This is an optimization exercise on Yosys and OpenROAD, whose aim is small area, a short achievable clock period and few clock cycles, not a production implementation. Where RTL was checked, it was by simulation tests only, not by an equivalence proof against the original. Some runs may be left out. An edit can pass the tests and still lose a function that they never use. For runs 2 and 3, only the layout was checked, not whether the RTL still works.

==> design.v <==
module counter(
	clk,
	rst,
	count,
	clear,
	keep
);
	input               clk;
	input               rst;
	input               keep;
	input               clear;
	output reg        [2:0]   count;
	reg        [2:0]   count_in;
	always@(posedge clk or posedge rst)
	begin
		if(rst)
		begin
			count<=3'd0;
		end
		else
		begin
			count<=count_in;
		end
	end
	always@(*)
	begin
		if(clear)
		begin
			count_in=3'd0;
		end
		else if(keep)
		begin
			count_in=count;
		end
		else
		begin
			count_in=count+3'd1;
		end
	end
endmodule
module cross_calculator(
						x0,
						y0,
						x1,
						y1,
						result
);
input signed  [10:0] x0;
input signed  [10:0] y0;
input signed  [10:0] x1;
input signed  [10:0] y1;
output signed [22:0] result;
wire   signed [21:0] Minute; 
wire   signed [21:0] Minus;
assign Minute=$signed(x0)*$signed(y1);
assign Minus =$signed(y0)*$signed(x1);
assign result=$signed(Minute)-$signed(Minus);
endmodule
module store_reg(
		clk,
		rst,
		write_enable,
		address,
		data_inx,
		data_iny,
		data_outx,
		data_outy
);
input	      clk;
input	      rst;
input	      write_enable;
input 	[2:0] address;
input 	[9:0] data_inx;
input 	[9:0] data_iny;
output  [9:0] data_outx;
output  [9:0] data_outy;
reg [9:0] ANS_REG [5:0][1:0];
integer i;
integer j;
always@(posedge clk or posedge rst)
begin
	if(rst)
	begin
		for(i=0;i<6;i=i+1)
		begin
			for(j=0;j<2;j=j+1)
			begin
				ANS_REG[i][j]<=10'd0;
			end
		end
	end
	else
	begin
		if(write_enable)
		begin
			ANS_REG[address][0]<=data_inx;
			ANS_REG[address][1]<=data_iny;
		end
		else
		begin
			for(i=0;i<6;i=i+1)
			begin
				for(j=0;j<2;j=j+1)
				begin
					ANS_REG[i][j]<=ANS_REG[i][j];
				end
			end
		end
	end
end
assign data_outx=ANS_REG[address][0];
assign data_outy=ANS_REG[address][1];
endmodule
module store_reg2(
		clk,
		rst,
		write_enable,
		address0,
		address1,
		data_inx,
		data_iny,
		data_outx0,
		data_outy0,
		data_outx1,
		data_outy1
);
input	      clk;
input	      rst;
input	      write_enable;
input 	[2:0] address0;
input 	[2:0] address1;
input 	[10:0] data_inx;
input 	[10:0] data_iny;
output  [10:0] data_outx0;
output  [10:0] data_outy0;
output  [10:0] data_outx1;
output  [10:0] data_outy1;
reg [10:0] ANS_REG [5:0][1:0];
integer i;
integer j;
always@(posedge clk or posedge rst)
begin
	if(rst)
	begin
		for(i=0;i<6;i=i+1)
		begin
			for(j=0;j<2;j=j+1)
			begin
				ANS_REG[i][j]<=11'd0;
			end
		end
	end
	else
	begin
		if(write_enable)
		begin
			ANS_REG[address0][0]<=data_inx;
			ANS_REG[address0][1]<=data_iny;
		end
		else
		begin
			for(i=0;i<6;i=i+1)
			begin
				for(j=0;j<2;j=j+1)
				begin
					ANS_REG[i][j]<=ANS_REG[i][j];
				end
			end
		end
	end
end
assign data_outx0=ANS_REG[address0][0];
assign data_outy0=ANS_REG[address0][1];
assign data_outx1=ANS_REG[address1][0];
assign data_outy1=ANS_REG[address1][1];
endmodule
module PSE ( clk,
			reset,
			Xin,
			Yin,
			point_num,
			valid,
			Xout,
			Yout);
input        clk;
input        reset;
input [9:0]  Xin;
input [9:0]  Yin;
input [2:0]  point_num;
output reg		 valid;
output reg [9:0] Xout;
output reg [9:0] Yout;
localparam   IDLE       = 3'b000;
localparam   STORE_P    = 3'b001;
localparam   VECTOR_GEN = 3'b010;
localparam   CROSS_CAL  = 3'b011;
localparam   DONE       = 3'b100;
localparam   STORE_ANS  = 3'b101;
integer i;
integer j;
reg         [ 2:0] CS;
reg         [ 2:0] NS;
wire        [ 2:0] point_in_count;
reg                point_in_clear;
reg                point_in_keep;
wire        [2:0]  ier_count;
reg                ier_clear;
reg                ier_keep;
wire        [2:0]  cand_count;
reg                cand_clear;
reg                cand_keep;
reg  signed [10:0] cross_x0;
reg  signed [10:0] cross_y0;
reg  signed [10:0] cross_x1;
reg  signed [10:0] cross_y1;
wire signed [22:0] cross_result1;
reg        ans_write;
reg  [2:0] ans_addr;
reg  [9:0] ans_inx;
reg  [9:0] ans_iny;
wire [9:0] ans_outx;
wire [9:0] ans_outy;
reg        store_write;
reg  [2:0] store_addr;
reg  [9:0] store_inx;
reg  [9:0] store_iny;
wire [9:0] store_outx;
wire [9:0] store_outy;
reg         vector_write;
reg  [ 2:0] vector_addr0;
reg  [ 2:0] vector_addr1;
reg  signed [10:0] vector_inx;
reg  signed [10:0] vector_iny;
wire signed [10:0] vector_outx0;
wire signed [10:0] vector_outy0;
wire signed [10:0] vector_outx1;
wire signed [10:0] vector_outy1;
always@(posedge clk or posedge reset)
begin
	if(reset)
	begin
		CS<=IDLE;
	end
	else
	begin
		CS<=NS;
	end
end
assign keep=1'b0;
store_reg ANS(
		.clk(clk),
		.rst(reset),
		.write_enable(ans_write),
		.address(ans_addr),
		.data_inx(ans_inx),
		.data_iny(ans_iny),
		.data_outx(ans_outx),
		.data_outy(ans_outy)
);
store_reg STORE(
		.clk(clk),
		.rst(reset),
		.write_enable(store_write),
		.address(store_addr),
		.data_inx(store_inx),
		.data_iny(store_iny),
		.data_outx(store_outx),
		.data_outy(store_outy)
);
store_reg2 VECTOR(
		.clk(clk),
		.rst(reset),
		.write_enable(vector_write),
		.address0(vector_addr0),
		.address1(vector_addr1),
		.data_inx(vector_inx),
		.data_iny(vector_iny),
		.data_outx0(vector_outx0),
		.data_outy0(vector_outy0),
		.data_outx1(vector_outx1),
		.data_outy1(vector_outy1)
);
counter point_in_counter(
	.clk(clk),
	.rst(reset),
	.count(point_in_count),
	.clear(point_in_clear),
	.keep(point_in_keep)
);
counter cross_cand_counter(
	.clk(clk),
	.rst(reset),
	.count(cand_count),
	.clear(cand_clear),
	.keep(cand_keep)
);
counter cross_ier_counter(
	.clk(clk),
	.rst(reset),
	.count(ier_count),
	.clear(ier_clear),
	.keep(ier_keep)
);
cross_calculator R0(
						.x0(cross_x0),
						.y0(cross_y0),
						.x1(cross_x1),
						.y1(cross_y1),
						.result(cross_result1)
);
always@(*)
begin
	cross_x0=vector_outx0;
	cross_y0=vector_outy0;
	cross_x1=vector_outx1;
	cross_y1=vector_outy1;
	case(CS)
		IDLE:
		begin
			NS=reset?IDLE:STORE_P;
			point_in_clear=reset?1'b1:1'b0;
			ans_write     =reset?1'b0:1'b1;
			ans_addr      =3'd0;
			ans_inx       =Xin;
			ans_iny       =Yin;
			point_in_keep =1'b0;
			cand_keep     =1'b0;
			cand_clear    =1'b1;
			ier_keep      =1'b0;
			ier_clear     =1'b1;
			valid         =1'b0;
			Xout          =10'd0;
			Yout          =10'd0;
			store_write   =1'b1;
			store_addr    =3'd0;
			store_inx     =Xin;
			store_iny     =Yin;
			vector_write  =1'b0;
			vector_addr0  =3'd0;
			vector_addr1  =3'd0;
			vector_inx    =11'd0;
			vector_iny    =11'd0;
		end
		STORE_P:
		begin
			if($unsigned(point_in_count)<($unsigned(point_num)))
			begin
				NS=STORE_P;
				store_write=1'b1;
				store_addr=point_in_count;
				store_inx  =Xin;
				store_iny  =Yin;
				vector_write=1'b0;
				vector_addr0=3'd0;
				vector_addr1=3'd0;
				vector_inx  =11'd0;
				vector_iny  =11'd0;
				point_in_clear=1'b0;
				point_in_keep =1'b0;
			end
			else
			begin
				NS=VECTOR_GEN;
				point_in_clear=1'b1;
				point_in_keep =1'b0;
				store_write=1'b0;
				store_addr =3'd0;
				store_inx  =10'd0;
				store_iny  =10'd0;
				vector_write=1'b0;
				vector_addr0=3'd0;
				vector_addr1=3'd0;
				vector_inx  =11'd0;
				vector_iny  =11'd0;
			end
			cand_keep =1'b0;
			cand_clear=1'b1;
			ier_keep  =1'b0;
			ier_clear =1'b1;
			valid=1'b0;
			Xout=10'd0;
			Yout=10'd0;
			ans_write=1'b0;
			ans_addr    =3'd0;
			ans_inx     =10'd0;
			ans_iny     =10'd0;
		end
		VECTOR_GEN:
		begin
			store_write=1'b0;
			store_addr =point_in_count+3'd1;
			store_inx  =10'd0;
			store_iny  =10'd0;
			vector_write=1'b1;
			vector_addr0 =point_in_count;
			vector_addr1 =3'd0;
			vector_inx  =$signed({1'b0,store_outx})-$signed({1'b0,ans_outx});
			vector_iny  =$signed({1'b0,store_outy})-$signed({1'b0,ans_outy});
			NS=(point_in_count==(point_num-3'd2))?CROSS_CAL:VECTOR_GEN;
			point_in_clear=(point_in_count==(point_num-3'd2))?1'b1:1'b0;
			point_in_keep =1'b0;
			cand_keep =1'b0;
			cand_clear=1'b1;
			ier_keep  =1'b0;
			ier_clear =1'b1;
			valid=1'b0;
			Xout=10'd0;
			Yout=10'd0;
			ans_write=1'b0;
			ans_addr    =3'd0;
			ans_inx     =10'd0;
			ans_iny     =10'd0;
		end
		CROSS_CAL:
		begin
			ans_write=1'b0;
			ans_addr    =3'd0;
			ans_inx     =10'd0;
			ans_iny     =10'd0;
			valid=1'b0;
			point_in_clear=1'b0;
			point_in_keep=($signed(cross_result1)>$signed(23'd0))?1'b0:1'b1;
			ier_keep=1'b0;
			ier_clear=1'b0;
			cand_keep=1'b1;
			cand_clear=1'b0;
			NS=($unsigned(ier_count[2:0])==($unsigned(point_num)-3'd2) )?STORE_ANS:CROSS_CAL;
			Xout=10'd0;
			Yout=10'd0;
			store_write=1'b0;
			store_addr =3'd0;
			store_inx  =10'd0;
			store_iny  =10'd0;
			vector_write=1'b0;
			vector_addr0=cand_count;
			vector_addr1=ier_count;
			vector_inx  =11'd0;
			vector_iny  =11'd0;
		end
		STORE_ANS:
		begin
			ans_write=1'b1;
			ans_addr    =point_in_count[2:0]+3'd1;
			ans_inx     =store_outx;
			ans_iny     =store_outy;
			store_write=1'b0;
			store_addr =cand_count+16'd1;
			store_inx  =10'd0;
			store_iny  =10'd0;
			vector_write=1'b0;
			vector_addr0=3'd0;
			vector_addr1=3'd0;
			vector_inx  =11'd0;
			vector_iny  =11'd0;
			NS=($unsigned(cand_count[2:0])==($unsigned(point_num)-3'd2) )?DONE:CROSS_CAL;
			point_in_clear=1'b1;
			point_in_keep=1'b0;
			cand_keep =1'b0;
			cand_clear=1'b0;
			ier_keep  =1'b0;
			ier_clear =1'b1;
			valid=1'b0;
			Xout=10'd0;
			Yout=10'd0;
		end
		DONE:
		begin
			valid=1'b1;
			point_in_clear=($unsigned(point_in_count)==($unsigned(point_num)-3'd1))?1'b1:1'b0;
			ans_write=1'b0;
			ans_addr    =point_in_count;
			ans_inx     =10'd0;
			ans_iny     =10'd0;
			store_write=1'b0;
			store_addr =3'd0;
			store_inx  =10'd0;
			store_iny  =10'd0;
			vector_write=1'b0;
			vector_addr0=3'd0;
			vector_addr1=3'd0;
			vector_inx  =11'd0;
			vector_iny  =11'd0;
			point_in_keep=1'b0;
			cand_keep =1'b0;
			cand_clear=1'b1;
			ier_keep  =1'b0;
			ier_clear =1'b1;
			Xout=ans_outx;
			Yout=ans_outy;
			NS=($unsigned(point_in_count)==($unsigned(point_num)-3'd1))?IDLE:DONE;
		end
		default:
		begin
			NS=IDLE;
			point_in_clear=1'b1;
			point_in_keep =1'b0;
			cand_keep =1'b0;
			cand_clear=1'b1;
			ier_keep  =1'b0;
			ier_clear =1'b1;
			Xout=10'd0;
			Yout=10'd0;
			valid=1'b0;
			ans_write=1'b0;
			ans_addr    =3'd0;
			ans_inx     =10'd0;
			ans_iny     =10'd0;
			store_write=1'b0;
			store_addr =3'd0;
			store_inx  =10'd0;
			store_iny  =10'd0;
			vector_write=1'b0;
			vector_addr0=3'd0;
			vector_addr1=3'd0;
			vector_inx  =11'd0;
			vector_iny  =11'd0;
		end
	endcase
end
endmodule
==> run.sh <==
#!/bin/bash
# synth_recipe.tcl (not shown) runs the flow's synth.tcl, then flattens the netlist and writes it again
# the make line also repeats each setting of config.mk as NAME=value (left out here)
make -C /OpenROAD-flow-scripts/flow DESIGN_CONFIG=/design/flow/config.mk WORK_HOME=/design/flow/orfs CLKGATE_MAP_FILE= SYNTH_SCRIPT=/design/flow/synth_recipe.tcl finish
==> config.mk <==
export PLATFORM = sky130hd
export DESIGN_NAME = PSE
export DESIGN_NICKNAME = PSE
export VERILOG_FILES = /design/flow/design.v
export SDC_FILE = /design/flow/constraint.sdc
export NUM_CORES = 4
export LEC_CHECK = 0
export CAP_MARGIN = 20
export CORE_MARGIN = 2
export CORE_UTILIZATION = 40
export SLEW_MARGIN = 20
==> constraint.sdc <==
create_clock -name core_clock -period 11.0 [get_ports {clk}]
set_input_delay 2.2000 -clock core_clock [delete_from_list [all_inputs] [get_ports {clk}]]
set_output_delay 2.2000 -clock core_clock [all_outputs]
set_load 0.01 [all_outputs]
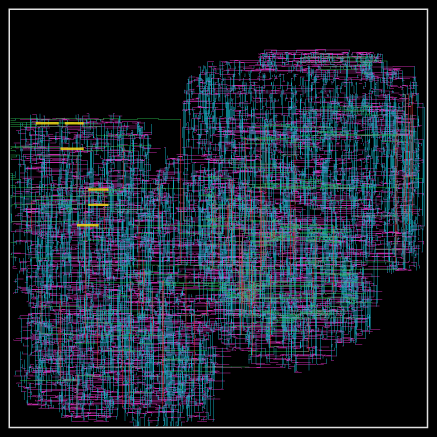
run_1/wires.png
(1.5 px per um)
layer	color	wire length
metal 5	yellow	75.4 um
metal 1	magenta	37.3 mm
metal 3	green	5,710 um
metal 4	red	2,850 um
metal 2	cyan	42.0 mm

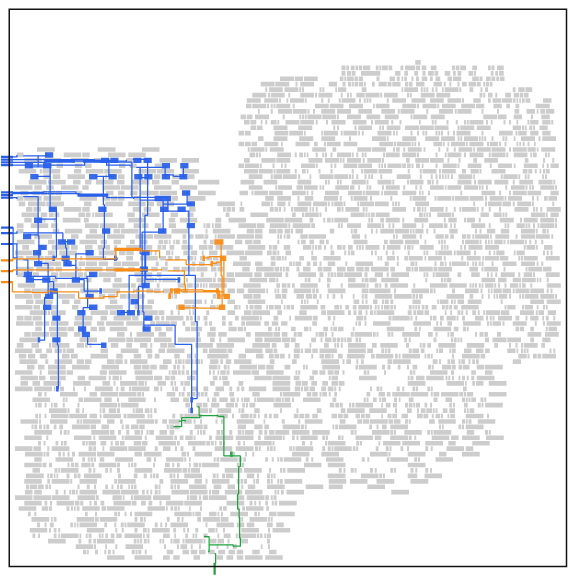
run_1/io_fan.png
(2 px per um)
port	color	bits	direction	edge	end cells	buffers	wire
point_num	orange	3	input	left	12	3	443 um
Yin	blue	10	input	left	70	10	1,450 um
valid	green	1	output	bottom	1	1	150 um

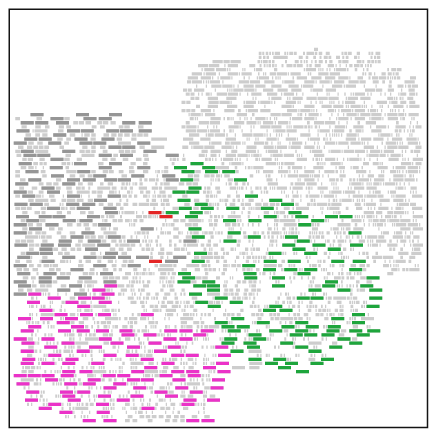
run_1/flops_by_reg.png
(1.5 px per um) Other sequential cells in the stronger gray, the rest of the logic in the fainter gray.
name in the netlist	color	sequential cells
ANS.ANS_REG	magenta	120
cross_cand_counter.count	red	3
VECTOR.ANS_REG	green	132
not colored	129

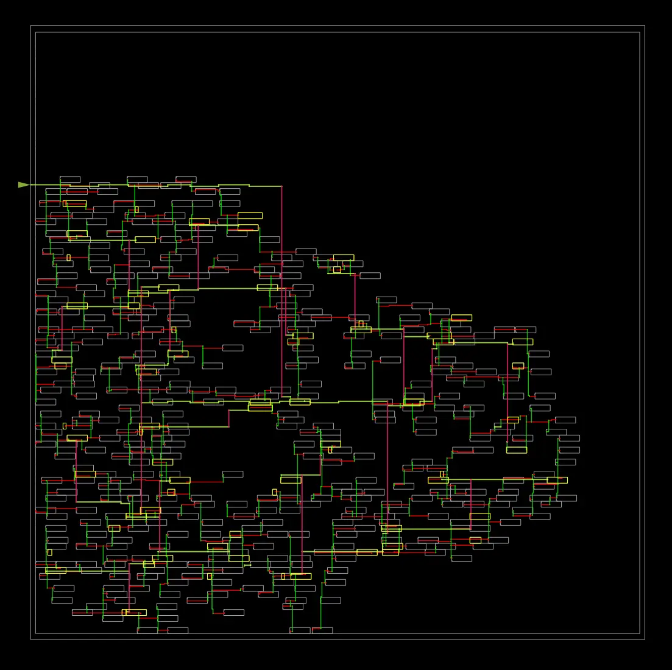
run_1/clocks.png
CTS Buf Count: 42
skew final: 0.0380 ns
clock latency (worst-skew pair): 0.60 ns
flip-flop and latch count: 384

==> results.py, run 1 <==
metrics = {
    "outcome": {
        "outcome": "timing/DRC/antenna clean",
    },
    "sta": {
        "rsz0062_at_grt": "no",
        "whs_ns": 0.477,
        "hold_viol": 0,
        "finalCritPeriodShare_pct": 93.0,
        "setup_viol": 0,
        "fin_crit_ns": 10.23,
    },
    "global_routing": {
        "track_usage_pct": 23.2,
        "gr-usage-met1_pct": 30.7,
        "grtUsageMet3_pct": 3.85,
        "first_global_vias": 23400,
        "grt_max_degree": 176,
        "grt_pass1_wl_mm": 139,
        "met2_usage_pct": 38.6,
    },
    "finish": {
        "buf_share_pct": 3.08,
        "syn2layout_area_growth_pct": 10.0,
        "largest_reg_flops": 132,
        "stdcell_area_um2": 33000,
        "layout-drive-gt1-share_pct": 13.3,
        "num-nonclk-buffers": 117,
        "top_area_cell_class": "multi-input combinational cells",
        "multi_input_area_share_pct": 55.7,
        "diodes": 1,
    },
    "detailed_routing": {
        "firstDrtPassIters": 8,
        "drt-met1-wl_mm": 37.3,
        "viasPerCell": 5.52,
        "num_vias": 22800,
        "drc": 0,
        "wl_met2_mm": 42.0,
    },
    "setup_path": {
        "crit_family": "adder cells",
        "r2r-start": "CS[0]",
        "worstSetupStartpointType": "register",
        "worstPathMaxFanout": 18,
        "path_buf_inv": 5,
        "critPathCapture": "point_in_counter.count[2]",
    },
    "die": {
        "die_y_um": 278,
    },
    "clocking": {
        "cts-root-buf": "clkbuf_16",
        "clock-sinks": 384,
        "path_clk_slew_ns": 0.06,
    },
    "synth": {
        "synth.most_common_cell": "nand2_1",
        "synth_fa_ha_area_share_pct": 23.1,
        "syn_nets": 3553,
        "synthSimpleGateAreaFrac_pct": 13.7,
        "yosys_warnings": 7,
        "synth_top_area_cell": "dfrtp_1",
        "synth_common_cells": "nand2_1, dfrtp_1, inv_1",
        "synth.area.mux_share_pct": 10.9,
    },
    "hold_path": {
        "hold-path-endpoint": "ANS.ANS_REG[8][7]",
        "min_from": "ANS.ANS_REG[8][7]",
    },
    "placed_design": {
        "place_hpwl_mm": 63.7,
        "routabilityCongestion": 0.889,
        "dpl.cell_count": 4060,
    },
}
Testbench counts for the RTL of run 1, summed over its fixed seeds: cycles 72,583.
run_1/layer_met2.png
(2 px per um)
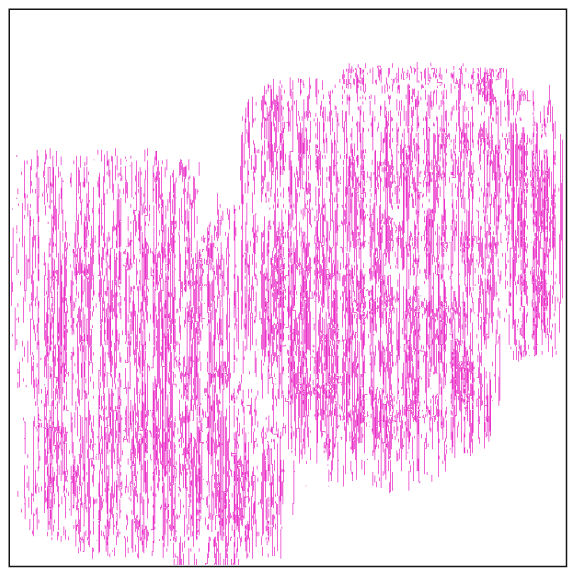

==> inputs of run 2 (changes only) <==
==> design.v (replaced) <==
module cross_calculator(
						x0,
						y0,
						x1,
						y1,
						pos
);
input signed  [10:0] x0;
input signed  [10:0] y0;
input signed  [10:0] x1;
input signed  [10:0] y1;
output               pos;
wire signed [21:0] p = x0 * y1 - y0 * x1;
assign pos = ~p[21];
endmodule
module PSE ( clk,
			reset,
			Xin,
			Yin,
			point_num,
			valid,
			Xout,
			Yout);
input        clk;
input        reset;
input [9:0]  Xin;
input [9:0]  Yin;
input [2:0]  point_num;
output       valid;
output [9:0] Xout;
output [9:0] Yout;
reg  [3:0] cyc;
reg  [2:0] n;
reg  [9:0] p0x, p0y;
reg  signed [10:0] sx1, sy1, sx2, sy2, sx3, sy3, sx4, sy4, sx5, sy5;
reg  [1:0] r1, r2, r3;
reg        b5first;
reg  [1:0] ia;
reg        ib;
reg        ibdone;
reg        vld;
reg  [9:0] ovx, ovy;
wire n6 = (n == 3'd6);
wire n5 = (n == 3'd5);
wire big = n[2] & (n[1] | n[0]);           
wire [3:0] start = big ? {1'b0, n} + 4'd1 : {1'b0, n};
wire merge = (cyc >= start) && (cyc <= start + {1'b0, n} - 4'd2);
wire last  = (cyc == start + {1'b0, n} - 4'd1);
wire [1:0] sizeA = big ? 2'd3 : n[1:0] - 2'd2;   
wire aLeft = ia < sizeA;
wire hA1 = (r1 == ia);
wire hA2 = ~hA1 & (r2 == ia);
wire hA3 = ~hA1 & ~hA2;
wire sel5 = ib ^ b5first;
reg  [3:0] xs;   
reg  [3:0] ys;   
always @(*) begin
	xs = 4'b0000;
	ys = 4'b0000;
	if (merge) begin
		xs = {1'b0, hA3, hA2, hA1};
		if (n6)      ys = sel5 ? 4'b1000 : 4'b0100;
		else if (n5) ys = 4'b0100;
		else if (n[0]) ys = 4'b0001;             
		else         ys = 4'b0010;               
	end else begin
		case (cyc)
			4'd3: begin xs = 4'b0001; ys = 4'b0001; end
			4'd4: begin xs = 4'b0001; ys = 4'b0010; end
			4'd5: begin xs = 4'b0010; ys = 4'b0010; end
			default: begin xs = 4'b1000; ys = 4'b1000; end
		endcase
	end
end
wire signed [10:0] ax = ({11{xs[0]}} & sx1) | ({11{xs[1]}} & sx2) | ({11{xs[2]}} & sx3) | ({11{xs[3]}} & sx4);
wire signed [10:0] ay = ({11{xs[0]}} & sy1) | ({11{xs[1]}} & sy2) | ({11{xs[2]}} & sy3) | ({11{xs[3]}} & sy4);
wire signed [10:0] bx = ({11{ys[0]}} & sx2) | ({11{ys[1]}} & sx3) | ({11{ys[2]}} & sx4) | ({11{ys[3]}} & sx5);
wire signed [10:0] by = ({11{ys[0]}} & sy2) | ({11{ys[1]}} & sy3) | ({11{ys[2]}} & sy4) | ({11{ys[3]}} & sy5);
wire c;   
cross_calculator CC(.x0(ax), .y0(ay), .x1(bx), .y1(by), .pos(c));
wire takeB = ~ibdone & (~aLeft | c);
always @(posedge clk or posedge reset) begin
	if (reset) begin
		cyc <= 4'd0;
		vld <= 1'b0;
	end else begin
		cyc <= last ? 4'd0 : cyc + 4'd1;
		vld <= (cyc != 4'd0) & (merge | (cyc == start - 4'd1));
	end
end
always @(posedge clk) begin
	if (cyc == 4'd0) begin
		p0x <= Xin;
		p0y <= Yin;
		n   <= point_num;
	end
	if (cyc == 4'd1) begin sx1 <= {1'b0, Xin} - {1'b0, p0x}; sy1 <= {1'b0, Yin} - {1'b0, p0y}; end
	if (cyc == 4'd2) begin sx2 <= {1'b0, Xin} - {1'b0, p0x}; sy2 <= {1'b0, Yin} - {1'b0, p0y}; end
	if (cyc == 4'd3) begin sx3 <= {1'b0, Xin} - {1'b0, p0x}; sy3 <= {1'b0, Yin} - {1'b0, p0y}; end
	if (cyc == 4'd4) begin sx4 <= {1'b0, Xin} - {1'b0, p0x}; sy4 <= {1'b0, Yin} - {1'b0, p0y}; end
	if (cyc == 4'd5) begin sx5 <= {1'b0, Xin} - {1'b0, p0x}; sy5 <= {1'b0, Yin} - {1'b0, p0y}; end
	if (cyc == 4'd0) begin
		r1 <= 2'd0; r2 <= 2'd0; r3 <= 2'd0;
		ia <= 2'd0; ib <= 1'b0; ibdone <= 1'b0;
	end else if (merge) begin
		if (takeB) begin
			if (n6 && !ib) ib <= 1'b1;
			else ibdone <= 1'b1;
		end else
			ia <= ia + 2'd1;
	end else begin
		if (cyc == 4'd3) begin r1 <= r1 + c; r2 <= r2 + !c; end
		if (cyc == 4'd4) begin r1 <= r1 + c; r3 <= r3 + !c; end
		if (cyc == 4'd5) begin r2 <= r2 + c; r3 <= r3 + !c; end
		if (cyc == 4'd6) b5first <= c;
	end
	if (merge) begin
		ovx <= takeB ? bx[9:0] : ax[9:0];
		ovy <= takeB ? by[9:0] : ay[9:0];
	end else begin
		ovx <= 10'd0;
		ovy <= 10'd0;
	end
end
assign valid = vld;
assign Xout = ovx + p0x;
assign Yout = ovy + p0y;
endmodule
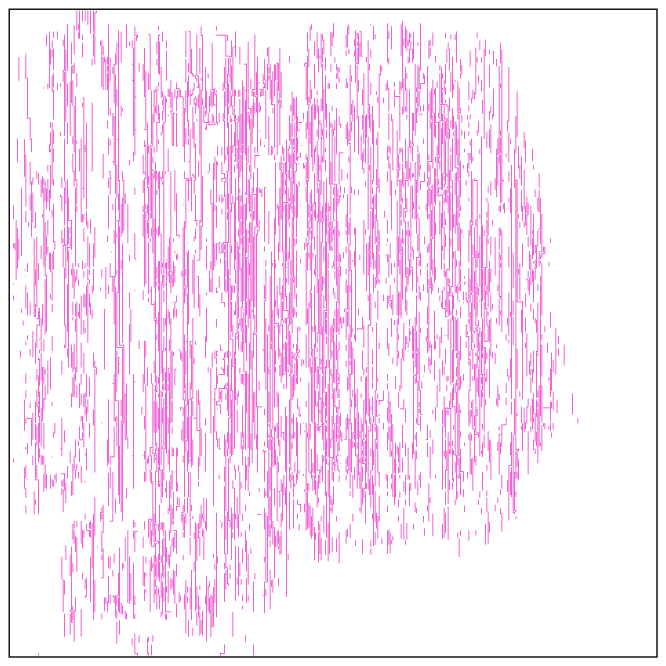
run_2/layer_met2.png
(3 px per um)
main direction	vertical
nets with wire on the layer	1,915
longest straight run	89.7 um
share of all routed wire	48%
wire length on this layer	22.5 mm

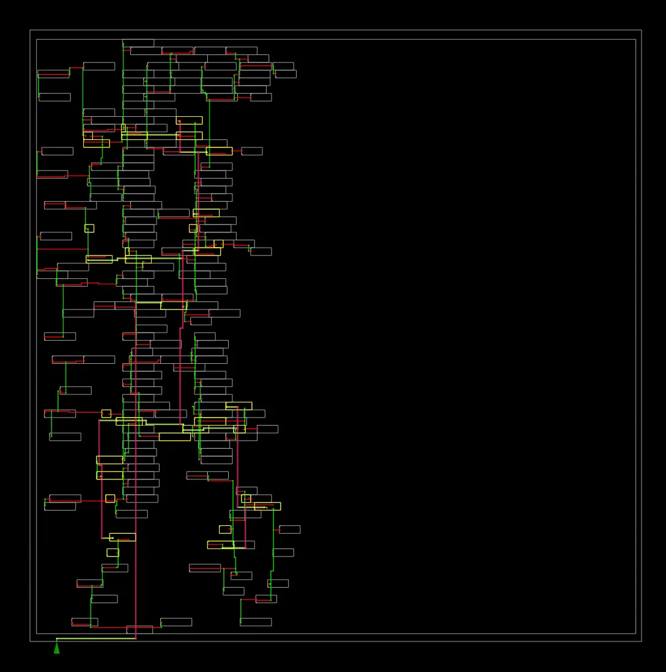
run_2/clocks.png
clock latency (worst-skew pair): 0.44 ns
flip-flop and latch count: 167

==> results.py, run 2 <==
metrics = {
    "outcome": {
        "outcome": "timing/DRC/antenna clean",
    },
    "setup_path": {
        "cp-startpoint": "n[1]",
        "crit_family": "adder cells",
        "path_buf_inv": 13,
        "r2r-start": "n[1]",
        "max_stage_delay_ns": 0.54,
        "critPathCapture": "ovy[2]",
        "worstSetupStartpointType": "register",
        "worstPathMaxFanout": 16,
    },
    "die": {
        "core_um2": 44200,
        "start_util_pct": 40.4,
        "die_y_um": 215,
        "placementRows": 77,
        "io_pins": 46,
    },
    "detailed_routing": {
        "drt-met1-wl_mm": 20.8,
        "drc": 0,
        "num_vias": 12400,
        "firstDrtPassIters": 6,
        "wl_met2_mm": 22.5,
        "viasPerCell": 5.12,
    },
    "synth": {
        "synth.most_common_cell": "inv_1",
        "synth_fa_ha_area_share_pct": 40.0,
        "synthSimpleGateAreaFrac_pct": 9.23,
        "syn_nets": 2121,
        "synth_common_cells": "inv_1, fa_1, nor2_1",
        "synth_top_area_cell": "fa_1",
        "yosys_warnings": 1,
        "synth.area.mux_share_pct": 0.483,
        "yosys-top-cells-area": "fa_1, edfxtp_1, ha_1, inv_1, nor2_1",
    },
    "finish": {
        "multi_input_area_share_pct": 57.0,
        "fin_nets": 2251,
        "clock_buffer_count": 20,
        "final_cell_mix": "inv_1, fa_1, nor2_1",
        "stdcell_area_um2": 20600,
        "layout-drive-gt1-share_pct": 11.9,
        "num-nonclk-buffers": 158,
        "buf_share_pct": 6.80,
        "syn2layout_area_growth_pct": 15.0,
        "multi_input_area_um2": 11700,
        "top_area_cell_class": "multi-input combinational cells",
    },
    "sta": {
        "finalCritPeriodShare_pct": 96.0,
        "whs_ns": 0.516,
        "hold_viol": 0,
        "setup_viol": 0,
        "fin_crit_ns": 10.56,
        "finClkSkew_ns": 0.0105,
    },
    "hold_path": {
        "hold-path-endpoint": "r1[0]",
        "min_from": "r1[0]",
    },
    "clocking": {
        "path_clk_slew_ns": 0.06,
        "cts-root-buf": "clkbuf_16",
        "clock-sinks": 167,
        "cts_made_buffers": 17,
    },
    "global_routing": {
        "grtUsageMet3_pct": 2.42,
        "track_usage_pct": 20.6,
        "gr-usage-met1_pct": 27.8,
        "first_global_vias": 13200,
        "met2_usage_pct": 35.2,
        "grt_busiest_layer": "met2",
        "grt_pass1_wl_mm": 73.2,
        "grt_max_degree": 33,
    },
    "placed_design": {
        "place_hpwl_mm": 38.3,
        "routabilityCongestion": 0.933,
    },
}
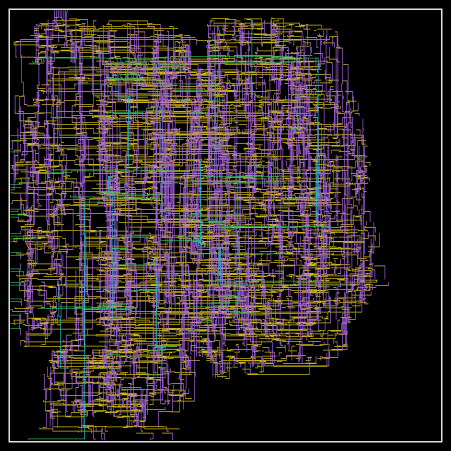
run_2/wires.png
(2 px per um)
layer	color	wire length
metal 4	cyan	1,040 um
metal 3	green	2,210 um
metal 1	yellow	20.8 mm
metal 2	purple	22.5 mm

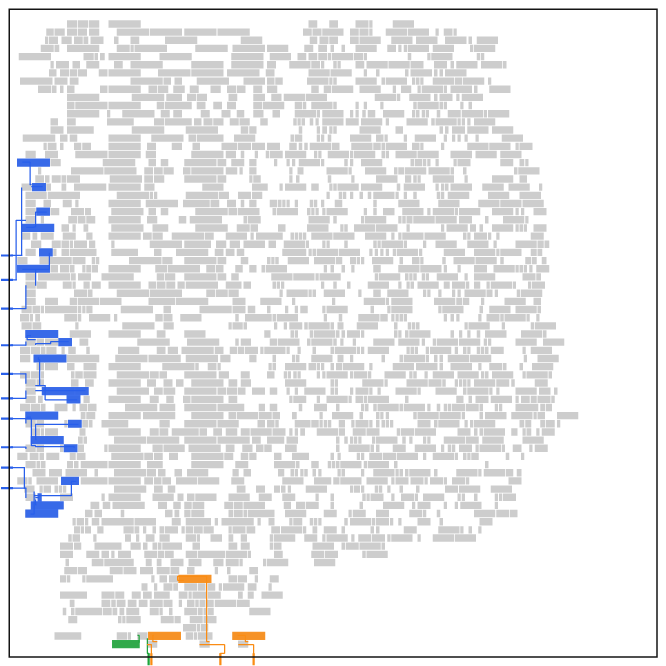
run_2/io_fan.png
(3 px per um)
port	color	bits	direction	edge	end cells	buffers	wire
point_num	orange	3	input	bottom	3	3	71.7 um
Yin	blue	10	input	left	21	10	301 um
valid	green	1	output	bottom	1	1	8.90 um

run_2/layer_met3.png
(2 px per um)
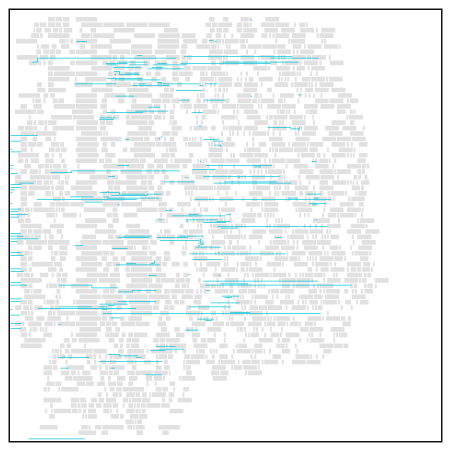

## Run 3: files that changed since run 2, shown whole
==> design.v <==
module cross_calculator(x0, y0, x1, y1, pos);
input  [10:0] x0;
input  [10:0] y0;
input  [10:0] x1;
input  [10:0] y1;
output        pos;
wire one1 = y1[0] ^ 1'b0;
wire two2 = (y1[1] & ~y1[0] & ~1'b0) | (~y1[1] & y1[0] & 1'b0);
wire neg3 = y1[1];
wire pp4 = ((one1 & x0[0]) | (two2 & 1'b0)) ^ neg3;
wire pp5 = ((one1 & x0[1]) | (two2 & x0[0])) ^ neg3;
wire pp6 = ((one1 & x0[2]) | (two2 & x0[1])) ^ neg3;
wire pp7 = ((one1 & x0[3]) | (two2 & x0[2])) ^ neg3;
wire pp8 = ((one1 & x0[4]) | (two2 & x0[3])) ^ neg3;
wire pp9 = ((one1 & x0[5]) | (two2 & x0[4])) ^ neg3;
wire pp10 = ((one1 & x0[6]) | (two2 & x0[5])) ^ neg3;
wire pp11 = ((one1 & x0[7]) | (two2 & x0[6])) ^ neg3;
wire pp12 = ((one1 & x0[8]) | (two2 & x0[7])) ^ neg3;
wire pp13 = ((one1 & x0[9]) | (two2 & x0[8])) ^ neg3;
wire pp14 = ((one1 & x0[10]) | (two2 & x0[9])) ^ neg3;
wire pp15 = ~(((one1 & x0[10]) | (two2 & x0[10])) ^ neg3);
wire one16 = y1[2] ^ y1[1];
wire two17 = (y1[3] & ~y1[2] & ~y1[1]) | (~y1[3] & y1[2] & y1[1]);
wire neg18 = y1[3];
wire pp19 = ((one16 & x0[0]) | (two17 & 1'b0)) ^ neg18;
wire pp20 = ((one16 & x0[1]) | (two17 & x0[0])) ^ neg18;
wire pp21 = ((one16 & x0[2]) | (two17 & x0[1])) ^ neg18;
wire pp22 = ((one16 & x0[3]) | (two17 & x0[2])) ^ neg18;
wire pp23 = ((one16 & x0[4]) | (two17 & x0[3])) ^ neg18;
wire pp24 = ((one16 & x0[5]) | (two17 & x0[4])) ^ neg18;
wire pp25 = ((one16 & x0[6]) | (two17 & x0[5])) ^ neg18;
wire pp26 = ((one16 & x0[7]) | (two17 & x0[6])) ^ neg18;
wire pp27 = ((one16 & x0[8]) | (two17 & x0[7])) ^ neg18;
wire pp28 = ((one16 & x0[9]) | (two17 & x0[8])) ^ neg18;
wire pp29 = ((one16 & x0[10]) | (two17 & x0[9])) ^ neg18;
wire pp30 = ~(((one16 & x0[10]) | (two17 & x0[10])) ^ neg18);
wire one31 = y1[4] ^ y1[3];
wire two32 = (y1[5] & ~y1[4] & ~y1[3]) | (~y1[5] & y1[4] & y1[3]);
wire neg33 = y1[5];
wire pp34 = ((one31 & x0[0]) | (two32 & 1'b0)) ^ neg33;
wire pp35 = ((one31 & x0[1]) | (two32 & x0[0])) ^ neg33;
wire pp36 = ((one31 & x0[2]) | (two32 & x0[1])) ^ neg33;
wire pp37 = ((one31 & x0[3]) | (two32 & x0[2])) ^ neg33;
wire pp38 = ((one31 & x0[4]) | (two32 & x0[3])) ^ neg33;
wire pp39 = ((one31 & x0[5]) | (two32 & x0[4])) ^ neg33;
wire pp40 = ((one31 & x0[6]) | (two32 & x0[5])) ^ neg33;
wire pp41 = ((one31 & x0[7]) | (two32 & x0[6])) ^ neg33;
wire pp42 = ((one31 & x0[8]) | (two32 & x0[7])) ^ neg33;
wire pp43 = ((one31 & x0[9]) | (two32 & x0[8])) ^ neg33;
wire pp44 = ((one31 & x0[10]) | (two32 & x0[9])) ^ neg33;
wire pp45 = ~(((one31 & x0[10]) | (two32 & x0[10])) ^ neg33);
wire one46 = y1[6] ^ y1[5];
wire two47 = (y1[7] & ~y1[6] & ~y1[5]) | (~y1[7] & y1[6] & y1[5]);
wire neg48 = y1[7];
wire pp49 = ((one46 & x0[0]) | (two47 & 1'b0)) ^ neg48;
wire pp50 = ((one46 & x0[1]) | (two47 & x0[0])) ^ neg48;
wire pp51 = ((one46 & x0[2]) | (two47 & x0[1])) ^ neg48;
wire pp52 = ((one46 & x0[3]) | (two47 & x0[2])) ^ neg48;
wire pp53 = ((one46 & x0[4]) | (two47 & x0[3])) ^ neg48;
wire pp54 = ((one46 & x0[5]) | (two47 & x0[4])) ^ neg48;
wire pp55 = ((one46 & x0[6]) | (two47 & x0[5])) ^ neg48;
wire pp56 = ((one46 & x0[7]) | (two47 & x0[6])) ^ neg48;
wire pp57 = ((one46 & x0[8]) | (two47 & x0[7])) ^ neg48;
wire pp58 = ((one46 & x0[9]) | (two47 & x0[8])) ^ neg48;
wire pp59 = ((one46 & x0[10]) | (two47 & x0[9])) ^ neg48;
wire pp60 = ~(((one46 & x0[10]) | (two47 & x0[10])) ^ neg48);
wire one61 = y1[8] ^ y1[7];
wire two62 = (y1[9] & ~y1[8] & ~y1[7]) | (~y1[9] & y1[8] & y1[7]);
wire neg63 = y1[9];
wire pp64 = ((one61 & x0[0]) | (two62 & 1'b0)) ^ neg63;
wire pp65 = ((one61 & x0[1]) | (two62 & x0[0])) ^ neg63;
wire pp66 = ((one61 & x0[2]) | (two62 & x0[1])) ^ neg63;
wire pp67 = ((one61 & x0[3]) | (two62 & x0[2])) ^ neg63;
wire pp68 = ((one61 & x0[4]) | (two62 & x0[3])) ^ neg63;
wire pp69 = ((one61 & x0[5]) | (two62 & x0[4])) ^ neg63;
wire pp70 = ((one61 & x0[6]) | (two62 & x0[5])) ^ neg63;
wire pp71 = ((one61 & x0[7]) | (two62 & x0[6])) ^ neg63;
wire pp72 = ((one61 & x0[8]) | (two62 & x0[7])) ^ neg63;
wire pp73 = ((one61 & x0[9]) | (two62 & x0[8])) ^ neg63;
wire pp74 = ((one61 & x0[10]) | (two62 & x0[9])) ^ neg63;
wire pp75 = ~(((one61 & x0[10]) | (two62 & x0[10])) ^ neg63);
wire one76 = y1[10] ^ y1[9];
wire two77 = (y1[10] & ~y1[10] & ~y1[9]) | (~y1[10] & y1[10] & y1[9]);
wire neg78 = y1[10];
wire pp79 = ((one76 & x0[0]) | (two77 & 1'b0)) ^ neg78;
wire pp80 = ((one76 & x0[1]) | (two77 & x0[0])) ^ neg78;
wire pp81 = ((one76 & x0[2]) | (two77 & x0[1])) ^ neg78;
wire pp82 = ((one76 & x0[3]) | (two77 & x0[2])) ^ neg78;
wire pp83 = ((one76 & x0[4]) | (two77 & x0[3])) ^ neg78;
wire pp84 = ((one76 & x0[5]) | (two77 & x0[4])) ^ neg78;
wire pp85 = ((one76 & x0[6]) | (two77 & x0[5])) ^ neg78;
wire pp86 = ((one76 & x0[7]) | (two77 & x0[6])) ^ neg78;
wire pp87 = ((one76 & x0[8]) | (two77 & x0[7])) ^ neg78;
wire pp88 = ((one76 & x0[9]) | (two77 & x0[8])) ^ neg78;
wire pp89 = ((one76 & x0[10]) | (two77 & x0[9])) ^ neg78;
wire pp90 = ~(((one76 & x0[10]) | (two77 & x0[10])) ^ neg78);
wire one91 = x1[0] ^ 1'b0;
wire two92 = (x1[1] & ~x1[0] & ~1'b0) | (~x1[1] & x1[0] & 1'b0);
wire neg93 = ~x1[1];
wire pp94 = ((one91 & y0[0]) | (two92 & 1'b0)) ^ neg93;
wire pp95 = ((one91 & y0[1]) | (two92 & y0[0])) ^ neg93;
wire pp96 = ((one91 & y0[2]) | (two92 & y0[1])) ^ neg93;
wire pp97 = ((one91 & y0[3]) | (two92 & y0[2])) ^ neg93;
wire pp98 = ((one91 & y0[4]) | (two92 & y0[3])) ^ neg93;
wire pp99 = ((one91 & y0[5]) | (two92 & y0[4])) ^ neg93;
wire pp100 = ((one91 & y0[6]) | (two92 & y0[5])) ^ neg93;
wire pp101 = ((one91 & y0[7]) | (two92 & y0[6])) ^ neg93;
wire pp102 = ((one91 & y0[8]) | (two92 & y0[7])) ^ neg93;
wire pp103 = ((one91 & y0[9]) | (two92 & y0[8])) ^ neg93;
wire pp104 = ((one91 & y0[10]) | (two92 & y0[9])) ^ neg93;
wire pp105 = ~(((one91 & y0[10]) | (two92 & y0[10])) ^ neg93);
wire one106 = x1[2] ^ x1[1];
wire two107 = (x1[3] & ~x1[2] & ~x1[1]) | (~x1[3] & x1[2] & x1[1]);
wire neg108 = ~x1[3];
wire pp109 = ((one106 & y0[0]) | (two107 & 1'b0)) ^ neg108;
wire pp110 = ((one106 & y0[1]) | (two107 & y0[0])) ^ neg108;
wire pp111 = ((one106 & y0[2]) | (two107 & y0[1])) ^ neg108;
wire pp112 = ((one106 & y0[3]) | (two107 & y0[2])) ^ neg108;
wire pp113 = ((one106 & y0[4]) | (two107 & y0[3])) ^ neg108;
wire pp114 = ((one106 & y0[5]) | (two107 & y0[4])) ^ neg108;
wire pp115 = ((one106 & y0[6]) | (two107 & y0[5])) ^ neg108;
wire pp116 = ((one106 & y0[7]) | (two107 & y0[6])) ^ neg108;
wire pp117 = ((one106 & y0[8]) | (two107 & y0[7])) ^ neg108;
wire pp118 = ((one106 & y0[9]) | (two107 & y0[8])) ^ neg108;
wire pp119 = ((one106 & y0[10]) | (two107 & y0[9])) ^ neg108;
wire pp120 = ~(((one106 & y0[10]) | (two107 & y0[10])) ^ neg108);
wire one121 = x1[4] ^ x1[3];
wire two122 = (x1[5] & ~x1[4] & ~x1[3]) | (~x1[5] & x1[4] & x1[3]);
wire neg123 = ~x1[5];
wire pp124 = ((one121 & y0[0]) | (two122 & 1'b0)) ^ neg123;
wire pp125 = ((one121 & y0[1]) | (two122 & y0[0])) ^ neg123;
wire pp126 = ((one121 & y0[2]) | (two122 & y0[1])) ^ neg123;
wire pp127 = ((one121 & y0[3]) | (two122 & y0[2])) ^ neg123;
wire pp128 = ((one121 & y0[4]) | (two122 & y0[3])) ^ neg123;
wire pp129 = ((one121 & y0[5]) | (two122 & y0[4])) ^ neg123;
wire pp130 = ((one121 & y0[6]) | (two122 & y0[5])) ^ neg123;
wire pp131 = ((one121 & y0[7]) | (two122 & y0[6])) ^ neg123;
wire pp132 = ((one121 & y0[8]) | (two122 & y0[7])) ^ neg123;
wire pp133 = ((one121 & y0[9]) | (two122 & y0[8])) ^ neg123;
wire pp134 = ((one121 & y0[10]) | (two122 & y0[9])) ^ neg123;
wire pp135 = ~(((one121 & y0[10]) | (two122 & y0[10])) ^ neg123);
wire one136 = x1[6] ^ x1[5];
wire two137 = (x1[7] & ~x1[6] & ~x1[5]) | (~x1[7] & x1[6] & x1[5]);
wire neg138 = ~x1[7];
wire pp139 = ((one136 & y0[0]) | (two137 & 1'b0)) ^ neg138;
wire pp140 = ((one136 & y0[1]) | (two137 & y0[0])) ^ neg138;
wire pp141 = ((one136 & y0[2]) | (two137 & y0[1])) ^ neg138;
wire pp142 = ((one136 & y0[3]) | (two137 & y0[2])) ^ neg138;
wire pp143 = ((one136 & y0[4]) | (two137 & y0[3])) ^ neg138;
wire pp144 = ((one136 & y0[5]) | (two137 & y0[4])) ^ neg138;
wire pp145 = ((one136 & y0[6]) | (two137 & y0[5])) ^ neg138;
wire pp146 = ((one136 & y0[7]) | (two137 & y0[6])) ^ neg138;
wire pp147 = ((one136 & y0[8]) | (two137 & y0[7])) ^ neg138;
wire pp148 = ((one136 & y0[9]) | (two137 & y0[8])) ^ neg138;
wire pp149 = ((one136 & y0[10]) | (two137 & y0[9])) ^ neg138;
wire pp150 = ~(((one136 & y0[10]) | (two137 & y0[10])) ^ neg138);
wire one151 = x1[8] ^ x1[7];
wire two152 = (x1[9] & ~x1[8] & ~x1[7]) | (~x1[9] & x1[8] & x1[7]);
wire neg153 = ~x1[9];
wire pp154 = ((one151 & y0[0]) | (two152 & 1'b0)) ^ neg153;
wire pp155 = ((one151 & y0[1]) | (two152 & y0[0])) ^ neg153;
wire pp156 = ((one151 & y0[2]) | (two152 & y0[1])) ^ neg153;
wire pp157 = ((one151 & y0[3]) | (two152 & y0[2])) ^ neg153;
wire pp158 = ((one151 & y0[4]) | (two152 & y0[3])) ^ neg153;
wire pp159 = ((one151 & y0[5]) | (two152 & y0[4])) ^ neg153;
wire pp160 = ((one151 & y0[6]) | (two152 & y0[5])) ^ neg153;
wire pp161 = ((one151 & y0[7]) | (two152 & y0[6])) ^ neg153;
wire pp162 = ((one151 & y0[8]) | (two152 & y0[7])) ^ neg153;
wire pp163 = ((one151 & y0[9]) | (two152 & y0[8])) ^ neg153;
wire pp164 = ((one151 & y0[10]) | (two152 & y0[9])) ^ neg153;
wire pp165 = ~(((one151 & y0[10]) | (two152 & y0[10])) ^ neg153);
wire one166 = x1[10] ^ x1[9];
wire two167 = (x1[10] & ~x1[10] & ~x1[9]) | (~x1[10] & x1[10] & x1[9]);
wire neg168 = ~x1[10];
wire pp169 = ((one166 & y0[0]) | (two167 & 1'b0)) ^ neg168;
wire pp170 = ((one166 & y0[1]) | (two167 & y0[0])) ^ neg168;
wire pp171 = ((one166 & y0[2]) | (two167 & y0[1])) ^ neg168;
wire pp172 = ((one166 & y0[3]) | (two167 & y0[2])) ^ neg168;
wire pp173 = ((one166 & y0[4]) | (two167 & y0[3])) ^ neg168;
wire pp174 = ((one166 & y0[5]) | (two167 & y0[4])) ^ neg168;
wire pp175 = ((one166 & y0[6]) | (two167 & y0[5])) ^ neg168;
wire pp176 = ((one166 & y0[7]) | (two167 & y0[6])) ^ neg168;
wire pp177 = ((one166 & y0[8]) | (two167 & y0[7])) ^ neg168;
wire pp178 = ((one166 & y0[9]) | (two167 & y0[8])) ^ neg168;
wire pp179 = ((one166 & y0[10]) | (two167 & y0[9])) ^ neg168;
wire pp180 = ~(((one166 & y0[10]) | (two167 & y0[10])) ^ neg168);
wire s181, c182;
assign {c182, s181} = pp14 + pp27;
wire s183, c184;
assign {c184, s183} = pp10 + pp23;
wire s185, c186;
assign {c186, s185} = pp12 + pp25 + pp38;
wire s187, c188;
assign {c188, s187} = pp51 + pp64;
wire s189, c190;
assign {c190, s189} = pp13 + pp26 + pp39;
wire s191, c192;
assign {c192, s191} = pp52 + pp65;
wire s193, c194;
assign {c194, s193} = pp40 + pp53 + pp66;
wire s195, c196;
assign {c196, s195} = pp79 + neg78 + pp104;
wire s197, c198;
assign {c198, s197} = pp117 + pp130 + pp143;
wire s199, c200;
assign {c200, s199} = pp15 + pp28 + pp41;
wire s201, c202;
assign {c202, s201} = pp54 + pp67 + pp80;
wire s203, c204;
assign {c204, s203} = pp105 + pp118 + pp131;
wire s205, c206;
assign {c206, s205} = pp144 + pp157;
wire s207, c208;
assign {c208, s207} = pp29 + pp42 + pp55;
wire s209, c210;
assign {c210, s209} = pp68 + pp81 + pp119;
wire s211, c212;
assign {c212, s211} = pp132 + pp145 + pp158;
wire s213, c214;
assign {c214, s213} = pp30 + pp43 + pp56;
wire s215, c216;
assign {c216, s215} = pp69 + pp82 + pp120;
wire s217, c218;
assign {c218, s217} = pp133 + pp146;
wire s219, c220;
assign {c220, s219} = pp44 + pp57 + pp70;
wire s221, c222;
assign {c222, s221} = pp45 + pp58;
wire s223, c224;
assign {c224, s223} = pp8 + pp21 + pp34;
wire s225, c226;
assign {c226, s225} = pp9 + pp22;
wire s227, c228;
assign {c228, s227} = pp36 + pp49 + neg48;
wire s229, c230;
assign {c230, s229} = pp100 + pp113 + pp126;
wire s231, c232;
assign {c232, s231} = pp11 + pp24 + pp37;
wire s233, c234;
assign {c234, s233} = pp50 + pp101 + pp114;
wire s235, c236;
assign {c236, s235} = pp127 + pp140;
wire s237, c238;
assign {c238, s237} = neg63 + pp102 + pp115;
wire s239, c240;
assign {c240, s239} = pp128 + pp141 + pp154;
wire s241, c242;
assign {c242, s241} = neg153 + s185 + s187;
wire s243, c244;
assign {c244, s243} = pp103 + pp116 + pp129;
wire s245, c246;
assign {c246, s245} = pp142 + pp155 + c186;
wire s247, c248;
assign {c248, s247} = c188 + s189 + s191;
wire s249, c250;
assign {c250, s249} = pp156 + pp169 + neg168;
wire s251, c252;
assign {c252, s251} = s181 + c190 + c192;
wire s253, c254;
assign {c254, s253} = s193 + s195 + s197;
wire s255, c256;
assign {c256, s255} = pp170 + c182 + c194;
wire s257, c258;
assign {c258, s257} = c196 + c198 + s199;
wire s259, c260;
assign {c260, s259} = s201 + s203 + s205;
wire s261, c262;
assign {c262, s261} = pp171 + c200 + c202;
wire s263, c264;
assign {c264, s263} = c204 + c206 + s207;
wire s265 = ~(s209 ^ s211);
wire c266 = s209 | s211;
wire s267, c268;
assign {c268, s267} = pp159 + pp172 + c208;
wire s269, c270;
assign {c270, s269} = c210 + c212 + s213;
wire s271 = ~(s215 ^ s217);
wire c272 = s215 | s217;
wire s273, c274;
assign {c274, s273} = pp83 + pp134 + pp147;
wire s275, c276;
assign {c276, s275} = pp160 + pp173 + c214;
wire s277, c278;
assign {c278, s277} = c216 + c218 + s219;
wire s279, c280;
assign {c280, s279} = pp71 + pp84 + pp135;
wire s281, c282;
assign {c282, s281} = pp148 + pp161 + pp174;
wire s283 = ~(c220 ^ s221);
wire c284 = c220 | s221;
wire s285, c286;
assign {c286, s285} = pp59 + pp72 + pp85;
wire s287, c288;
assign {c288, s287} = pp149 + pp162 + pp175;
wire s289, c290;
assign {c290, s289} = pp60 + pp73 + pp86;
wire s291, c292;
assign {c292, s291} = pp150 + pp163;
wire s293, c294;
assign {c294, s293} = pp6 + pp19 + neg18;
wire s295, c296;
assign {c296, s295} = pp7 + pp20;
wire s297, c298;
assign {c298, s297} = neg33 + pp98 + pp111;
wire s299, c300;
assign {c300, s299} = pp124 + neg123;
wire s301, c302;
assign {c302, s301} = pp35 + pp99 + pp112;
wire s303, c304;
assign {c304, s303} = pp125 + c224 + s225;
wire s305, c306;
assign {c306, s305} = pp139 + neg138 + s183;
wire s307, c308;
assign {c308, s307} = c226 + s227 + s229;
wire s309, c310;
assign {c310, s309} = c184 + c228 + c230;
wire s311, c312;
assign {c312, s311} = s231 + s233 + s235;
wire s313, c314;
assign {c314, s313} = c232 + c234 + c236;
wire s315, c316;
assign {c316, s315} = s237 + s239 + s241;
wire s317, c318;
assign {c318, s317} = c238 + c240 + c242;
wire s319, c320;
assign {c320, s319} = s243 + s245 + s247;
wire s321, c322;
assign {c322, s321} = c244 + c246 + c248;
wire s323, c324;
assign {c324, s323} = s249 + s251 + s253;
wire s325, c326;
assign {c326, s325} = c250 + c252 + c254;
wire s327, c328;
assign {c328, s327} = s255 + s257 + s259;
wire s329, c330;
assign {c330, s329} = c256 + c258 + c260;
wire s331, c332;
assign {c332, s331} = s261 + s263 + s265;
wire s333, c334;
assign {c334, s333} = c262 + c264 + c266;
wire s335, c336;
assign {c336, s335} = s267 + s269 + s271;
wire s337, c338;
assign {c338, s337} = c268 + c270 + c272;
wire s339, c340;
assign {c340, s339} = s273 + s275 + s277;
wire s341, c342;
assign {c342, s341} = c274 + c276 + c278;
wire s343, c344;
assign {c344, s343} = s279 + s281 + s283;
wire s345, c346;
assign {c346, s345} = c222 + c280 + c282;
wire s347, c348;
assign {c348, s347} = c284 + s285 + s287;
wire s349, c350;
assign {c350, s349} = pp176 + c286 + c288;
wire s351 = ~(s289 ^ s291);
wire c352 = s289 | s291;
wire s353, c354;
assign {c354, s353} = pp74 + pp87 + pp164;
wire s355, c356;
assign {c356, s355} = pp177 + c290 + c292;
wire s357, c358;
assign {c358, s357} = pp75 + pp88 + pp165;
wire s359 = ~pp178;
wire c360 = pp178;
wire s361, c362;
assign {c362, s361} = pp4 + neg3;
wire s363, c364;
assign {c364, s363} = pp96 + pp109;
wire s365, c366;
assign {c366, s365} = pp97 + pp110 + c294;
wire s367, c368;
assign {c368, s367} = s223 + c296 + s297;
wire s369, c370;
assign {c370, s369} = c298 + c300 + s301;
wire s371, c372;
assign {c372, s371} = c302 + c304 + s305;
wire s373, c374;
assign {c374, s373} = c306 + c308 + s309;
wire s375, c376;
assign {c376, s375} = c310 + c312 + s313;
wire s377, c378;
assign {c378, s377} = c314 + c316 + s317;
wire s379, c380;
assign {c380, s379} = c318 + c320 + s321;
wire s381, c382;
assign {c382, s381} = c322 + c324 + s325;
wire s383, c384;
assign {c384, s383} = c326 + c328 + s329;
wire s385, c386;
assign {c386, s385} = c330 + c332 + s333;
wire s387, c388;
assign {c388, s387} = c334 + c336 + s337;
wire s389, c390;
assign {c390, s389} = c338 + c340 + s341;
wire s391, c392;
assign {c392, s391} = c342 + c344 + s345;
wire s393, c394;
assign {c394, s393} = c346 + c348 + s349;
wire s395, c396;
assign {c396, s395} = c350 + c352 + s353;
wire s397, c398;
assign {c398, s397} = c354 + c356 + s357;
wire s399, c400;
assign {c400, s399} = pp89 + pp179 + c358;
wire s401, c402;
assign {c402, s401} = pp90 + pp180;
wire s403, c404;
assign {c404, s403} = pp94 + neg93;
wire s405, c406;
assign {c406, s405} = pp5 + pp95 + c362;
wire s407, c408;
assign {c408, s407} = neg108 + s293 + s363;
wire s409, c410;
assign {c410, s409} = s295 + c364 + s365;
wire s411, c412;
assign {c412, s411} = s299 + c366 + s367;
wire s413, c414;
assign {c414, s413} = s303 + c368 + s369;
wire s415, c416;
assign {c416, s415} = s307 + c370 + s371;
wire s417, c418;
assign {c418, s417} = s311 + c372 + s373;
wire s419, c420;
assign {c420, s419} = s315 + c374 + s375;
wire s421, c422;
assign {c422, s421} = s319 + c376 + s377;
wire s423, c424;
assign {c424, s423} = s323 + c378 + s379;
wire s425, c426;
assign {c426, s425} = s327 + c380 + s381;
wire s427, c428;
assign {c428, s427} = s331 + c382 + s383;
wire s429, c430;
assign {c430, s429} = s335 + c384 + s385;
wire s431, c432;
assign {c432, s431} = s339 + c386 + s387;
wire s433, c434;
assign {c434, s433} = s343 + c388 + s389;
wire s435, c436;
assign {c436, s435} = s347 + c390 + s391;
wire s437, c438;
assign {c438, s437} = s351 + c392 + s393;
wire s439, c440;
assign {c440, s439} = s355 + c394 + s395;
wire s441, c442;
assign {c442, s441} = s359 + c396 + s397;
wire s443, c444;
assign {c444, s443} = c360 + c398 + s399;
wire s445 = ~(c400 ^ s401);
wire c446 = c400 | s401;
wire [21:0] ra = {c444, c442, c440, c438, c436, c434, c432, c430, c428, c426, c424, c422, c420, c418, c416, c414, c412, c410, c408, c406, c404, s361};
wire [21:0] rb = {s445, s443, s441, s439, s437, s435, s433, s431, s429, s427, s425, s423, s421, s419, s417, s415, s413, s411, s409, s407, s405, s403};
wire [21:0] sum = ra + rb;
assign pos = ~sum[21];
endmodule
module PSE ( clk,
			reset,
			Xin,
			Yin,
			point_num,
			valid,
			Xout,
			Yout);
input        clk;
input        reset;
input [9:0]  Xin;
input [9:0]  Yin;
input [2:0]  point_num;
output       valid;
output [9:0] Xout;
output [9:0] Yout;
reg  [3:0] cyc;
reg  [2:0] n;
reg  [9:0] p0x, p0y;
reg  [10:0] sx1, sy1, sx2, sy2, sx3, sy3, sx4, sy4, sx5, sy5;
reg  [3:0] xs;          
reg  [3:0] ys;          
reg  [4:0] osel;        
reg        vld;
reg        c12, c13, c23, b5first;
reg        mg;          
reg  [1:0] ia;          
reg        ib;          
reg        aLeft, bLeft;
wire c;   
wire [10:0] ax = ({11{xs[0]}} & sx1) | ({11{xs[1]}} & sx2) | ({11{xs[2]}} & sx3) | ({11{xs[3]}} & sx4);
wire [10:0] ay = ({11{xs[0]}} & sy1) | ({11{xs[1]}} & sy2) | ({11{xs[2]}} & sy3) | ({11{xs[3]}} & sy4);
wire [10:0] bx = ({11{ys[0]}} & sx2) | ({11{ys[1]}} & sx3) | ({11{ys[2]}} & sx4) | ({11{ys[3]}} & sx5);
wire [10:0] by = ({11{ys[0]}} & sy2) | ({11{ys[1]}} & sy3) | ({11{ys[2]}} & sy4) | ({11{ys[3]}} & sy5);
cross_calculator CC(.x0(ax), .y0(ay), .x1(bx), .y1(by), .pos(c));
wire big = n[2] & (n[1] | n[0]);           
wire [3:0] start = big ? {1'b0, n} + 4'd1 : {1'b0, n};    
wire [3:0] stop  = start + {1'b0, n} - 4'd1;              
wire pre  = (cyc == start - 4'd1);         
function [3:0] headA;    
	input [1:0] k;
	input x12, x13, x23;
	input [2:0] nn;
	reg [1:0] r1, r2, r3;
	begin
		if (nn == 3'd3) begin
			r1 = 2'd0; r2 = 2'd3; r3 = 2'd3;
		end else if (nn == 3'd4) begin
			r1 = {1'b0, x12}; r2 = {1'b0, ~x12}; r3 = 2'd3;
		end else begin
			r1 = {1'b0, x12} + {1'b0, x13};
			r2 = {1'b0, ~x12} + {1'b0, x23};
			r3 = {1'b0, ~x13} + {1'b0, ~x23};
		end
		headA = {1'b0, r3 == k, r2 == k, r1 == k};
	end
endfunction
function [3:0] headB;
	input       k;
	input       b5;
	input [2:0] nn;
	begin
		case (nn)
			3'd3: headB = 4'b0001;
			3'd4: headB = 4'b0010;
			3'd5: headB = 4'b0100;
			default: headB = (k ^ b5) ? 4'b1000 : 4'b0100;
		endcase
	end
endfunction
wire [4:0] xslot = {1'b0, xs};
wire [4:0] yslot = {ys, 1'b0};
reg [3:0] xs_n [0:1];
reg [3:0] ys_n [0:1];
reg [4:0] osel_n [0:1];
reg       vld_n [0:1];
reg       mg_n [0:1];
reg [1:0] ia_n [0:1];
reg       ib_n [0:1];
reg       aL_n [0:1];
reg       bL_n [0:1];
reg       c12_n [0:1], c13_n [0:1], c23_n [0:1], b5_n [0:1];
reg [1:0] sizeA;
reg       takeB;
integer v;
always @(*) begin
	sizeA = big ? 2'd3 : (n == 3'd4 ? 2'd2 : 2'd1);
	for (v = 0; v < 2; v = v + 1) begin
		c12_n[v] = (cyc == 4'd3) ? v[0] : c12;
		c13_n[v] = (cyc == 4'd4) ? v[0] : c13;
		c23_n[v] = (cyc == 4'd5) ? v[0] : c23;
		b5_n[v]  = (cyc == 4'd6) ? v[0] : b5first;
		xs_n[v] = 4'b0000;
		ys_n[v] = 4'b0000;
		osel_n[v] = 5'b00000;
		vld_n[v] = 1'b0;
		mg_n[v] = 1'b0;
		ia_n[v] = 2'd0;
		ib_n[v] = 1'b0;
		aL_n[v] = 1'b1;
		bL_n[v] = 1'b1;
		takeB = bLeft & (~aLeft | v[0]);
		if (mg) begin
			vld_n[v] = 1'b1;
			osel_n[v] = takeB ? yslot : xslot;
			ia_n[v] = takeB ? ia : ia + 2'd1;
			ib_n[v] = takeB ? 1'b1 : ib;
			aL_n[v] = takeB ? aLeft : (ia + 2'd1 < sizeA);
			bL_n[v] = takeB ? (n == 3'd6 && !ib) : bLeft;
			mg_n[v] = (cyc != stop - 4'd1);
			xs_n[v] = headA(ia_n[v], c12, c13, c23, n);
			ys_n[v] = headB(ib_n[v], b5first, n);
		end else if (pre) begin
			vld_n[v] = 1'b1;
			mg_n[v] = 1'b1;
			xs_n[v] = headA(2'd0, c12_n[v], c13_n[v], c23_n[v], n);
			ys_n[v] = headB(1'b0, b5_n[v], n);
		end else begin
			case (cyc)
				4'd2: begin xs_n[v] = 4'b0001; ys_n[v] = 4'b0001; end   
				4'd3: begin xs_n[v] = 4'b0001; ys_n[v] = 4'b0010; end   
				4'd4: begin xs_n[v] = 4'b0010; ys_n[v] = 4'b0010; end   
				4'd5: begin xs_n[v] = 4'b1000; ys_n[v] = 4'b1000; end   
				default: ;
			endcase
		end
	end
end
always @(posedge clk or posedge reset) begin
	if (reset) begin
		cyc <= 4'd0;
		vld <= 1'b0;
		mg  <= 1'b0;
	end else begin
		cyc <= (cyc == stop) ? 4'd0 : cyc + 4'd1;
		vld <= (cyc != 4'd0) & (c ? vld_n[1] : vld_n[0]);
		mg  <= (cyc != 4'd0) & (c ? mg_n[1] : mg_n[0]);
	end
end
always @(posedge clk) begin
	if (cyc == 4'd0) begin
		p0x <= Xin;
		p0y <= Yin;
		n   <= point_num;
	end
	if (cyc == 4'd1) begin sx1 <= {1'b0, Xin} - {1'b0, p0x}; sy1 <= {1'b0, Yin} - {1'b0, p0y}; end
	if (cyc == 4'd2) begin sx2 <= {1'b0, Xin} - {1'b0, p0x}; sy2 <= {1'b0, Yin} - {1'b0, p0y}; end
	if (cyc == 4'd3) begin sx3 <= {1'b0, Xin} - {1'b0, p0x}; sy3 <= {1'b0, Yin} - {1'b0, p0y}; end
	if (cyc == 4'd4) begin sx4 <= {1'b0, Xin} - {1'b0, p0x}; sy4 <= {1'b0, Yin} - {1'b0, p0y}; end
	if (cyc == 4'd5) begin sx5 <= {1'b0, Xin} - {1'b0, p0x}; sy5 <= {1'b0, Yin} - {1'b0, p0y}; end
	xs    <= c ? xs_n[1] : xs_n[0];
	ys    <= c ? ys_n[1] : ys_n[0];
	osel  <= c ? osel_n[1] : osel_n[0];
	ia    <= c ? ia_n[1] : ia_n[0];
	ib    <= c ? ib_n[1] : ib_n[0];
	aLeft <= c ? aL_n[1] : aL_n[0];
	bLeft <= c ? bL_n[1] : bL_n[0];
	c12 <= c12_n[c];
	c13 <= c13_n[c];
	c23 <= c23_n[c];
	b5first <= b5_n[c];
end
wire [9:0] ovx = ({10{osel[0]}} & sx1[9:0]) | ({10{osel[1]}} & sx2[9:0]) | ({10{osel[2]}} & sx3[9:0])
               | ({10{osel[3]}} & sx4[9:0]) | ({10{osel[4]}} & sx5[9:0]);
wire [9:0] ovy = ({10{osel[0]}} & sy1[9:0]) | ({10{osel[1]}} & sy2[9:0]) | ({10{osel[2]}} & sy3[9:0])
               | ({10{osel[3]}} & sy4[9:0]) | ({10{osel[4]}} & sy5[9:0]);
assign valid = vld;
assign Xout = ovx + p0x;
assign Yout = ovy + p0y;
endmodule
==> config.mk <==
export PLATFORM = sky130hd
export DESIGN_NAME = PSE
export DESIGN_NICKNAME = PSE
export VERILOG_FILES = /design/flow/design.v
export SDC_FILE = /design/flow/constraint.sdc
export NUM_CORES = 4
export LEC_CHECK = 0
export CAP_MARGIN = 20
export CORE_MARGIN = 2
export CORE_UTILIZATION = 40
export SETUP_SLACK_MARGIN = 4.0
export SLEW_MARGIN = 20
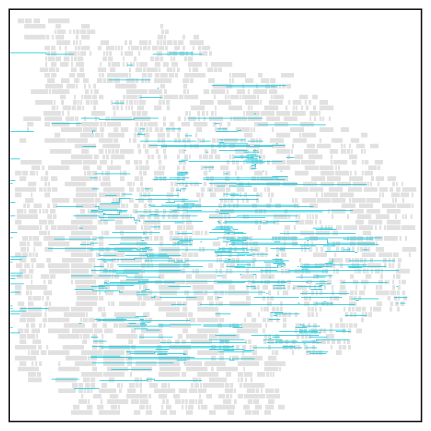
run_3/layer_met3.png
(2 px per um)
share of all routed wire	9.6%
main direction	horizontal
wire length on this layer	5,130 um

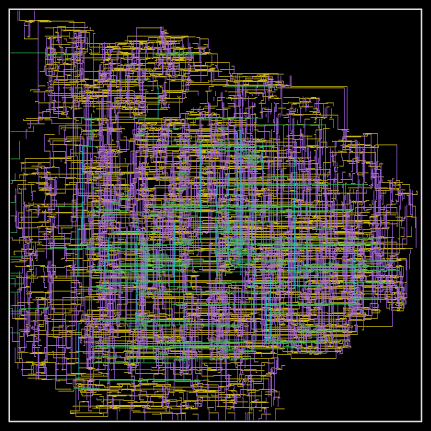
run_3/wires.png
(2 px per um)
layer	color	wire length
metal 1	yellow	22.5 mm
metal 3	green	5,130 um
metal 4	cyan	1,430 um
metal 2	purple	24.4 mm

==> results.py, run 3 <==
metrics = {
    "die": {
        "placementRows": 73,
        "die_y_um": 205,
        "start_util_pct": 40.6,
        "io_pins": 46,
        "core_um2": 39900,
    },
    "finish": {
        "design.seq.count": 161,
        "inv_count": 156,
        "final_util_pct": 45.1,
        "final_cell_mix": "a21oi_1, nand2_1, inv_1",
        "multi_input_area_um2": 10700,
        "buf_share_pct": 4.59,
        "fin_nets": 2036,
        "multi_input_area_share_pct": 59.4,
        "clock_buffer_count": 17,
        "syn2layout_area_growth_pct": 11.0,
        "top_area_cell_class": "multi-input combinational cells",
        "layout-drive-gt1-share_pct": 8.01,
        "num-nonclk-buffers": 87,
        "stdcell_area_um2": 18000,
    },
    "clocking": {
        "cts-root-buf": "clkbuf_16",
        "hold_buffers": 0,
        "path_clk_slew_ns": 0.07,
        "insertion_delay_ns": 0.45,
    },
    "sta": {
        "finClkSkew_ns": 0.0110,
        "whs_ns": 0.517,
        "finalCritPeriodShare_pct": 61.5,
        "fin_crit_ns": 6.77,
        "setup_viol": 0,
    },
    "synth": {
        "synth_top_area_cell": "edfxtp_1",
        "synth_fa_ha_area_share_pct": 21.7,
        "yosys-top-cells-area": "edfxtp_1, fa_1, ha_1, a21oi_1, a22oi_1",
        "yosys_warnings": 14,
        "synth.area.mux_share_pct": 0.633,
        "syn_nets": 2074,
        "synth.most_common_cell": "a21oi_1",
        "synth_common_cells": "a21oi_1, nand2_1, inv_1",
    },
    "global_routing": {
        "grt_max_degree": 40,
        "grt_busiest_layer": "met2",
        "met2_usage_pct": 40.6,
        "grtUsageMet3_pct": 4.88,
        "grt_pass1_wl_mm": 82.1,
        "gr-usage-met1_pct": 35.5,
        "first_global_vias": 13800,
        "track_usage_pct": 25.6,
    },
    "placed_design": {
        "routabilityCongestion": 0.995,
        "dpl.cell_count": 2290,
        "place_hpwl_mm": 39.1,
    },
    "detailed_routing": {
        "drt-met1-wl_mm": 22.5,
        "drc": 0,
        "viasPerCell": 6.19,
        "num_vias": 14500,
        "routed.top_layer": "met4",
    },
    "outcome": {
        "outcome": "timing/DRC/antenna clean",
    },
    "setup_path": {
        "r2r-start": "ys[1]",
        "worstSetupStartpointType": "register",
        "crit_family": "adder cells",
        "cp-startpoint": "ys[1]",
        "max_stage_delay_ns": 0.58,
    },
    "hold_path": {
        "hold-path-endpoint": "ib",
        "min_from": "ib",
    },
}
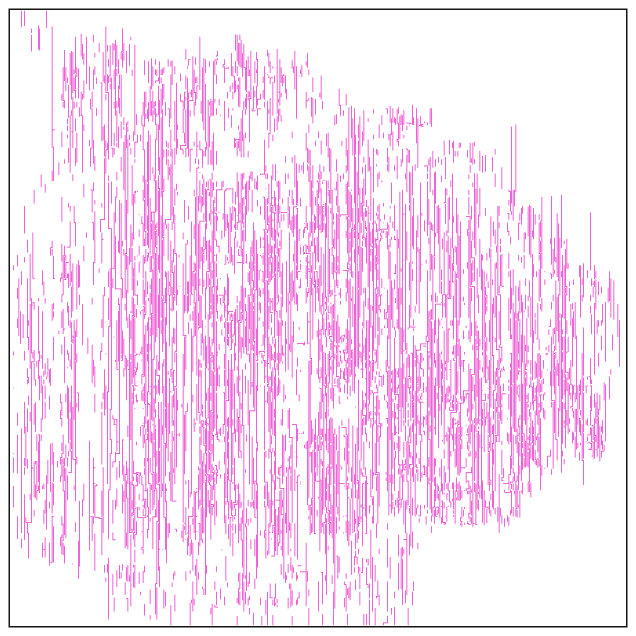
run_3/layer_met2.png
(3 px per um)
longest straight run	72.8 um
nets with wire on the layer	1,663
wire length on this layer	24.4 mm

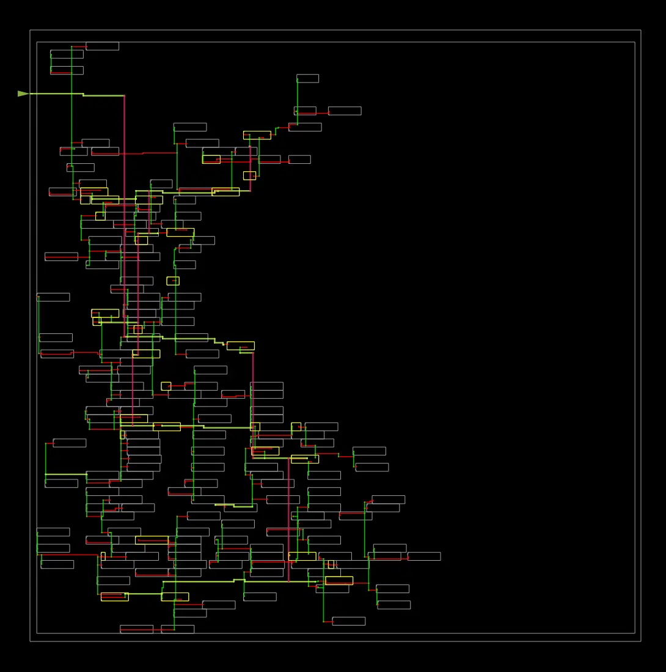
run_3/clocks.png
CTS Buf Count: 17
clk sink count: 161

run_3/io_fan.png
(3 px per um)
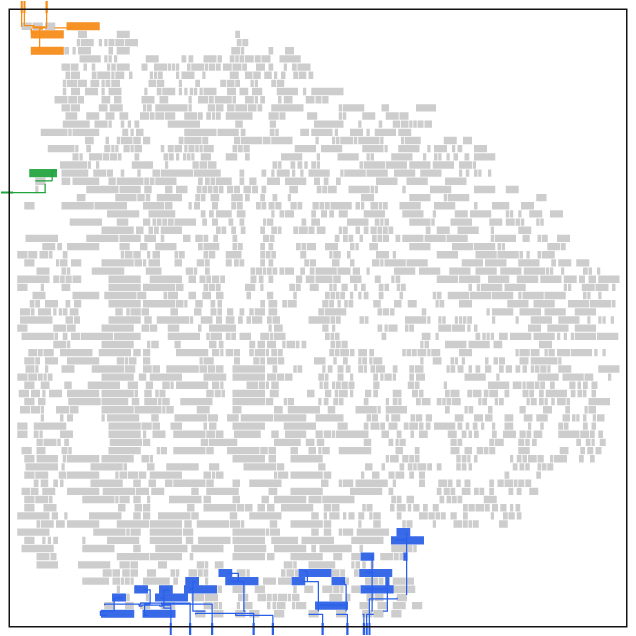

--- run 4: outline of the changes from run 3 ---
design.v: 627 -> 869 lines; modules unchanged: 1
  cross_calculator: edited, 457 -> 699 lines
--- a/config.mk
+++ b/config.mk
@@ -6,7 +6,8 @@
 export NUM_CORES = 4
 export LEC_CHECK = 0
+export ABC_CLOCK_PERIOD_IN_PS = 5000
 export CAP_MARGIN = 20
 export CORE_MARGIN = 2
 export CORE_UTILIZATION = 40
-export SETUP_SLACK_MARGIN = 4.0
+export SETUP_SLACK_MARGIN = 5
 export SLEW_MARGIN = 20
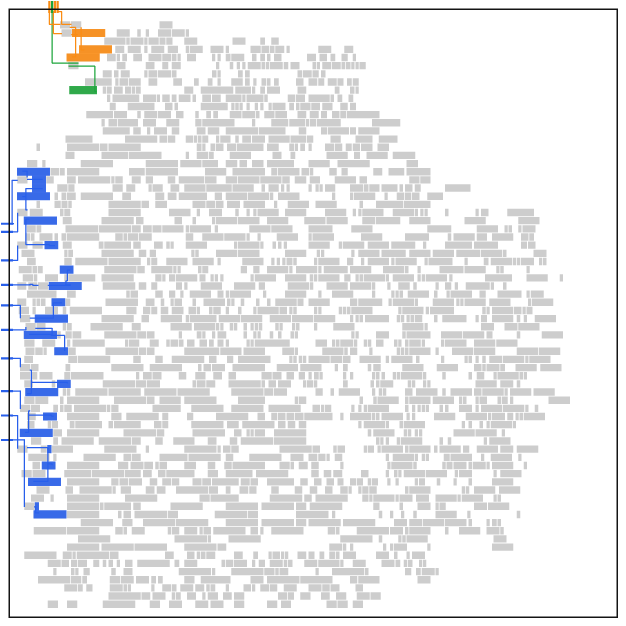
run_4/io_fan.png
(3 px per um)
port	color	bits	direction	edge	end cells	buffers	wire
point_num	orange	3	input	top	3	3	51.6 um
Yin	blue	10	input	left	21	10	278 um
valid	green	1	output	top	1	1	43.9 um

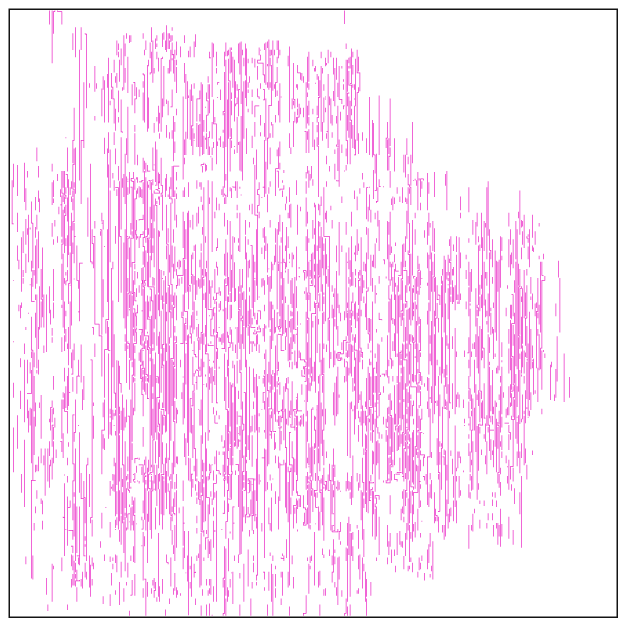
run_4/layer_met2.png
(3 px per um)
share of all routed wire	46%
longest straight run	68.7 um
wire length on this layer	20.8 mm
main direction	vertical

==> results.py, run 4 <==
metrics = {
    "global_routing": {
        "grt_pass1_wl_mm": 71.0,
        "grt_max_degree": 26,
        "first_global_vias": 12500,
        "gr-usage-met1_pct": 30.6,
        "met2_usage_pct": 36.0,
        "track_usage_pct": 22.8,
    },
    "finish": {
        "num-nonclk-buffers": 124,
        "layout-drive-gt1-share_pct": 15.1,
        "multi_input_area_share_pct": 57.4,
        "syn2layout_area_growth_pct": 17.4,
        "design.seq.count": 161,
        "stdcell_area_um2": 18400,
        "final_util_pct": 47.6,
        "top_area_cell_class": "multi-input combinational cells",
        "buf_share_pct": 6.88,
        "inv_count": 200,
        "multi_input_area_um2": 10600,
        "final_cell_mix": "inv_1, fa_1, nor2_1",
        "clock_buffer_count": 18,
        "fin_nets": 1934,
    },
    "sta": {
        "fin_crit_ns": 6.59,
        "finClkSkew_ns": 0.0105,
        "whs_ns": 0.618,
        "finalCritPeriodShare_pct": 59.9,
    },
    "detailed_routing": {
        "drc": 0,
        "viasPerCell": 5.61,
        "routed.top_layer": "met4",
        "drt-met1-wl_mm": 19.5,
        "num_vias": 11900,
    },
    "synth": {
        "yosys_warnings": 14,
        "yosys-top-cells-area": "edfxtp_1, fa_1, ha_1, inv_1, nor2_1",
        "syn_nets": 1852,
        "synth.area.mux_share_pct": 0.741,
        "synth.most_common_cell": "fa_1",
        "synth_top_area_cell": "edfxtp_1",
    },
    "die": {
        "io_pins": 46,
        "placementRows": 72,
        "start_util_pct": 40.5,
        "die_y_um": 202,
    },
    "hold_path": {
        "hold-path-endpoint": "ib",
        "min_from": "ib",
    },
    "setup_path": {
        "worstSetupStartpointType": "register",
        "max_stage_delay_ns": 0.58,
        "r2r-start": "xs[1]",
        "crit_family": "adder cells",
        "cp-startpoint": "xs[1]",
    },
    "clocking": {
        "hold_buffers": 0,
        "clock-sinks": 161,
        "cts_made_buffers": 17,
        "insertion_delay_ns": 0.44,
        "cts-root-buf": "clkbuf_16",
    },
    "placed_design": {
        "dpl.cell_count": 2052,
        "place_hpwl_mm": 33.3,
        "routabilityCongestion": 0.938,
    },
    "outcome": {
        "outcome": "timing/DRC/antenna clean",
    },
}
Testbench counts for the RTL of run 4, summed over its fixed seeds: cycles 22,671.
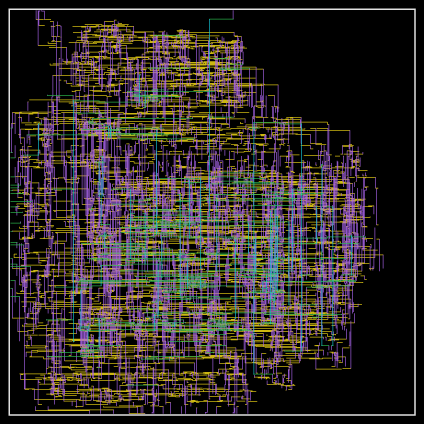
run_4/wires.png
(2 px per um)
layer	color	wire length
metal 3	green	3,720 um
metal 4	cyan	1,550 um
metal 2	purple	20.8 mm
metal 1	yellow	19,500 um

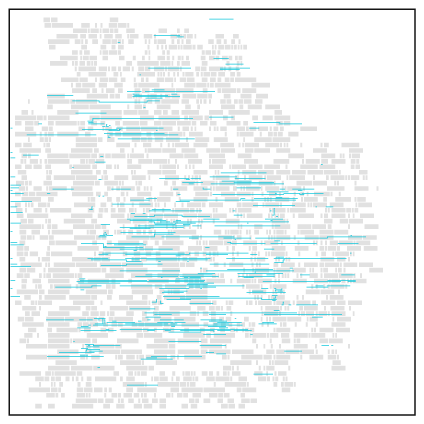
run_4/layer_met3.png
(2 px per um)
longest straight run	75.9 um
nets with wire on the layer	178
wire length on this layer	3,720 um
share of all routed wire	8.2%
main direction	horizontal

run_4/clocks.png
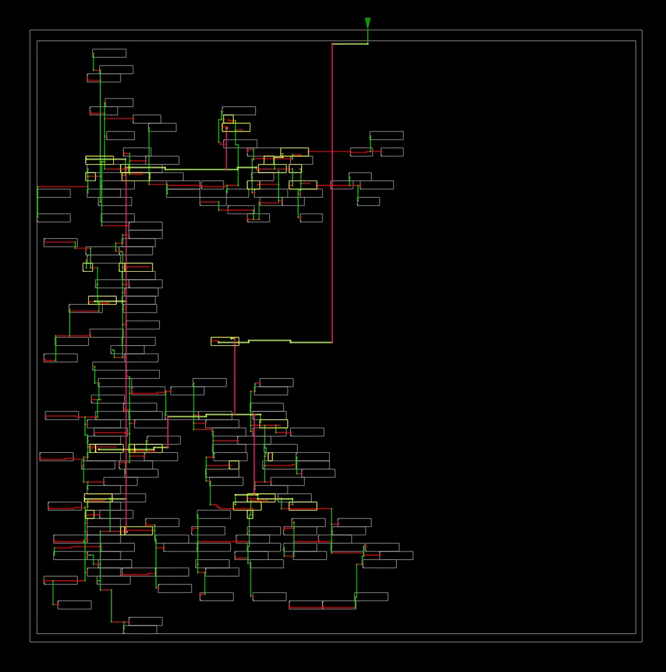

==> inputs of run 5 (changes only) <==
==> config.mk (replaced) <==
export PLATFORM = sky130hd
export DESIGN_NAME = PSE
export DESIGN_NICKNAME = PSE
export VERILOG_FILES = /design/flow/design.v
export SDC_FILE = /design/flow/constraint.sdc
export NUM_CORES = 4
export LEC_CHECK = 0
export ABC_CLOCK_PERIOD_IN_PS = 4000
export CAP_MARGIN = 20
export CORE_MARGIN = 2
export CORE_UTILIZATION = 40
export SETUP_SLACK_MARGIN = 4.5
export SLEW_MARGIN = 20
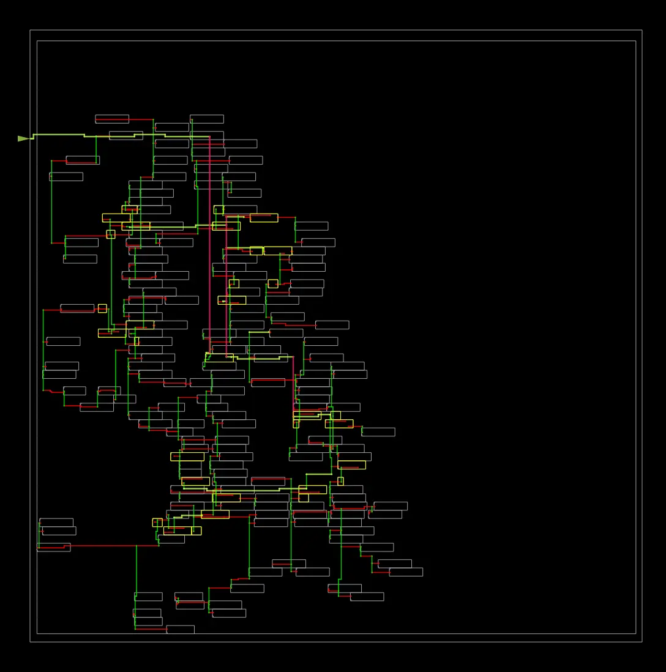
run_5/clocks.png
clock latency (worst-skew pair): 0.42 ns

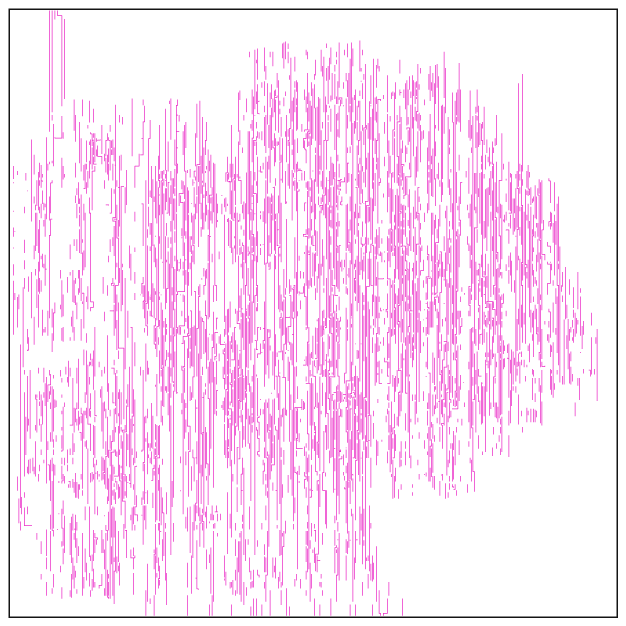
run_5/layer_met2.png
(3 px per um)
longest straight run	80.6 um
share of all routed wire	49%

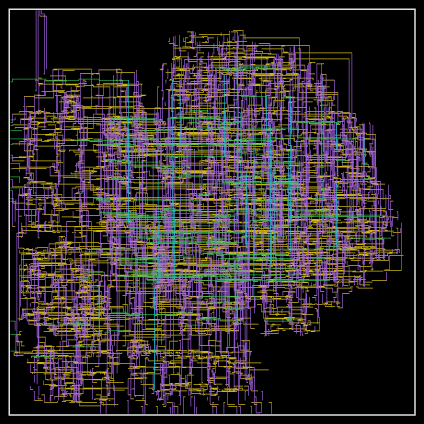
run_5/wires.png
(2 px per um)
layer	color	wire length
metal 2	purple	22.3 mm
metal 1	yellow	18,700 um
metal 3	green	3,310 um
metal 4	cyan	1,240 um

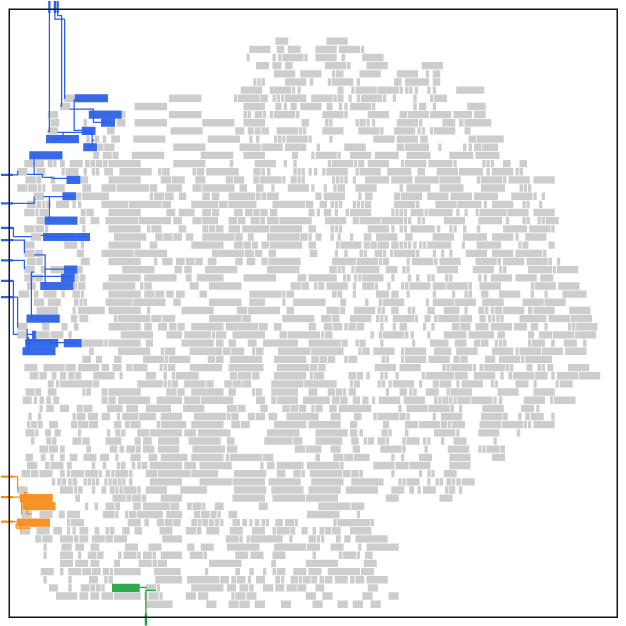
run_5/io_fan.png
(3 px per um)
port	color	bits	direction	edge	end cells	buffers	wire
valid	green	1	output	bottom	1	1	14.2 um
Yin	blue	10	input	7 left, 3 top	21	10	381 um
point_num	orange	3	input	left	3	3	36.3 um

==> results.py, run 5 <==
metrics = {
    "outcome": {
        "outcome": "timing/DRC/antenna clean",
    },
    "synth": {
        "synth.distinct_cells": 79,
        "synth_seq_cells": 161,
        "synth_top_area_cell": "edfxtp_1",
        "synth.most_common_cell": "fa_1",
        "yosys_warnings": 14,
        "syn_nets": 1852,
        "synth.area.mux_share_pct": 0.741,
        "yosys-top-cells-area": "edfxtp_1, fa_1, ha_1, inv_1, nor2_1",
    },
    "clocking": {
        "cts_made_buffers": 17,
        "hold_buffers": 0,
        "clock-sinks": 161,
        "cts-root-buf": "clkbuf_16",
    },
    "setup_path": {
        "r2r.worst_path.cells": 26,
        "max_stage_delay_ns": 0.53,
        "cp-startpoint": "ys[0]",
        "critPathCapture": "aLeft",
        "worstSetupStartpointType": "register",
        "r2r-start": "ys[0]",
        "crit_family": "adder cells",
    },
    "global_routing": {
        "first_global_vias": 12500,
        "grt_pass1_wl_mm": 71.4,
        "overflow": 0,
        "grt_max_degree": 29,
        "gr-usage-met1_pct": 30.2,
        "met2_usage_pct": 39.0,
        "track_usage_pct": 22.9,
    },
    "sta": {
        "setup_tns_ns": 0,
        "finalCritPeriodShare_pct": 60.2,
        "whs_ns": 0.610,
        "fin_crit_ns": 6.62,
    },
    "placed_design": {
        "place_hpwl_mm": 32.9,
        "routabilityCongestion": 0.910,
        "io_buffers": 45,
        "dpl.cell_count": 2048,
    },
    "finish": {
        "multi_input_area_share_pct": 56.9,
        "final_cell_mix": "inv_1, fa_1, nor2_1",
        "fin_nets": 1948,
        "buf_share_pct": 7.19,
        "top_area_cell_class": "multi-input combinational cells",
        "num-nonclk-buffers": 138,
        "clock_buffer_count": 18,
        "inv_count": 200,
        "layout-drive-gt1-share_pct": 16.1,
        "stdcell_area_um2": 18500,
        "final_util_pct": 47.7,
        "design.seq.count": 161,
        "n_fill_cell": 3614,
        "syn2layout_area_growth_pct": 17.8,
        "multi_input_area_um2": 10500,
    },
    "detailed_routing": {
        "firstDrtPassIters": 8,
        "num_vias": 11800,
        "routed.top_layer": "met4",
        "drt-met1-wl_mm": 18.7,
        "drc": 0,
    },
    "die": {
        "die_y_um": 202,
        "placementRows": 72,
        "io_pins": 46,
        "start_util_pct": 40.5,
    },
    "hold_path": {
        "min_from": "ib",
        "hold-path-endpoint": "ib",
    },
}
==> inputs of run 6 (changes only) <==
--- a/config.mk
+++ b/config.mk
@@ -5,7 +5,7 @@
 export SDC_FILE = /design/flow/constraint.sdc
 export NUM_CORES = 4
 export LEC_CHECK = 0
-export ABC_CLOCK_PERIOD_IN_PS = 4000
+export ABC_CLOCK_PERIOD_IN_PS = 5500
 export CAP_MARGIN = 20
 export CORE_MARGIN = 2
 export CORE_UTILIZATION = 40
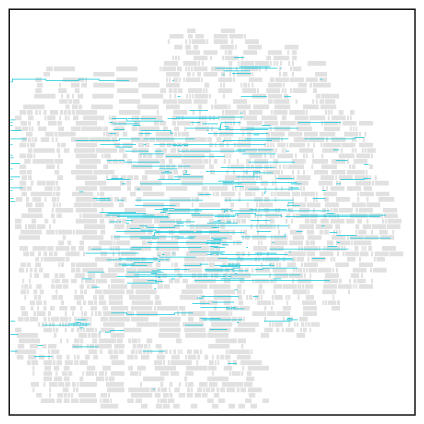
run_6/layer_met3.png
(2 px per um)
main direction	horizontal
nets with wire on the layer	170

==> results.py, run 6 <==
metrics = {
    "finish": {
        "multi_input_area_share_pct": 56.9,
        "stdcell_area_um2": 18500,
        "multi_input_area_um2": 10500,
        "top_area_cell_class": "multi-input combinational cells",
        "mostFrequentLayoutCell": "inv_1",
        "final_cell_mix": "inv_1, fa_1, nor2_1",
        "layout-drive-gt1-share_pct": 16.1,
        "design.seq.count": 161,
        "diodes": 0,
        "n_fill_cell": 3614,
        "num-nonclk-buffers": 138,
        "clkCellAreaFrac_pct": 3.09,
        "clock_buffer_count": 18,
        "inv_count": 200,
        "fin_nets": 1948,
        "final_util_pct": 47.7,
        "syn2layout_area_growth_pct": 17.8,
        "register_area_um2": 4660,
        "buf_share_pct": 7.19,
        "seq_share_pct": 25.2,
    },
    "clocking": {
        "clock-sinks": 161,
        "hold_buffers": 0,
        "insertion_delay_ns": 0.42,
        "cts-root-buf": "clkbuf_16",
        "path_clk_slew_ns": 0.07,
        "cts_made_buffers": 17,
    },
    "detailed_routing": {
        "drc": 0,
        "firstDrtPassIters": 8,
        "wire_per_inst_um": 21.3,
        "routed.top_layer": "met4",
        "drt-met1-wl_mm": 18.7,
        "num_vias": 11800,
    },
    "synth": {
        "synth_top_family_by_area": "adder cells",
        "synth_seq_cells": 161,
        "synth.area.mux_share_pct": 0.741,
        "yosys_warnings": 14,
        "synth_top_area_share_pct": 26.6,
        "syn_nets": 1852,
        "synth_common_cells": "fa_1, inv_1, nor2_1",
        "yosys-top-cells-area": "edfxtp_1, fa_1, ha_1, inv_1, nor2_1",
        "synth.most_common_cell": "fa_1",
        "synth.distinct_cells": 79,
        "synth_top_area_cell": "edfxtp_1",
    },
    "sta": {
        "setup_viol": 0,
        "maxSlewHeadroom_pct": 33.2,
        "fin_crit_ns": 6.62,
        "hold_viol": 0,
        "setup_tns_ns": 0,
        "finalCritPeriodShare_pct": 60.2,
        "whs_ns": 0.610,
        "rsz0062_at_grt": "yes",
    },
    "setup_path": {
        "max_stage_delay_ns": 0.53,
        "cp-startpoint": "ys[0]",
        "required_ns": 11.17,
        "r2r_end": "aLeft",
        "crit_family": "adder cells",
        "critPathCapture": "aLeft",
        "r2r-start": "ys[0]",
        "r2r.worst_path.cells": 26,
        "crit_type": "register to register",
        "rrSetupSlack_ns": 4.38,
        "worstSetupStartpointType": "register",
    },
    "die": {
        "core_um2": 38700,
        "start_util_pct": 40.5,
        "placementRows": 72,
        "die_x_um": 202,
        "io_pins": 46,
        "die_y_um": 202,
    },
    "global_routing": {
        "gr-usage-met1_pct": 30.2,
        "grt_antenna_before_repair": 0,
        "grt_max_degree": 29,
        "first_global_vias": 12500,
        "overflow": 0,
        "met2_usage_pct": 39.0,
        "track_usage_pct": 22.9,
        "grt_pass1_wl_mm": 71.4,
    },
    "placed_design": {
        "io_buffers": 45,
        "dp_worst_setup_slack_ns": 3.44,
        "dpl.cell_count": 2048,
        "place_hpwl_mm": 32.9,
        "routabilityCongestion": 0.910,
        "place_area_um2": 16800,
    },
    "hold_path": {
        "min_from": "ib",
        "hold-path-endpoint": "ib",
    },
    "outcome": {
        "outcome": "timing/DRC/antenna clean",
    },
    "run": {
        "max_cap_viol_count": 0,
    },
}
==> inputs of run 7 (changes only) <==
--- a/config.mk
+++ b/config.mk
@@ -8,6 +8,6 @@
 export ABC_CLOCK_PERIOD_IN_PS = 5500
 export CAP_MARGIN = 20
 export CORE_MARGIN = 2
-export CORE_UTILIZATION = 40
+export CORE_UTILIZATION = 55
 export SETUP_SLACK_MARGIN = 4.5
 export SLEW_MARGIN = 20
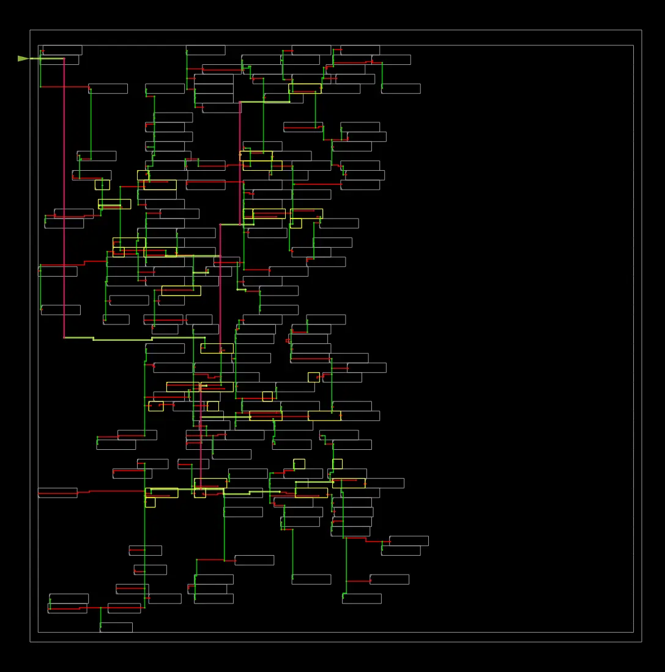
run_7/clocks.png
clock latency (worst-skew pair): 0.43 ns
flip-flop and latch count: 161

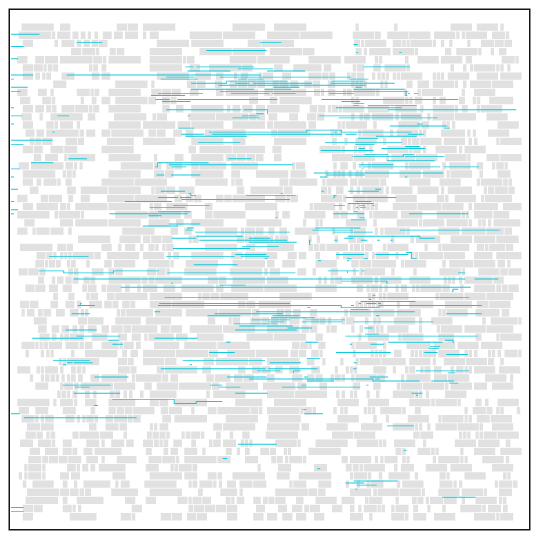
run_7/layer_met3.png
(3 px per um)
share of all routed wire	8.1%
wire length on this layer	3,690 um
nets with wire on the layer	175
main direction	horizontal

==> results.py, run 7 <==
metrics = {
    "placed_design": {
        "place_area_um2": 16600,
        "routabilityCongestion": 0.976,
        "place_hpwl_mm": 33.4,
        "dpl.cell_count": 1911,
    },
    "detailed_routing": {
        "routed.top_layer": "met4",
        "firstDrtPassIters": 7,
        "wire_per_inst_um": 22.9,
        "antenna_left": 0,
        "num_vias": 12000,
        "drc": 0,
    },
    "synth": {
        "synth.area.mux_share_pct": 0.741,
        "synth_seq_cells": 161,
        "synth.most_common_cell": "fa_1",
        "synth.distinct_cells": 79,
        "synth_top_family_by_area": "adder cells",
        "synth_fa_ha_area_share_pct": 34.4,
        "yosysSeqAreaShare_pct": 29.6,
        "synth_top_area_share_pct": 26.6,
        "synth_top_area_cell": "edfxtp_1",
        "syn_nets": 1852,
        "yosys_warnings": 14,
    },
    "finish": {
        "mostFrequentLayoutCell": "inv_1",
        "multi_input_area_share_pct": 57.5,
        "register_area_um2": 4670,
        "seq_share_pct": 25.5,
        "n_fill_cell": 2264,
        "multi_input_area_um2": 10500,
        "num-nonclk-buffers": 135,
        "final_util_pct": 65.6,
        "clock_buffer_count": 17,
        "stdcell_area_um2": 18300,
        "fin_nets": 1945,
        "diodes": 0,
        "final_cell_mix": "inv_1, fa_1, nor2_1",
        "layout-drive-gt1-share_pct": 15.8,
        "top_area_cell_class": "multi-input combinational cells",
        "clkCellAreaFrac_pct": 3.27,
        "inv_count": 200,
    },
    "global_routing": {
        "grt_pass1_wl_mm": 71.4,
        "overflow": 0,
        "met2_usage_pct": 52.2,
        "grt_max_degree": 29,
        "first_global_vias": 12400,
        "grt_antenna_before_repair": 0,
        "gr-usage-met1_pct": 40.5,
    },
    "setup_path": {
        "worstSetupStartpointType": "register",
        "cp-startpoint": "ys[0]",
        "crit_type": "register to register",
        "crit_family": "adder cells",
        "r2r.worst_path.cells": 26,
        "required_ns": 11.29,
        "rrSetupSlack_ns": 4.34,
        "r2r_end": "xs[2]",
        "critPathCapture": "xs[2]",
        "r2r-start": "ys[0]",
    },
    "hold_path": {
        "hold-path-endpoint": "ib",
        "min_from": "ib",
    },
    "sta": {
        "setup_viol": 0,
        "maxSlewHeadroom_pct": 31.0,
        "hold_viol": 0,
        "rsz0062_at_grt": "yes",
        "whs_ns": 0.609,
        "setup_tns_ns": 0,
    },
    "die": {
        "die_x_um": 173,
        "io_pins": 46,
        "placementRows": 61,
        "start_util_pct": 56.2,
    },
    "clocking": {
        "hold_buffers": 0,
        "cts_made_buffers": 17,
        "path_clk_slew_ns": 0.07,
        "clock-sinks": 161,
    },
    "run": {
        "max_cap_viol_count": 0,
    },
    "outcome": {
        "outcome": "timing/DRC/antenna clean",
    },
}
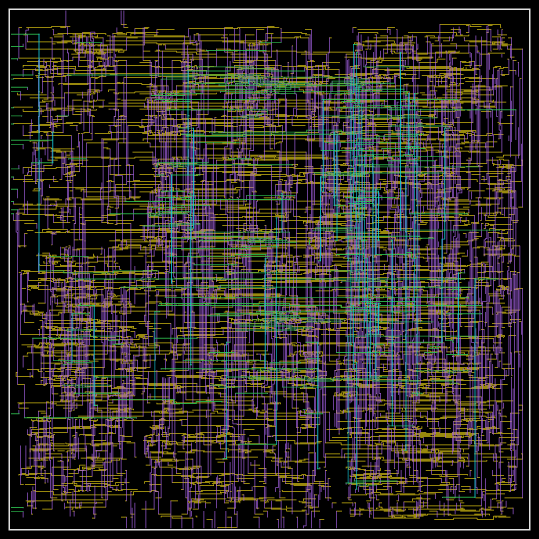
run_7/wires.png
(3 px per um)
layer	color	wire length
metal 1	yellow	18,400 um
metal 2	purple	21.8 mm
metal 3	green	3,690 um
metal 4	cyan	1,910 um

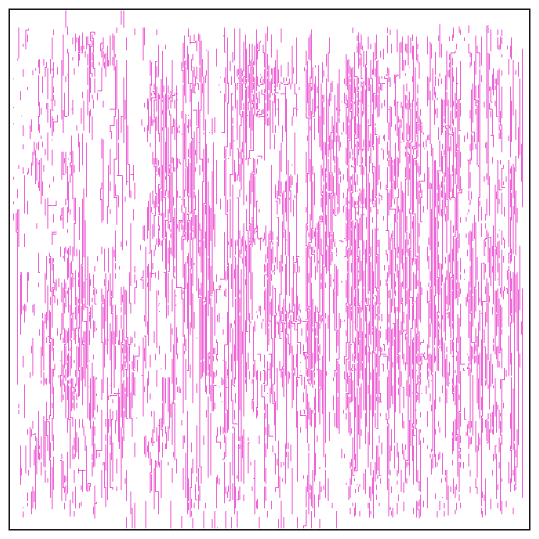
run_7/layer_met2.png
(3 px per um)
wire length on this layer	21.8 mm
longest straight run	80.9 um

run_7/io_fan.png
(3 px per um)
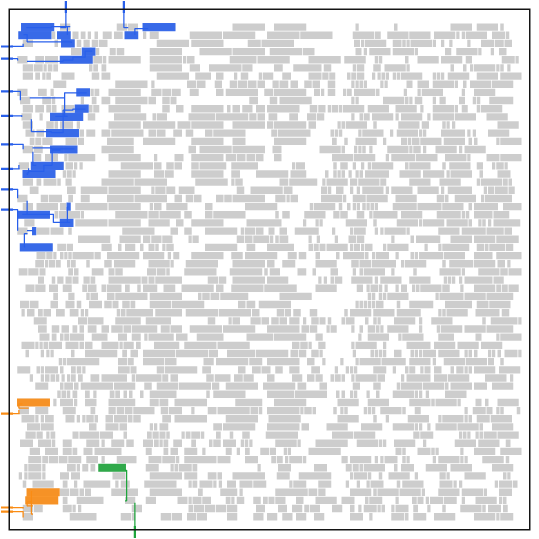

==> inputs of run 8 (changes only) <==
==> config.mk (replaced) <==
export PLATFORM = sky130hd
export DESIGN_NAME = PSE
export DESIGN_NICKNAME = PSE
export VERILOG_FILES = /design/flow/design.v
export SDC_FILE = /design/flow/constraint.sdc
export NUM_CORES = 4
export LEC_CHECK = 0
export CAP_MARGIN = 20
export CORE_MARGIN = 2
export CORE_UTILIZATION = 40
export SETUP_SLACK_MARGIN = 4.0
export SLEW_MARGIN = 20
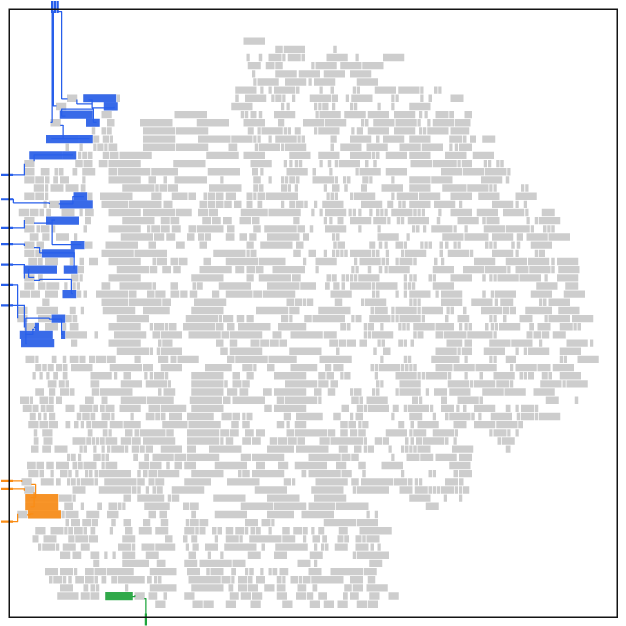
run_8/io_fan.png
(3 px per um)
port	color	bits	direction	edge	end cells	buffers	wire
valid	green	1	output	bottom	1	1	7.30 um
point_num	orange	3	input	left	3	3	28.8 um
Yin	blue	10	input	7 left, 3 top	21	10	353 um

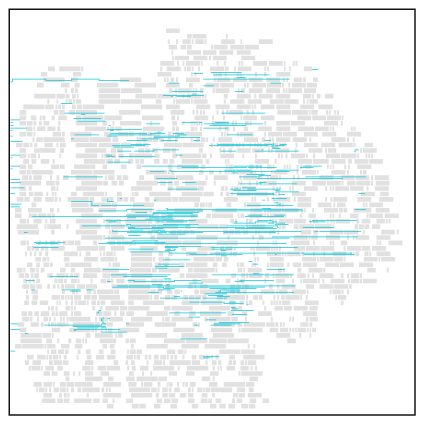
run_8/layer_met3.png
(2 px per um)
wire length on this layer	3,780 um
nets with wire on the layer	180
longest straight run	93.8 um

==> results.py, run 8 <==
metrics = {
    "outcome": {
        "outcome": "timing/DRC/antenna clean",
    },
    "sta": {
        "setup_tns_ns": 0,
        "hold_viol": 0,
        "rsz0062_at_grt": "no",
        "maxSlewHeadroom_pct": 34.3,
        "setup_viol": 0,
        "whs_ns": 0.596,
    },
    "setup_path": {
        "rrSetupSlack_ns": 4.20,
        "crit_top_cell": "fa_1",
        "crit_family": "adder cells",
        "cp-startpoint": "sy4[2]",
        "r2r.worst_path.cells": 20,
        "critPathCapture": "bLeft",
        "r2r_end": "bLeft",
        "r2r-start": "sy4[2]",
    },
    "synth": {
        "synth.most_common_cell": "fa_1",
        "synth_fa_ha_area_share_pct": 34.4,
        "synth_top_area_share_pct": 26.6,
        "synth.area.mux_share_pct": 0.741,
        "yosysSeqAreaShare_pct": 29.6,
        "yosys_warnings": 14,
        "synth_top_family_by_area": "adder cells",
        "synth_top_area_cell": "edfxtp_1",
        "synth_seq_cells": 161,
        "synth.distinct_cells": 79,
    },
    "finish": {
        "register_area_um2": 4660,
        "fin_nets": 1906,
        "num-nonclk-buffers": 96,
        "final_util_pct": 45.9,
        "diodes": 0,
        "multi_input_gates": 1095,
        "clkCellAreaFrac_pct": 3.36,
        "inv_count": 200,
        "seq_share_pct": 26.2,
        "top_area_cell_class": "multi-input combinational cells",
        "final_cell_mix": "fa_1, inv_1, nor2_1",
        "layout-drive-gt1-share_pct": 9.47,
        "n_fill_cell": 3688,
    },
    "placed_design": {
        "dpl.cell_count": 2052,
        "routabilityCongestion": 0.901,
        "place_hpwl_mm": 32.6,
        "place_area_um2": 16800,
    },
    "clocking": {
        "cts_made_buffers": 17,
        "path_clk_slew_ns": 0.06,
        "clock-sinks": 161,
        "htree_levels": 4,
        "hold_buffers": 0,
    },
    "die": {
        "start_util_pct": 40.5,
        "die_y_um": 202,
        "die_x_um": 202,
    },
    "run": {
        "max_cap_viol_count": 0,
    },
    "global_routing": {
        "met2_usage_pct": 37.0,
        "overflow": 0,
        "grt_antenna_before_repair": 0,
        "grt_max_degree": 29,
        "first_global_vias": 12400,
        "grt_pass1_wl_mm": 68.9,
    },
    "detailed_routing": {
        "num_vias": 11700,
        "drc": 0,
        "drt-initial-drc-count": 1127,
        "wire_per_inst_um": 20.8,
        "firstDrtPassIters": 6,
    },
    "hold_path": {
        "hold-path-endpoint": "osel[2]",
    },
}
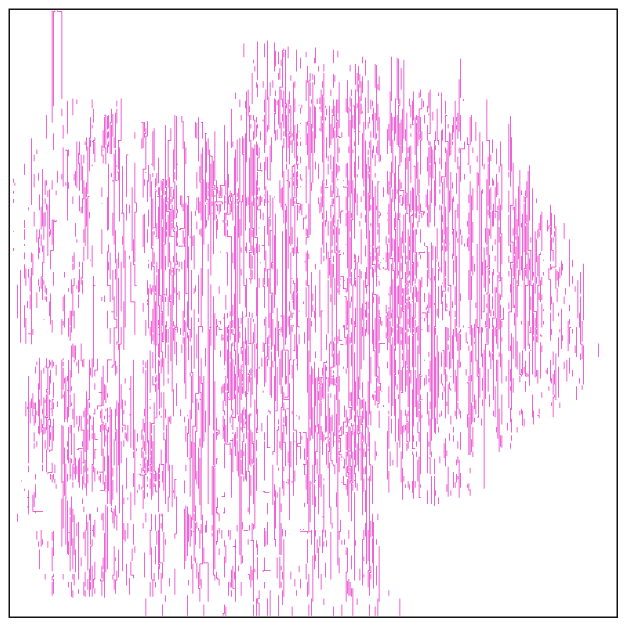
run_8/layer_met2.png
(3 px per um)
wire length on this layer	21.1 mm
main direction	vertical
longest straight run	78.2 um
share of all routed wire	48%

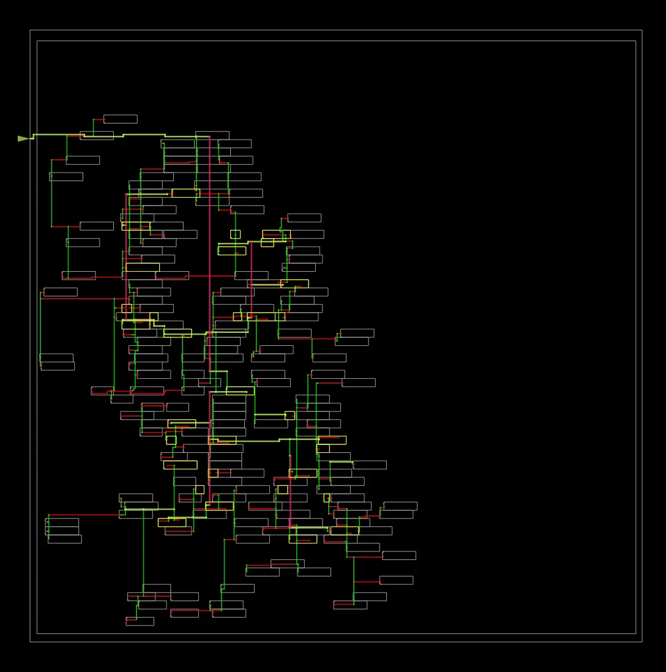
run_8/clocks.png
clock latency (worst-skew pair): 0.44 ns
skew final: 0.0124 ns
number of clock buffers in the layout: 17

run_8/wires.png
(2 px per um)
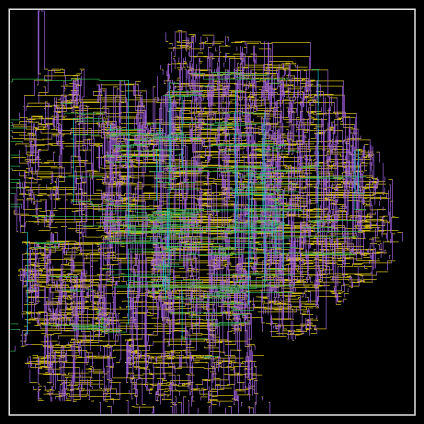

==> inputs of run 9 (changes only) <==
--- a/config.mk
+++ b/config.mk
@@ -8,5 +8,5 @@
 export CAP_MARGIN = 20
 export CORE_MARGIN = 2
 export CORE_UTILIZATION = 40
-export SETUP_SLACK_MARGIN = 4.0
+export SETUP_SLACK_MARGIN = 3.5
 export SLEW_MARGIN = 20
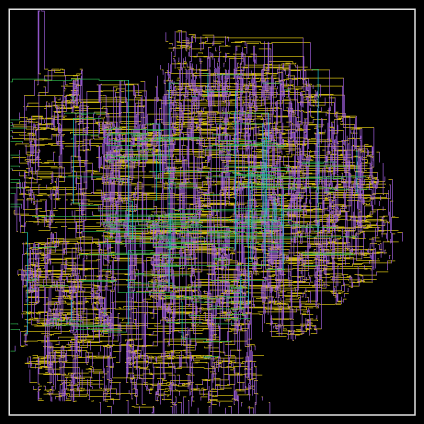
run_9/wires.png
(2 px per um)
layer	color	wire length
metal 3	green	3,140 um
metal 2	purple	20.8 mm
metal 1	yellow	17,800 um
metal 4	cyan	969 um

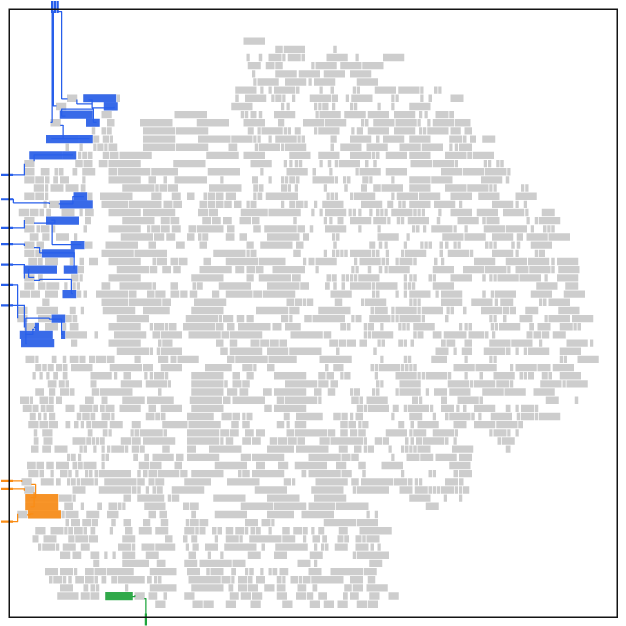
run_9/io_fan.png
(3 px per um)
port	color	bits	direction	edge	end cells	buffers	wire
point_num	orange	3	input	left	3	3	28.8 um
valid	green	1	output	bottom	1	1	7.30 um
Yin	blue	10	input	7 left, 3 top	21	10	353 um

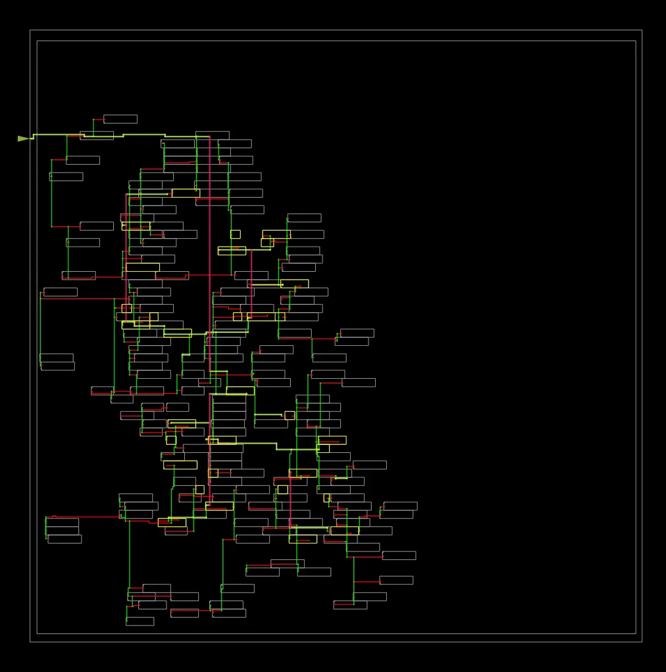
run_9/clocks.png
skew final: 0.0129 ns
clock latency (worst-skew pair): 0.43 ns

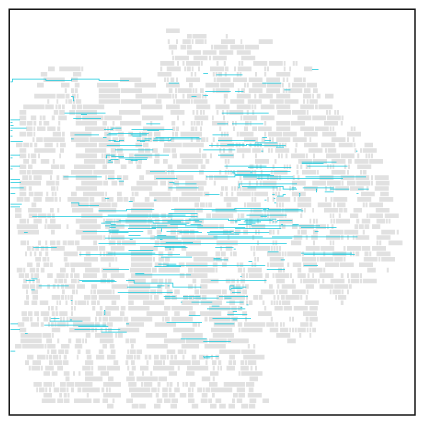
run_9/layer_met3.png
(2 px per um)
longest straight run	93.8 um
main direction	horizontal
nets with wire on the layer	159
wire length on this layer	3,140 um

==> results.py, run 9 <==
metrics = {
    "placed_design": {
        "place_area_um2": 16800,
        "routabilityCongestion": 0.901,
    },
    "sta": {
        "whs_ns": 0.630,
        "setup_tns_ns": 0,
        "rsz0062_at_grt": "yes",
        "maxSlewHeadroom_pct": 34.2,
        "hold_viol": 0,
    },
    "detailed_routing": {
        "firstDrtPassIters": 9,
        "drt-initial-drc-count": 982,
        "num_vias": 11600,
        "drc": 0,
    },
    "clocking": {
        "path_clk_slew_ns": 0.06,
        "clock-sinks": 161,
        "cts_made_buffers": 17,
        "hold_buffers": 0,
        "htree_levels": 4,
    },
    "setup_path": {
        "crit_top_cell": "fa_1",
        "crit_family": "adder cells",
        "rrSetupSlack_ns": 3.67,
        "worstSetupStartpointType": "register",
        "cp-startpoint": "ys[1]",
        "r2r.worst_path.cells": 20,
        "r2r-start": "ys[1]",
    },
    "global_routing": {
        "grt_pass1_wl_mm": 67.9,
        "overflow": 0,
        "met2_usage_pct": 36.8,
        "grt_max_degree": 29,
        "first_global_vias": 12200,
    },
    "synth": {
        "synth_top_area_share_pct": 26.6,
        "synth.area.mux_share_pct": 0.741,
        "synth_top_family_by_area": "adder cells",
        "synth_seq_cells": 161,
        "yosysSeqAreaShare_pct": 29.6,
        "yosys_warnings": 14,
        "synth.most_common_cell": "fa_1",
        "synth.distinct_cells": 79,
    },
    "finish": {
        "seq_share_pct": 26.7,
        "diodes": 0,
        "num-nonclk-buffers": 81,
        "clock_buffer_count": 17,
        "final_cell_mix": "fa_1, inv_1, nor2_1",
        "fin_nets": 1890,
        "inv_count": 200,
        "clkCellAreaFrac_pct": 3.42,
        "n_fill_cell": 3711,
        "top_area_cell_class": "multi-input combinational cells",
        "layout-drive-gt1-share_pct": 6.82,
        "multi_input_gates": 1094,
    },
    "run": {
        "max_cap_viol_count": 0,
    },
    "die": {
        "start_util_pct": 40.5,
        "die_x_um": 202,
        "die_y_um": 202,
    },
    "outcome": {
        "outcome": "timing/DRC/antenna clean",
    },
    "hold_path": {
        "hold-path-endpoint": "ib",
    },
}
==> inputs of run 10 (changes only) <==
--- a/config.mk
+++ b/config.mk
@@ -8,5 +8,5 @@
 export CAP_MARGIN = 20
 export CORE_MARGIN = 2
 export CORE_UTILIZATION = 40
-export SETUP_SLACK_MARGIN = 3.5
+export SETUP_SLACK_MARGIN = 5
 export SLEW_MARGIN = 20
==> results.py, run 10 <==
metrics = {
    "finish": {
        "fin_nets": 1934,
        "layout-drive-gt1-share_pct": 15.1,
        "clkCellAreaFrac_pct": 2.90,
        "top_area_cell_class": "multi-input combinational cells",
        "n_fill_cell": 3630,
        "multi_input_gates": 1095,
        "final_cell_mix": "inv_1, fa_1, nor2_1",
        "num-nonclk-buffers": 124,
        "inv_count": 200,
        "seq_share_pct": 25.2,
        "diodes": 0,
        "clock_buffer_count": 18,
    },
    "synth": {
        "synth.most_common_cell": "fa_1",
        "yosysSeqAreaShare_pct": 29.6,
        "yosys_warnings": 14,
        "synth_top_area_share_pct": 26.6,
        "synth.area.mux_share_pct": 0.741,
        "synth_seq_cells": 161,
    },
    "placed_design": {
        "routabilityCongestion": 0.938,
        "place_area_um2": 16900,
    },
    "global_routing": {
        "grt_pass1_wl_mm": 71.0,
        "first_global_vias": 12500,
        "overflow": 0,
        "met2_usage_pct": 36.0,
        "grt_max_degree": 26,
    },
    "run": {
        "max_cap_viol_count": 0,
    },
    "die": {
        "start_util_pct": 40.5,
        "die_x_um": 202,
    },
    "sta": {
        "finClkSkew_ns": 0.0105,
        "whs_ns": 0.618,
        "hold_viol": 0,
        "maxSlewHeadroom_pct": 40.1,
        "max_clock_freq_ghz": 0.152,
        "rsz0062_at_grt": "yes",
    },
    "setup_path": {
        "cp-startpoint": "xs[1]",
        "r2r.worst_path.cells": 20,
        "r2r-start": "xs[1]",
        "worstSetupStartpointType": "register",
        "rrSetupSlack_ns": 4.41,
    },
    "clocking": {
        "clock-sinks": 161,
        "hold_buffers": 0,
        "path_clk_slew_ns": 0.06,
        "clockBufferDepth": 2,
        "cts_made_buffers": 17,
        "insertion_delay_ns": 0.44,
    },
    "detailed_routing": {
        "num_vias": 11900,
        "firstDrtPassIters": 9,
    },
    "outcome": {
        "outcome": "timing/DRC/antenna clean",
    },
    "hold_path": {
        "whs_path_depth": 1,
        "hold-path-endpoint": "ib",
    },
}

[afterwards: timing with drivers on the ports]
How much do the figures lean on ideal ports? The routed layouts below were timed once more, with nothing changed but the port constraints. Step 1 sets driving cells, clkbuf_16 on the clock port and buf_2 on the other inputs (assumed; they add their load-dependent delay and slew). Step 2, shift: input delay + t, output delay - t, t = (earliest + latest rising clock arrival at the registers) / 2. This alone moves slack from input paths to output paths. Slacks: ideal ports / drivers / drivers and shift; pairs: ideal ports / drivers.
| run | t (ns) | setup WS [ns] | worst setup path after step 2 | worst register clock-pin slew, ns |
|---|---|---|---|---|
| run 1 | 0.639 | 0.767 / 0.767 / 0.767 | register to register | 0.06 / 0.06 |
| run 2 | 0.482 | 0.440 / 0.440 / 0.440 | register to register | 0.07 / 0.07 |
| run 3 | 0.489 | 4.231 / 4.231 / 4.231 | register to register | 0.07 / 0.07 |
| run 4 | 0.488 | 4.414 / 4.414 / 4.414 | register to register | 0.07 / 0.07 |
| run 5 | 0.467 | 4.377 / 4.377 / 4.377 | register to register | 0.07 / 0.07 |
| run 6 | 0.467 | 4.377 / 4.377 / 4.377 | register to register | 0.07 / 0.07 |
| run 7 | 0.466 | 4.341 / 4.341 / 4.341 | register to register | 0.07 / 0.07 |
| run 8 | 0.479 | 4.196 / 4.196 / 4.196 | register to register | 0.07 / 0.07 |
| run 9 | 0.476 | 3.666 / 3.666 / 3.666 | register to register | 0.07 / 0.07 |
| run 10 | 0.488 | 4.414 / 4.414 / 4.414 | register to register | 0.07 / 0.07 |
After both steps every run listed still meets setup and hold.
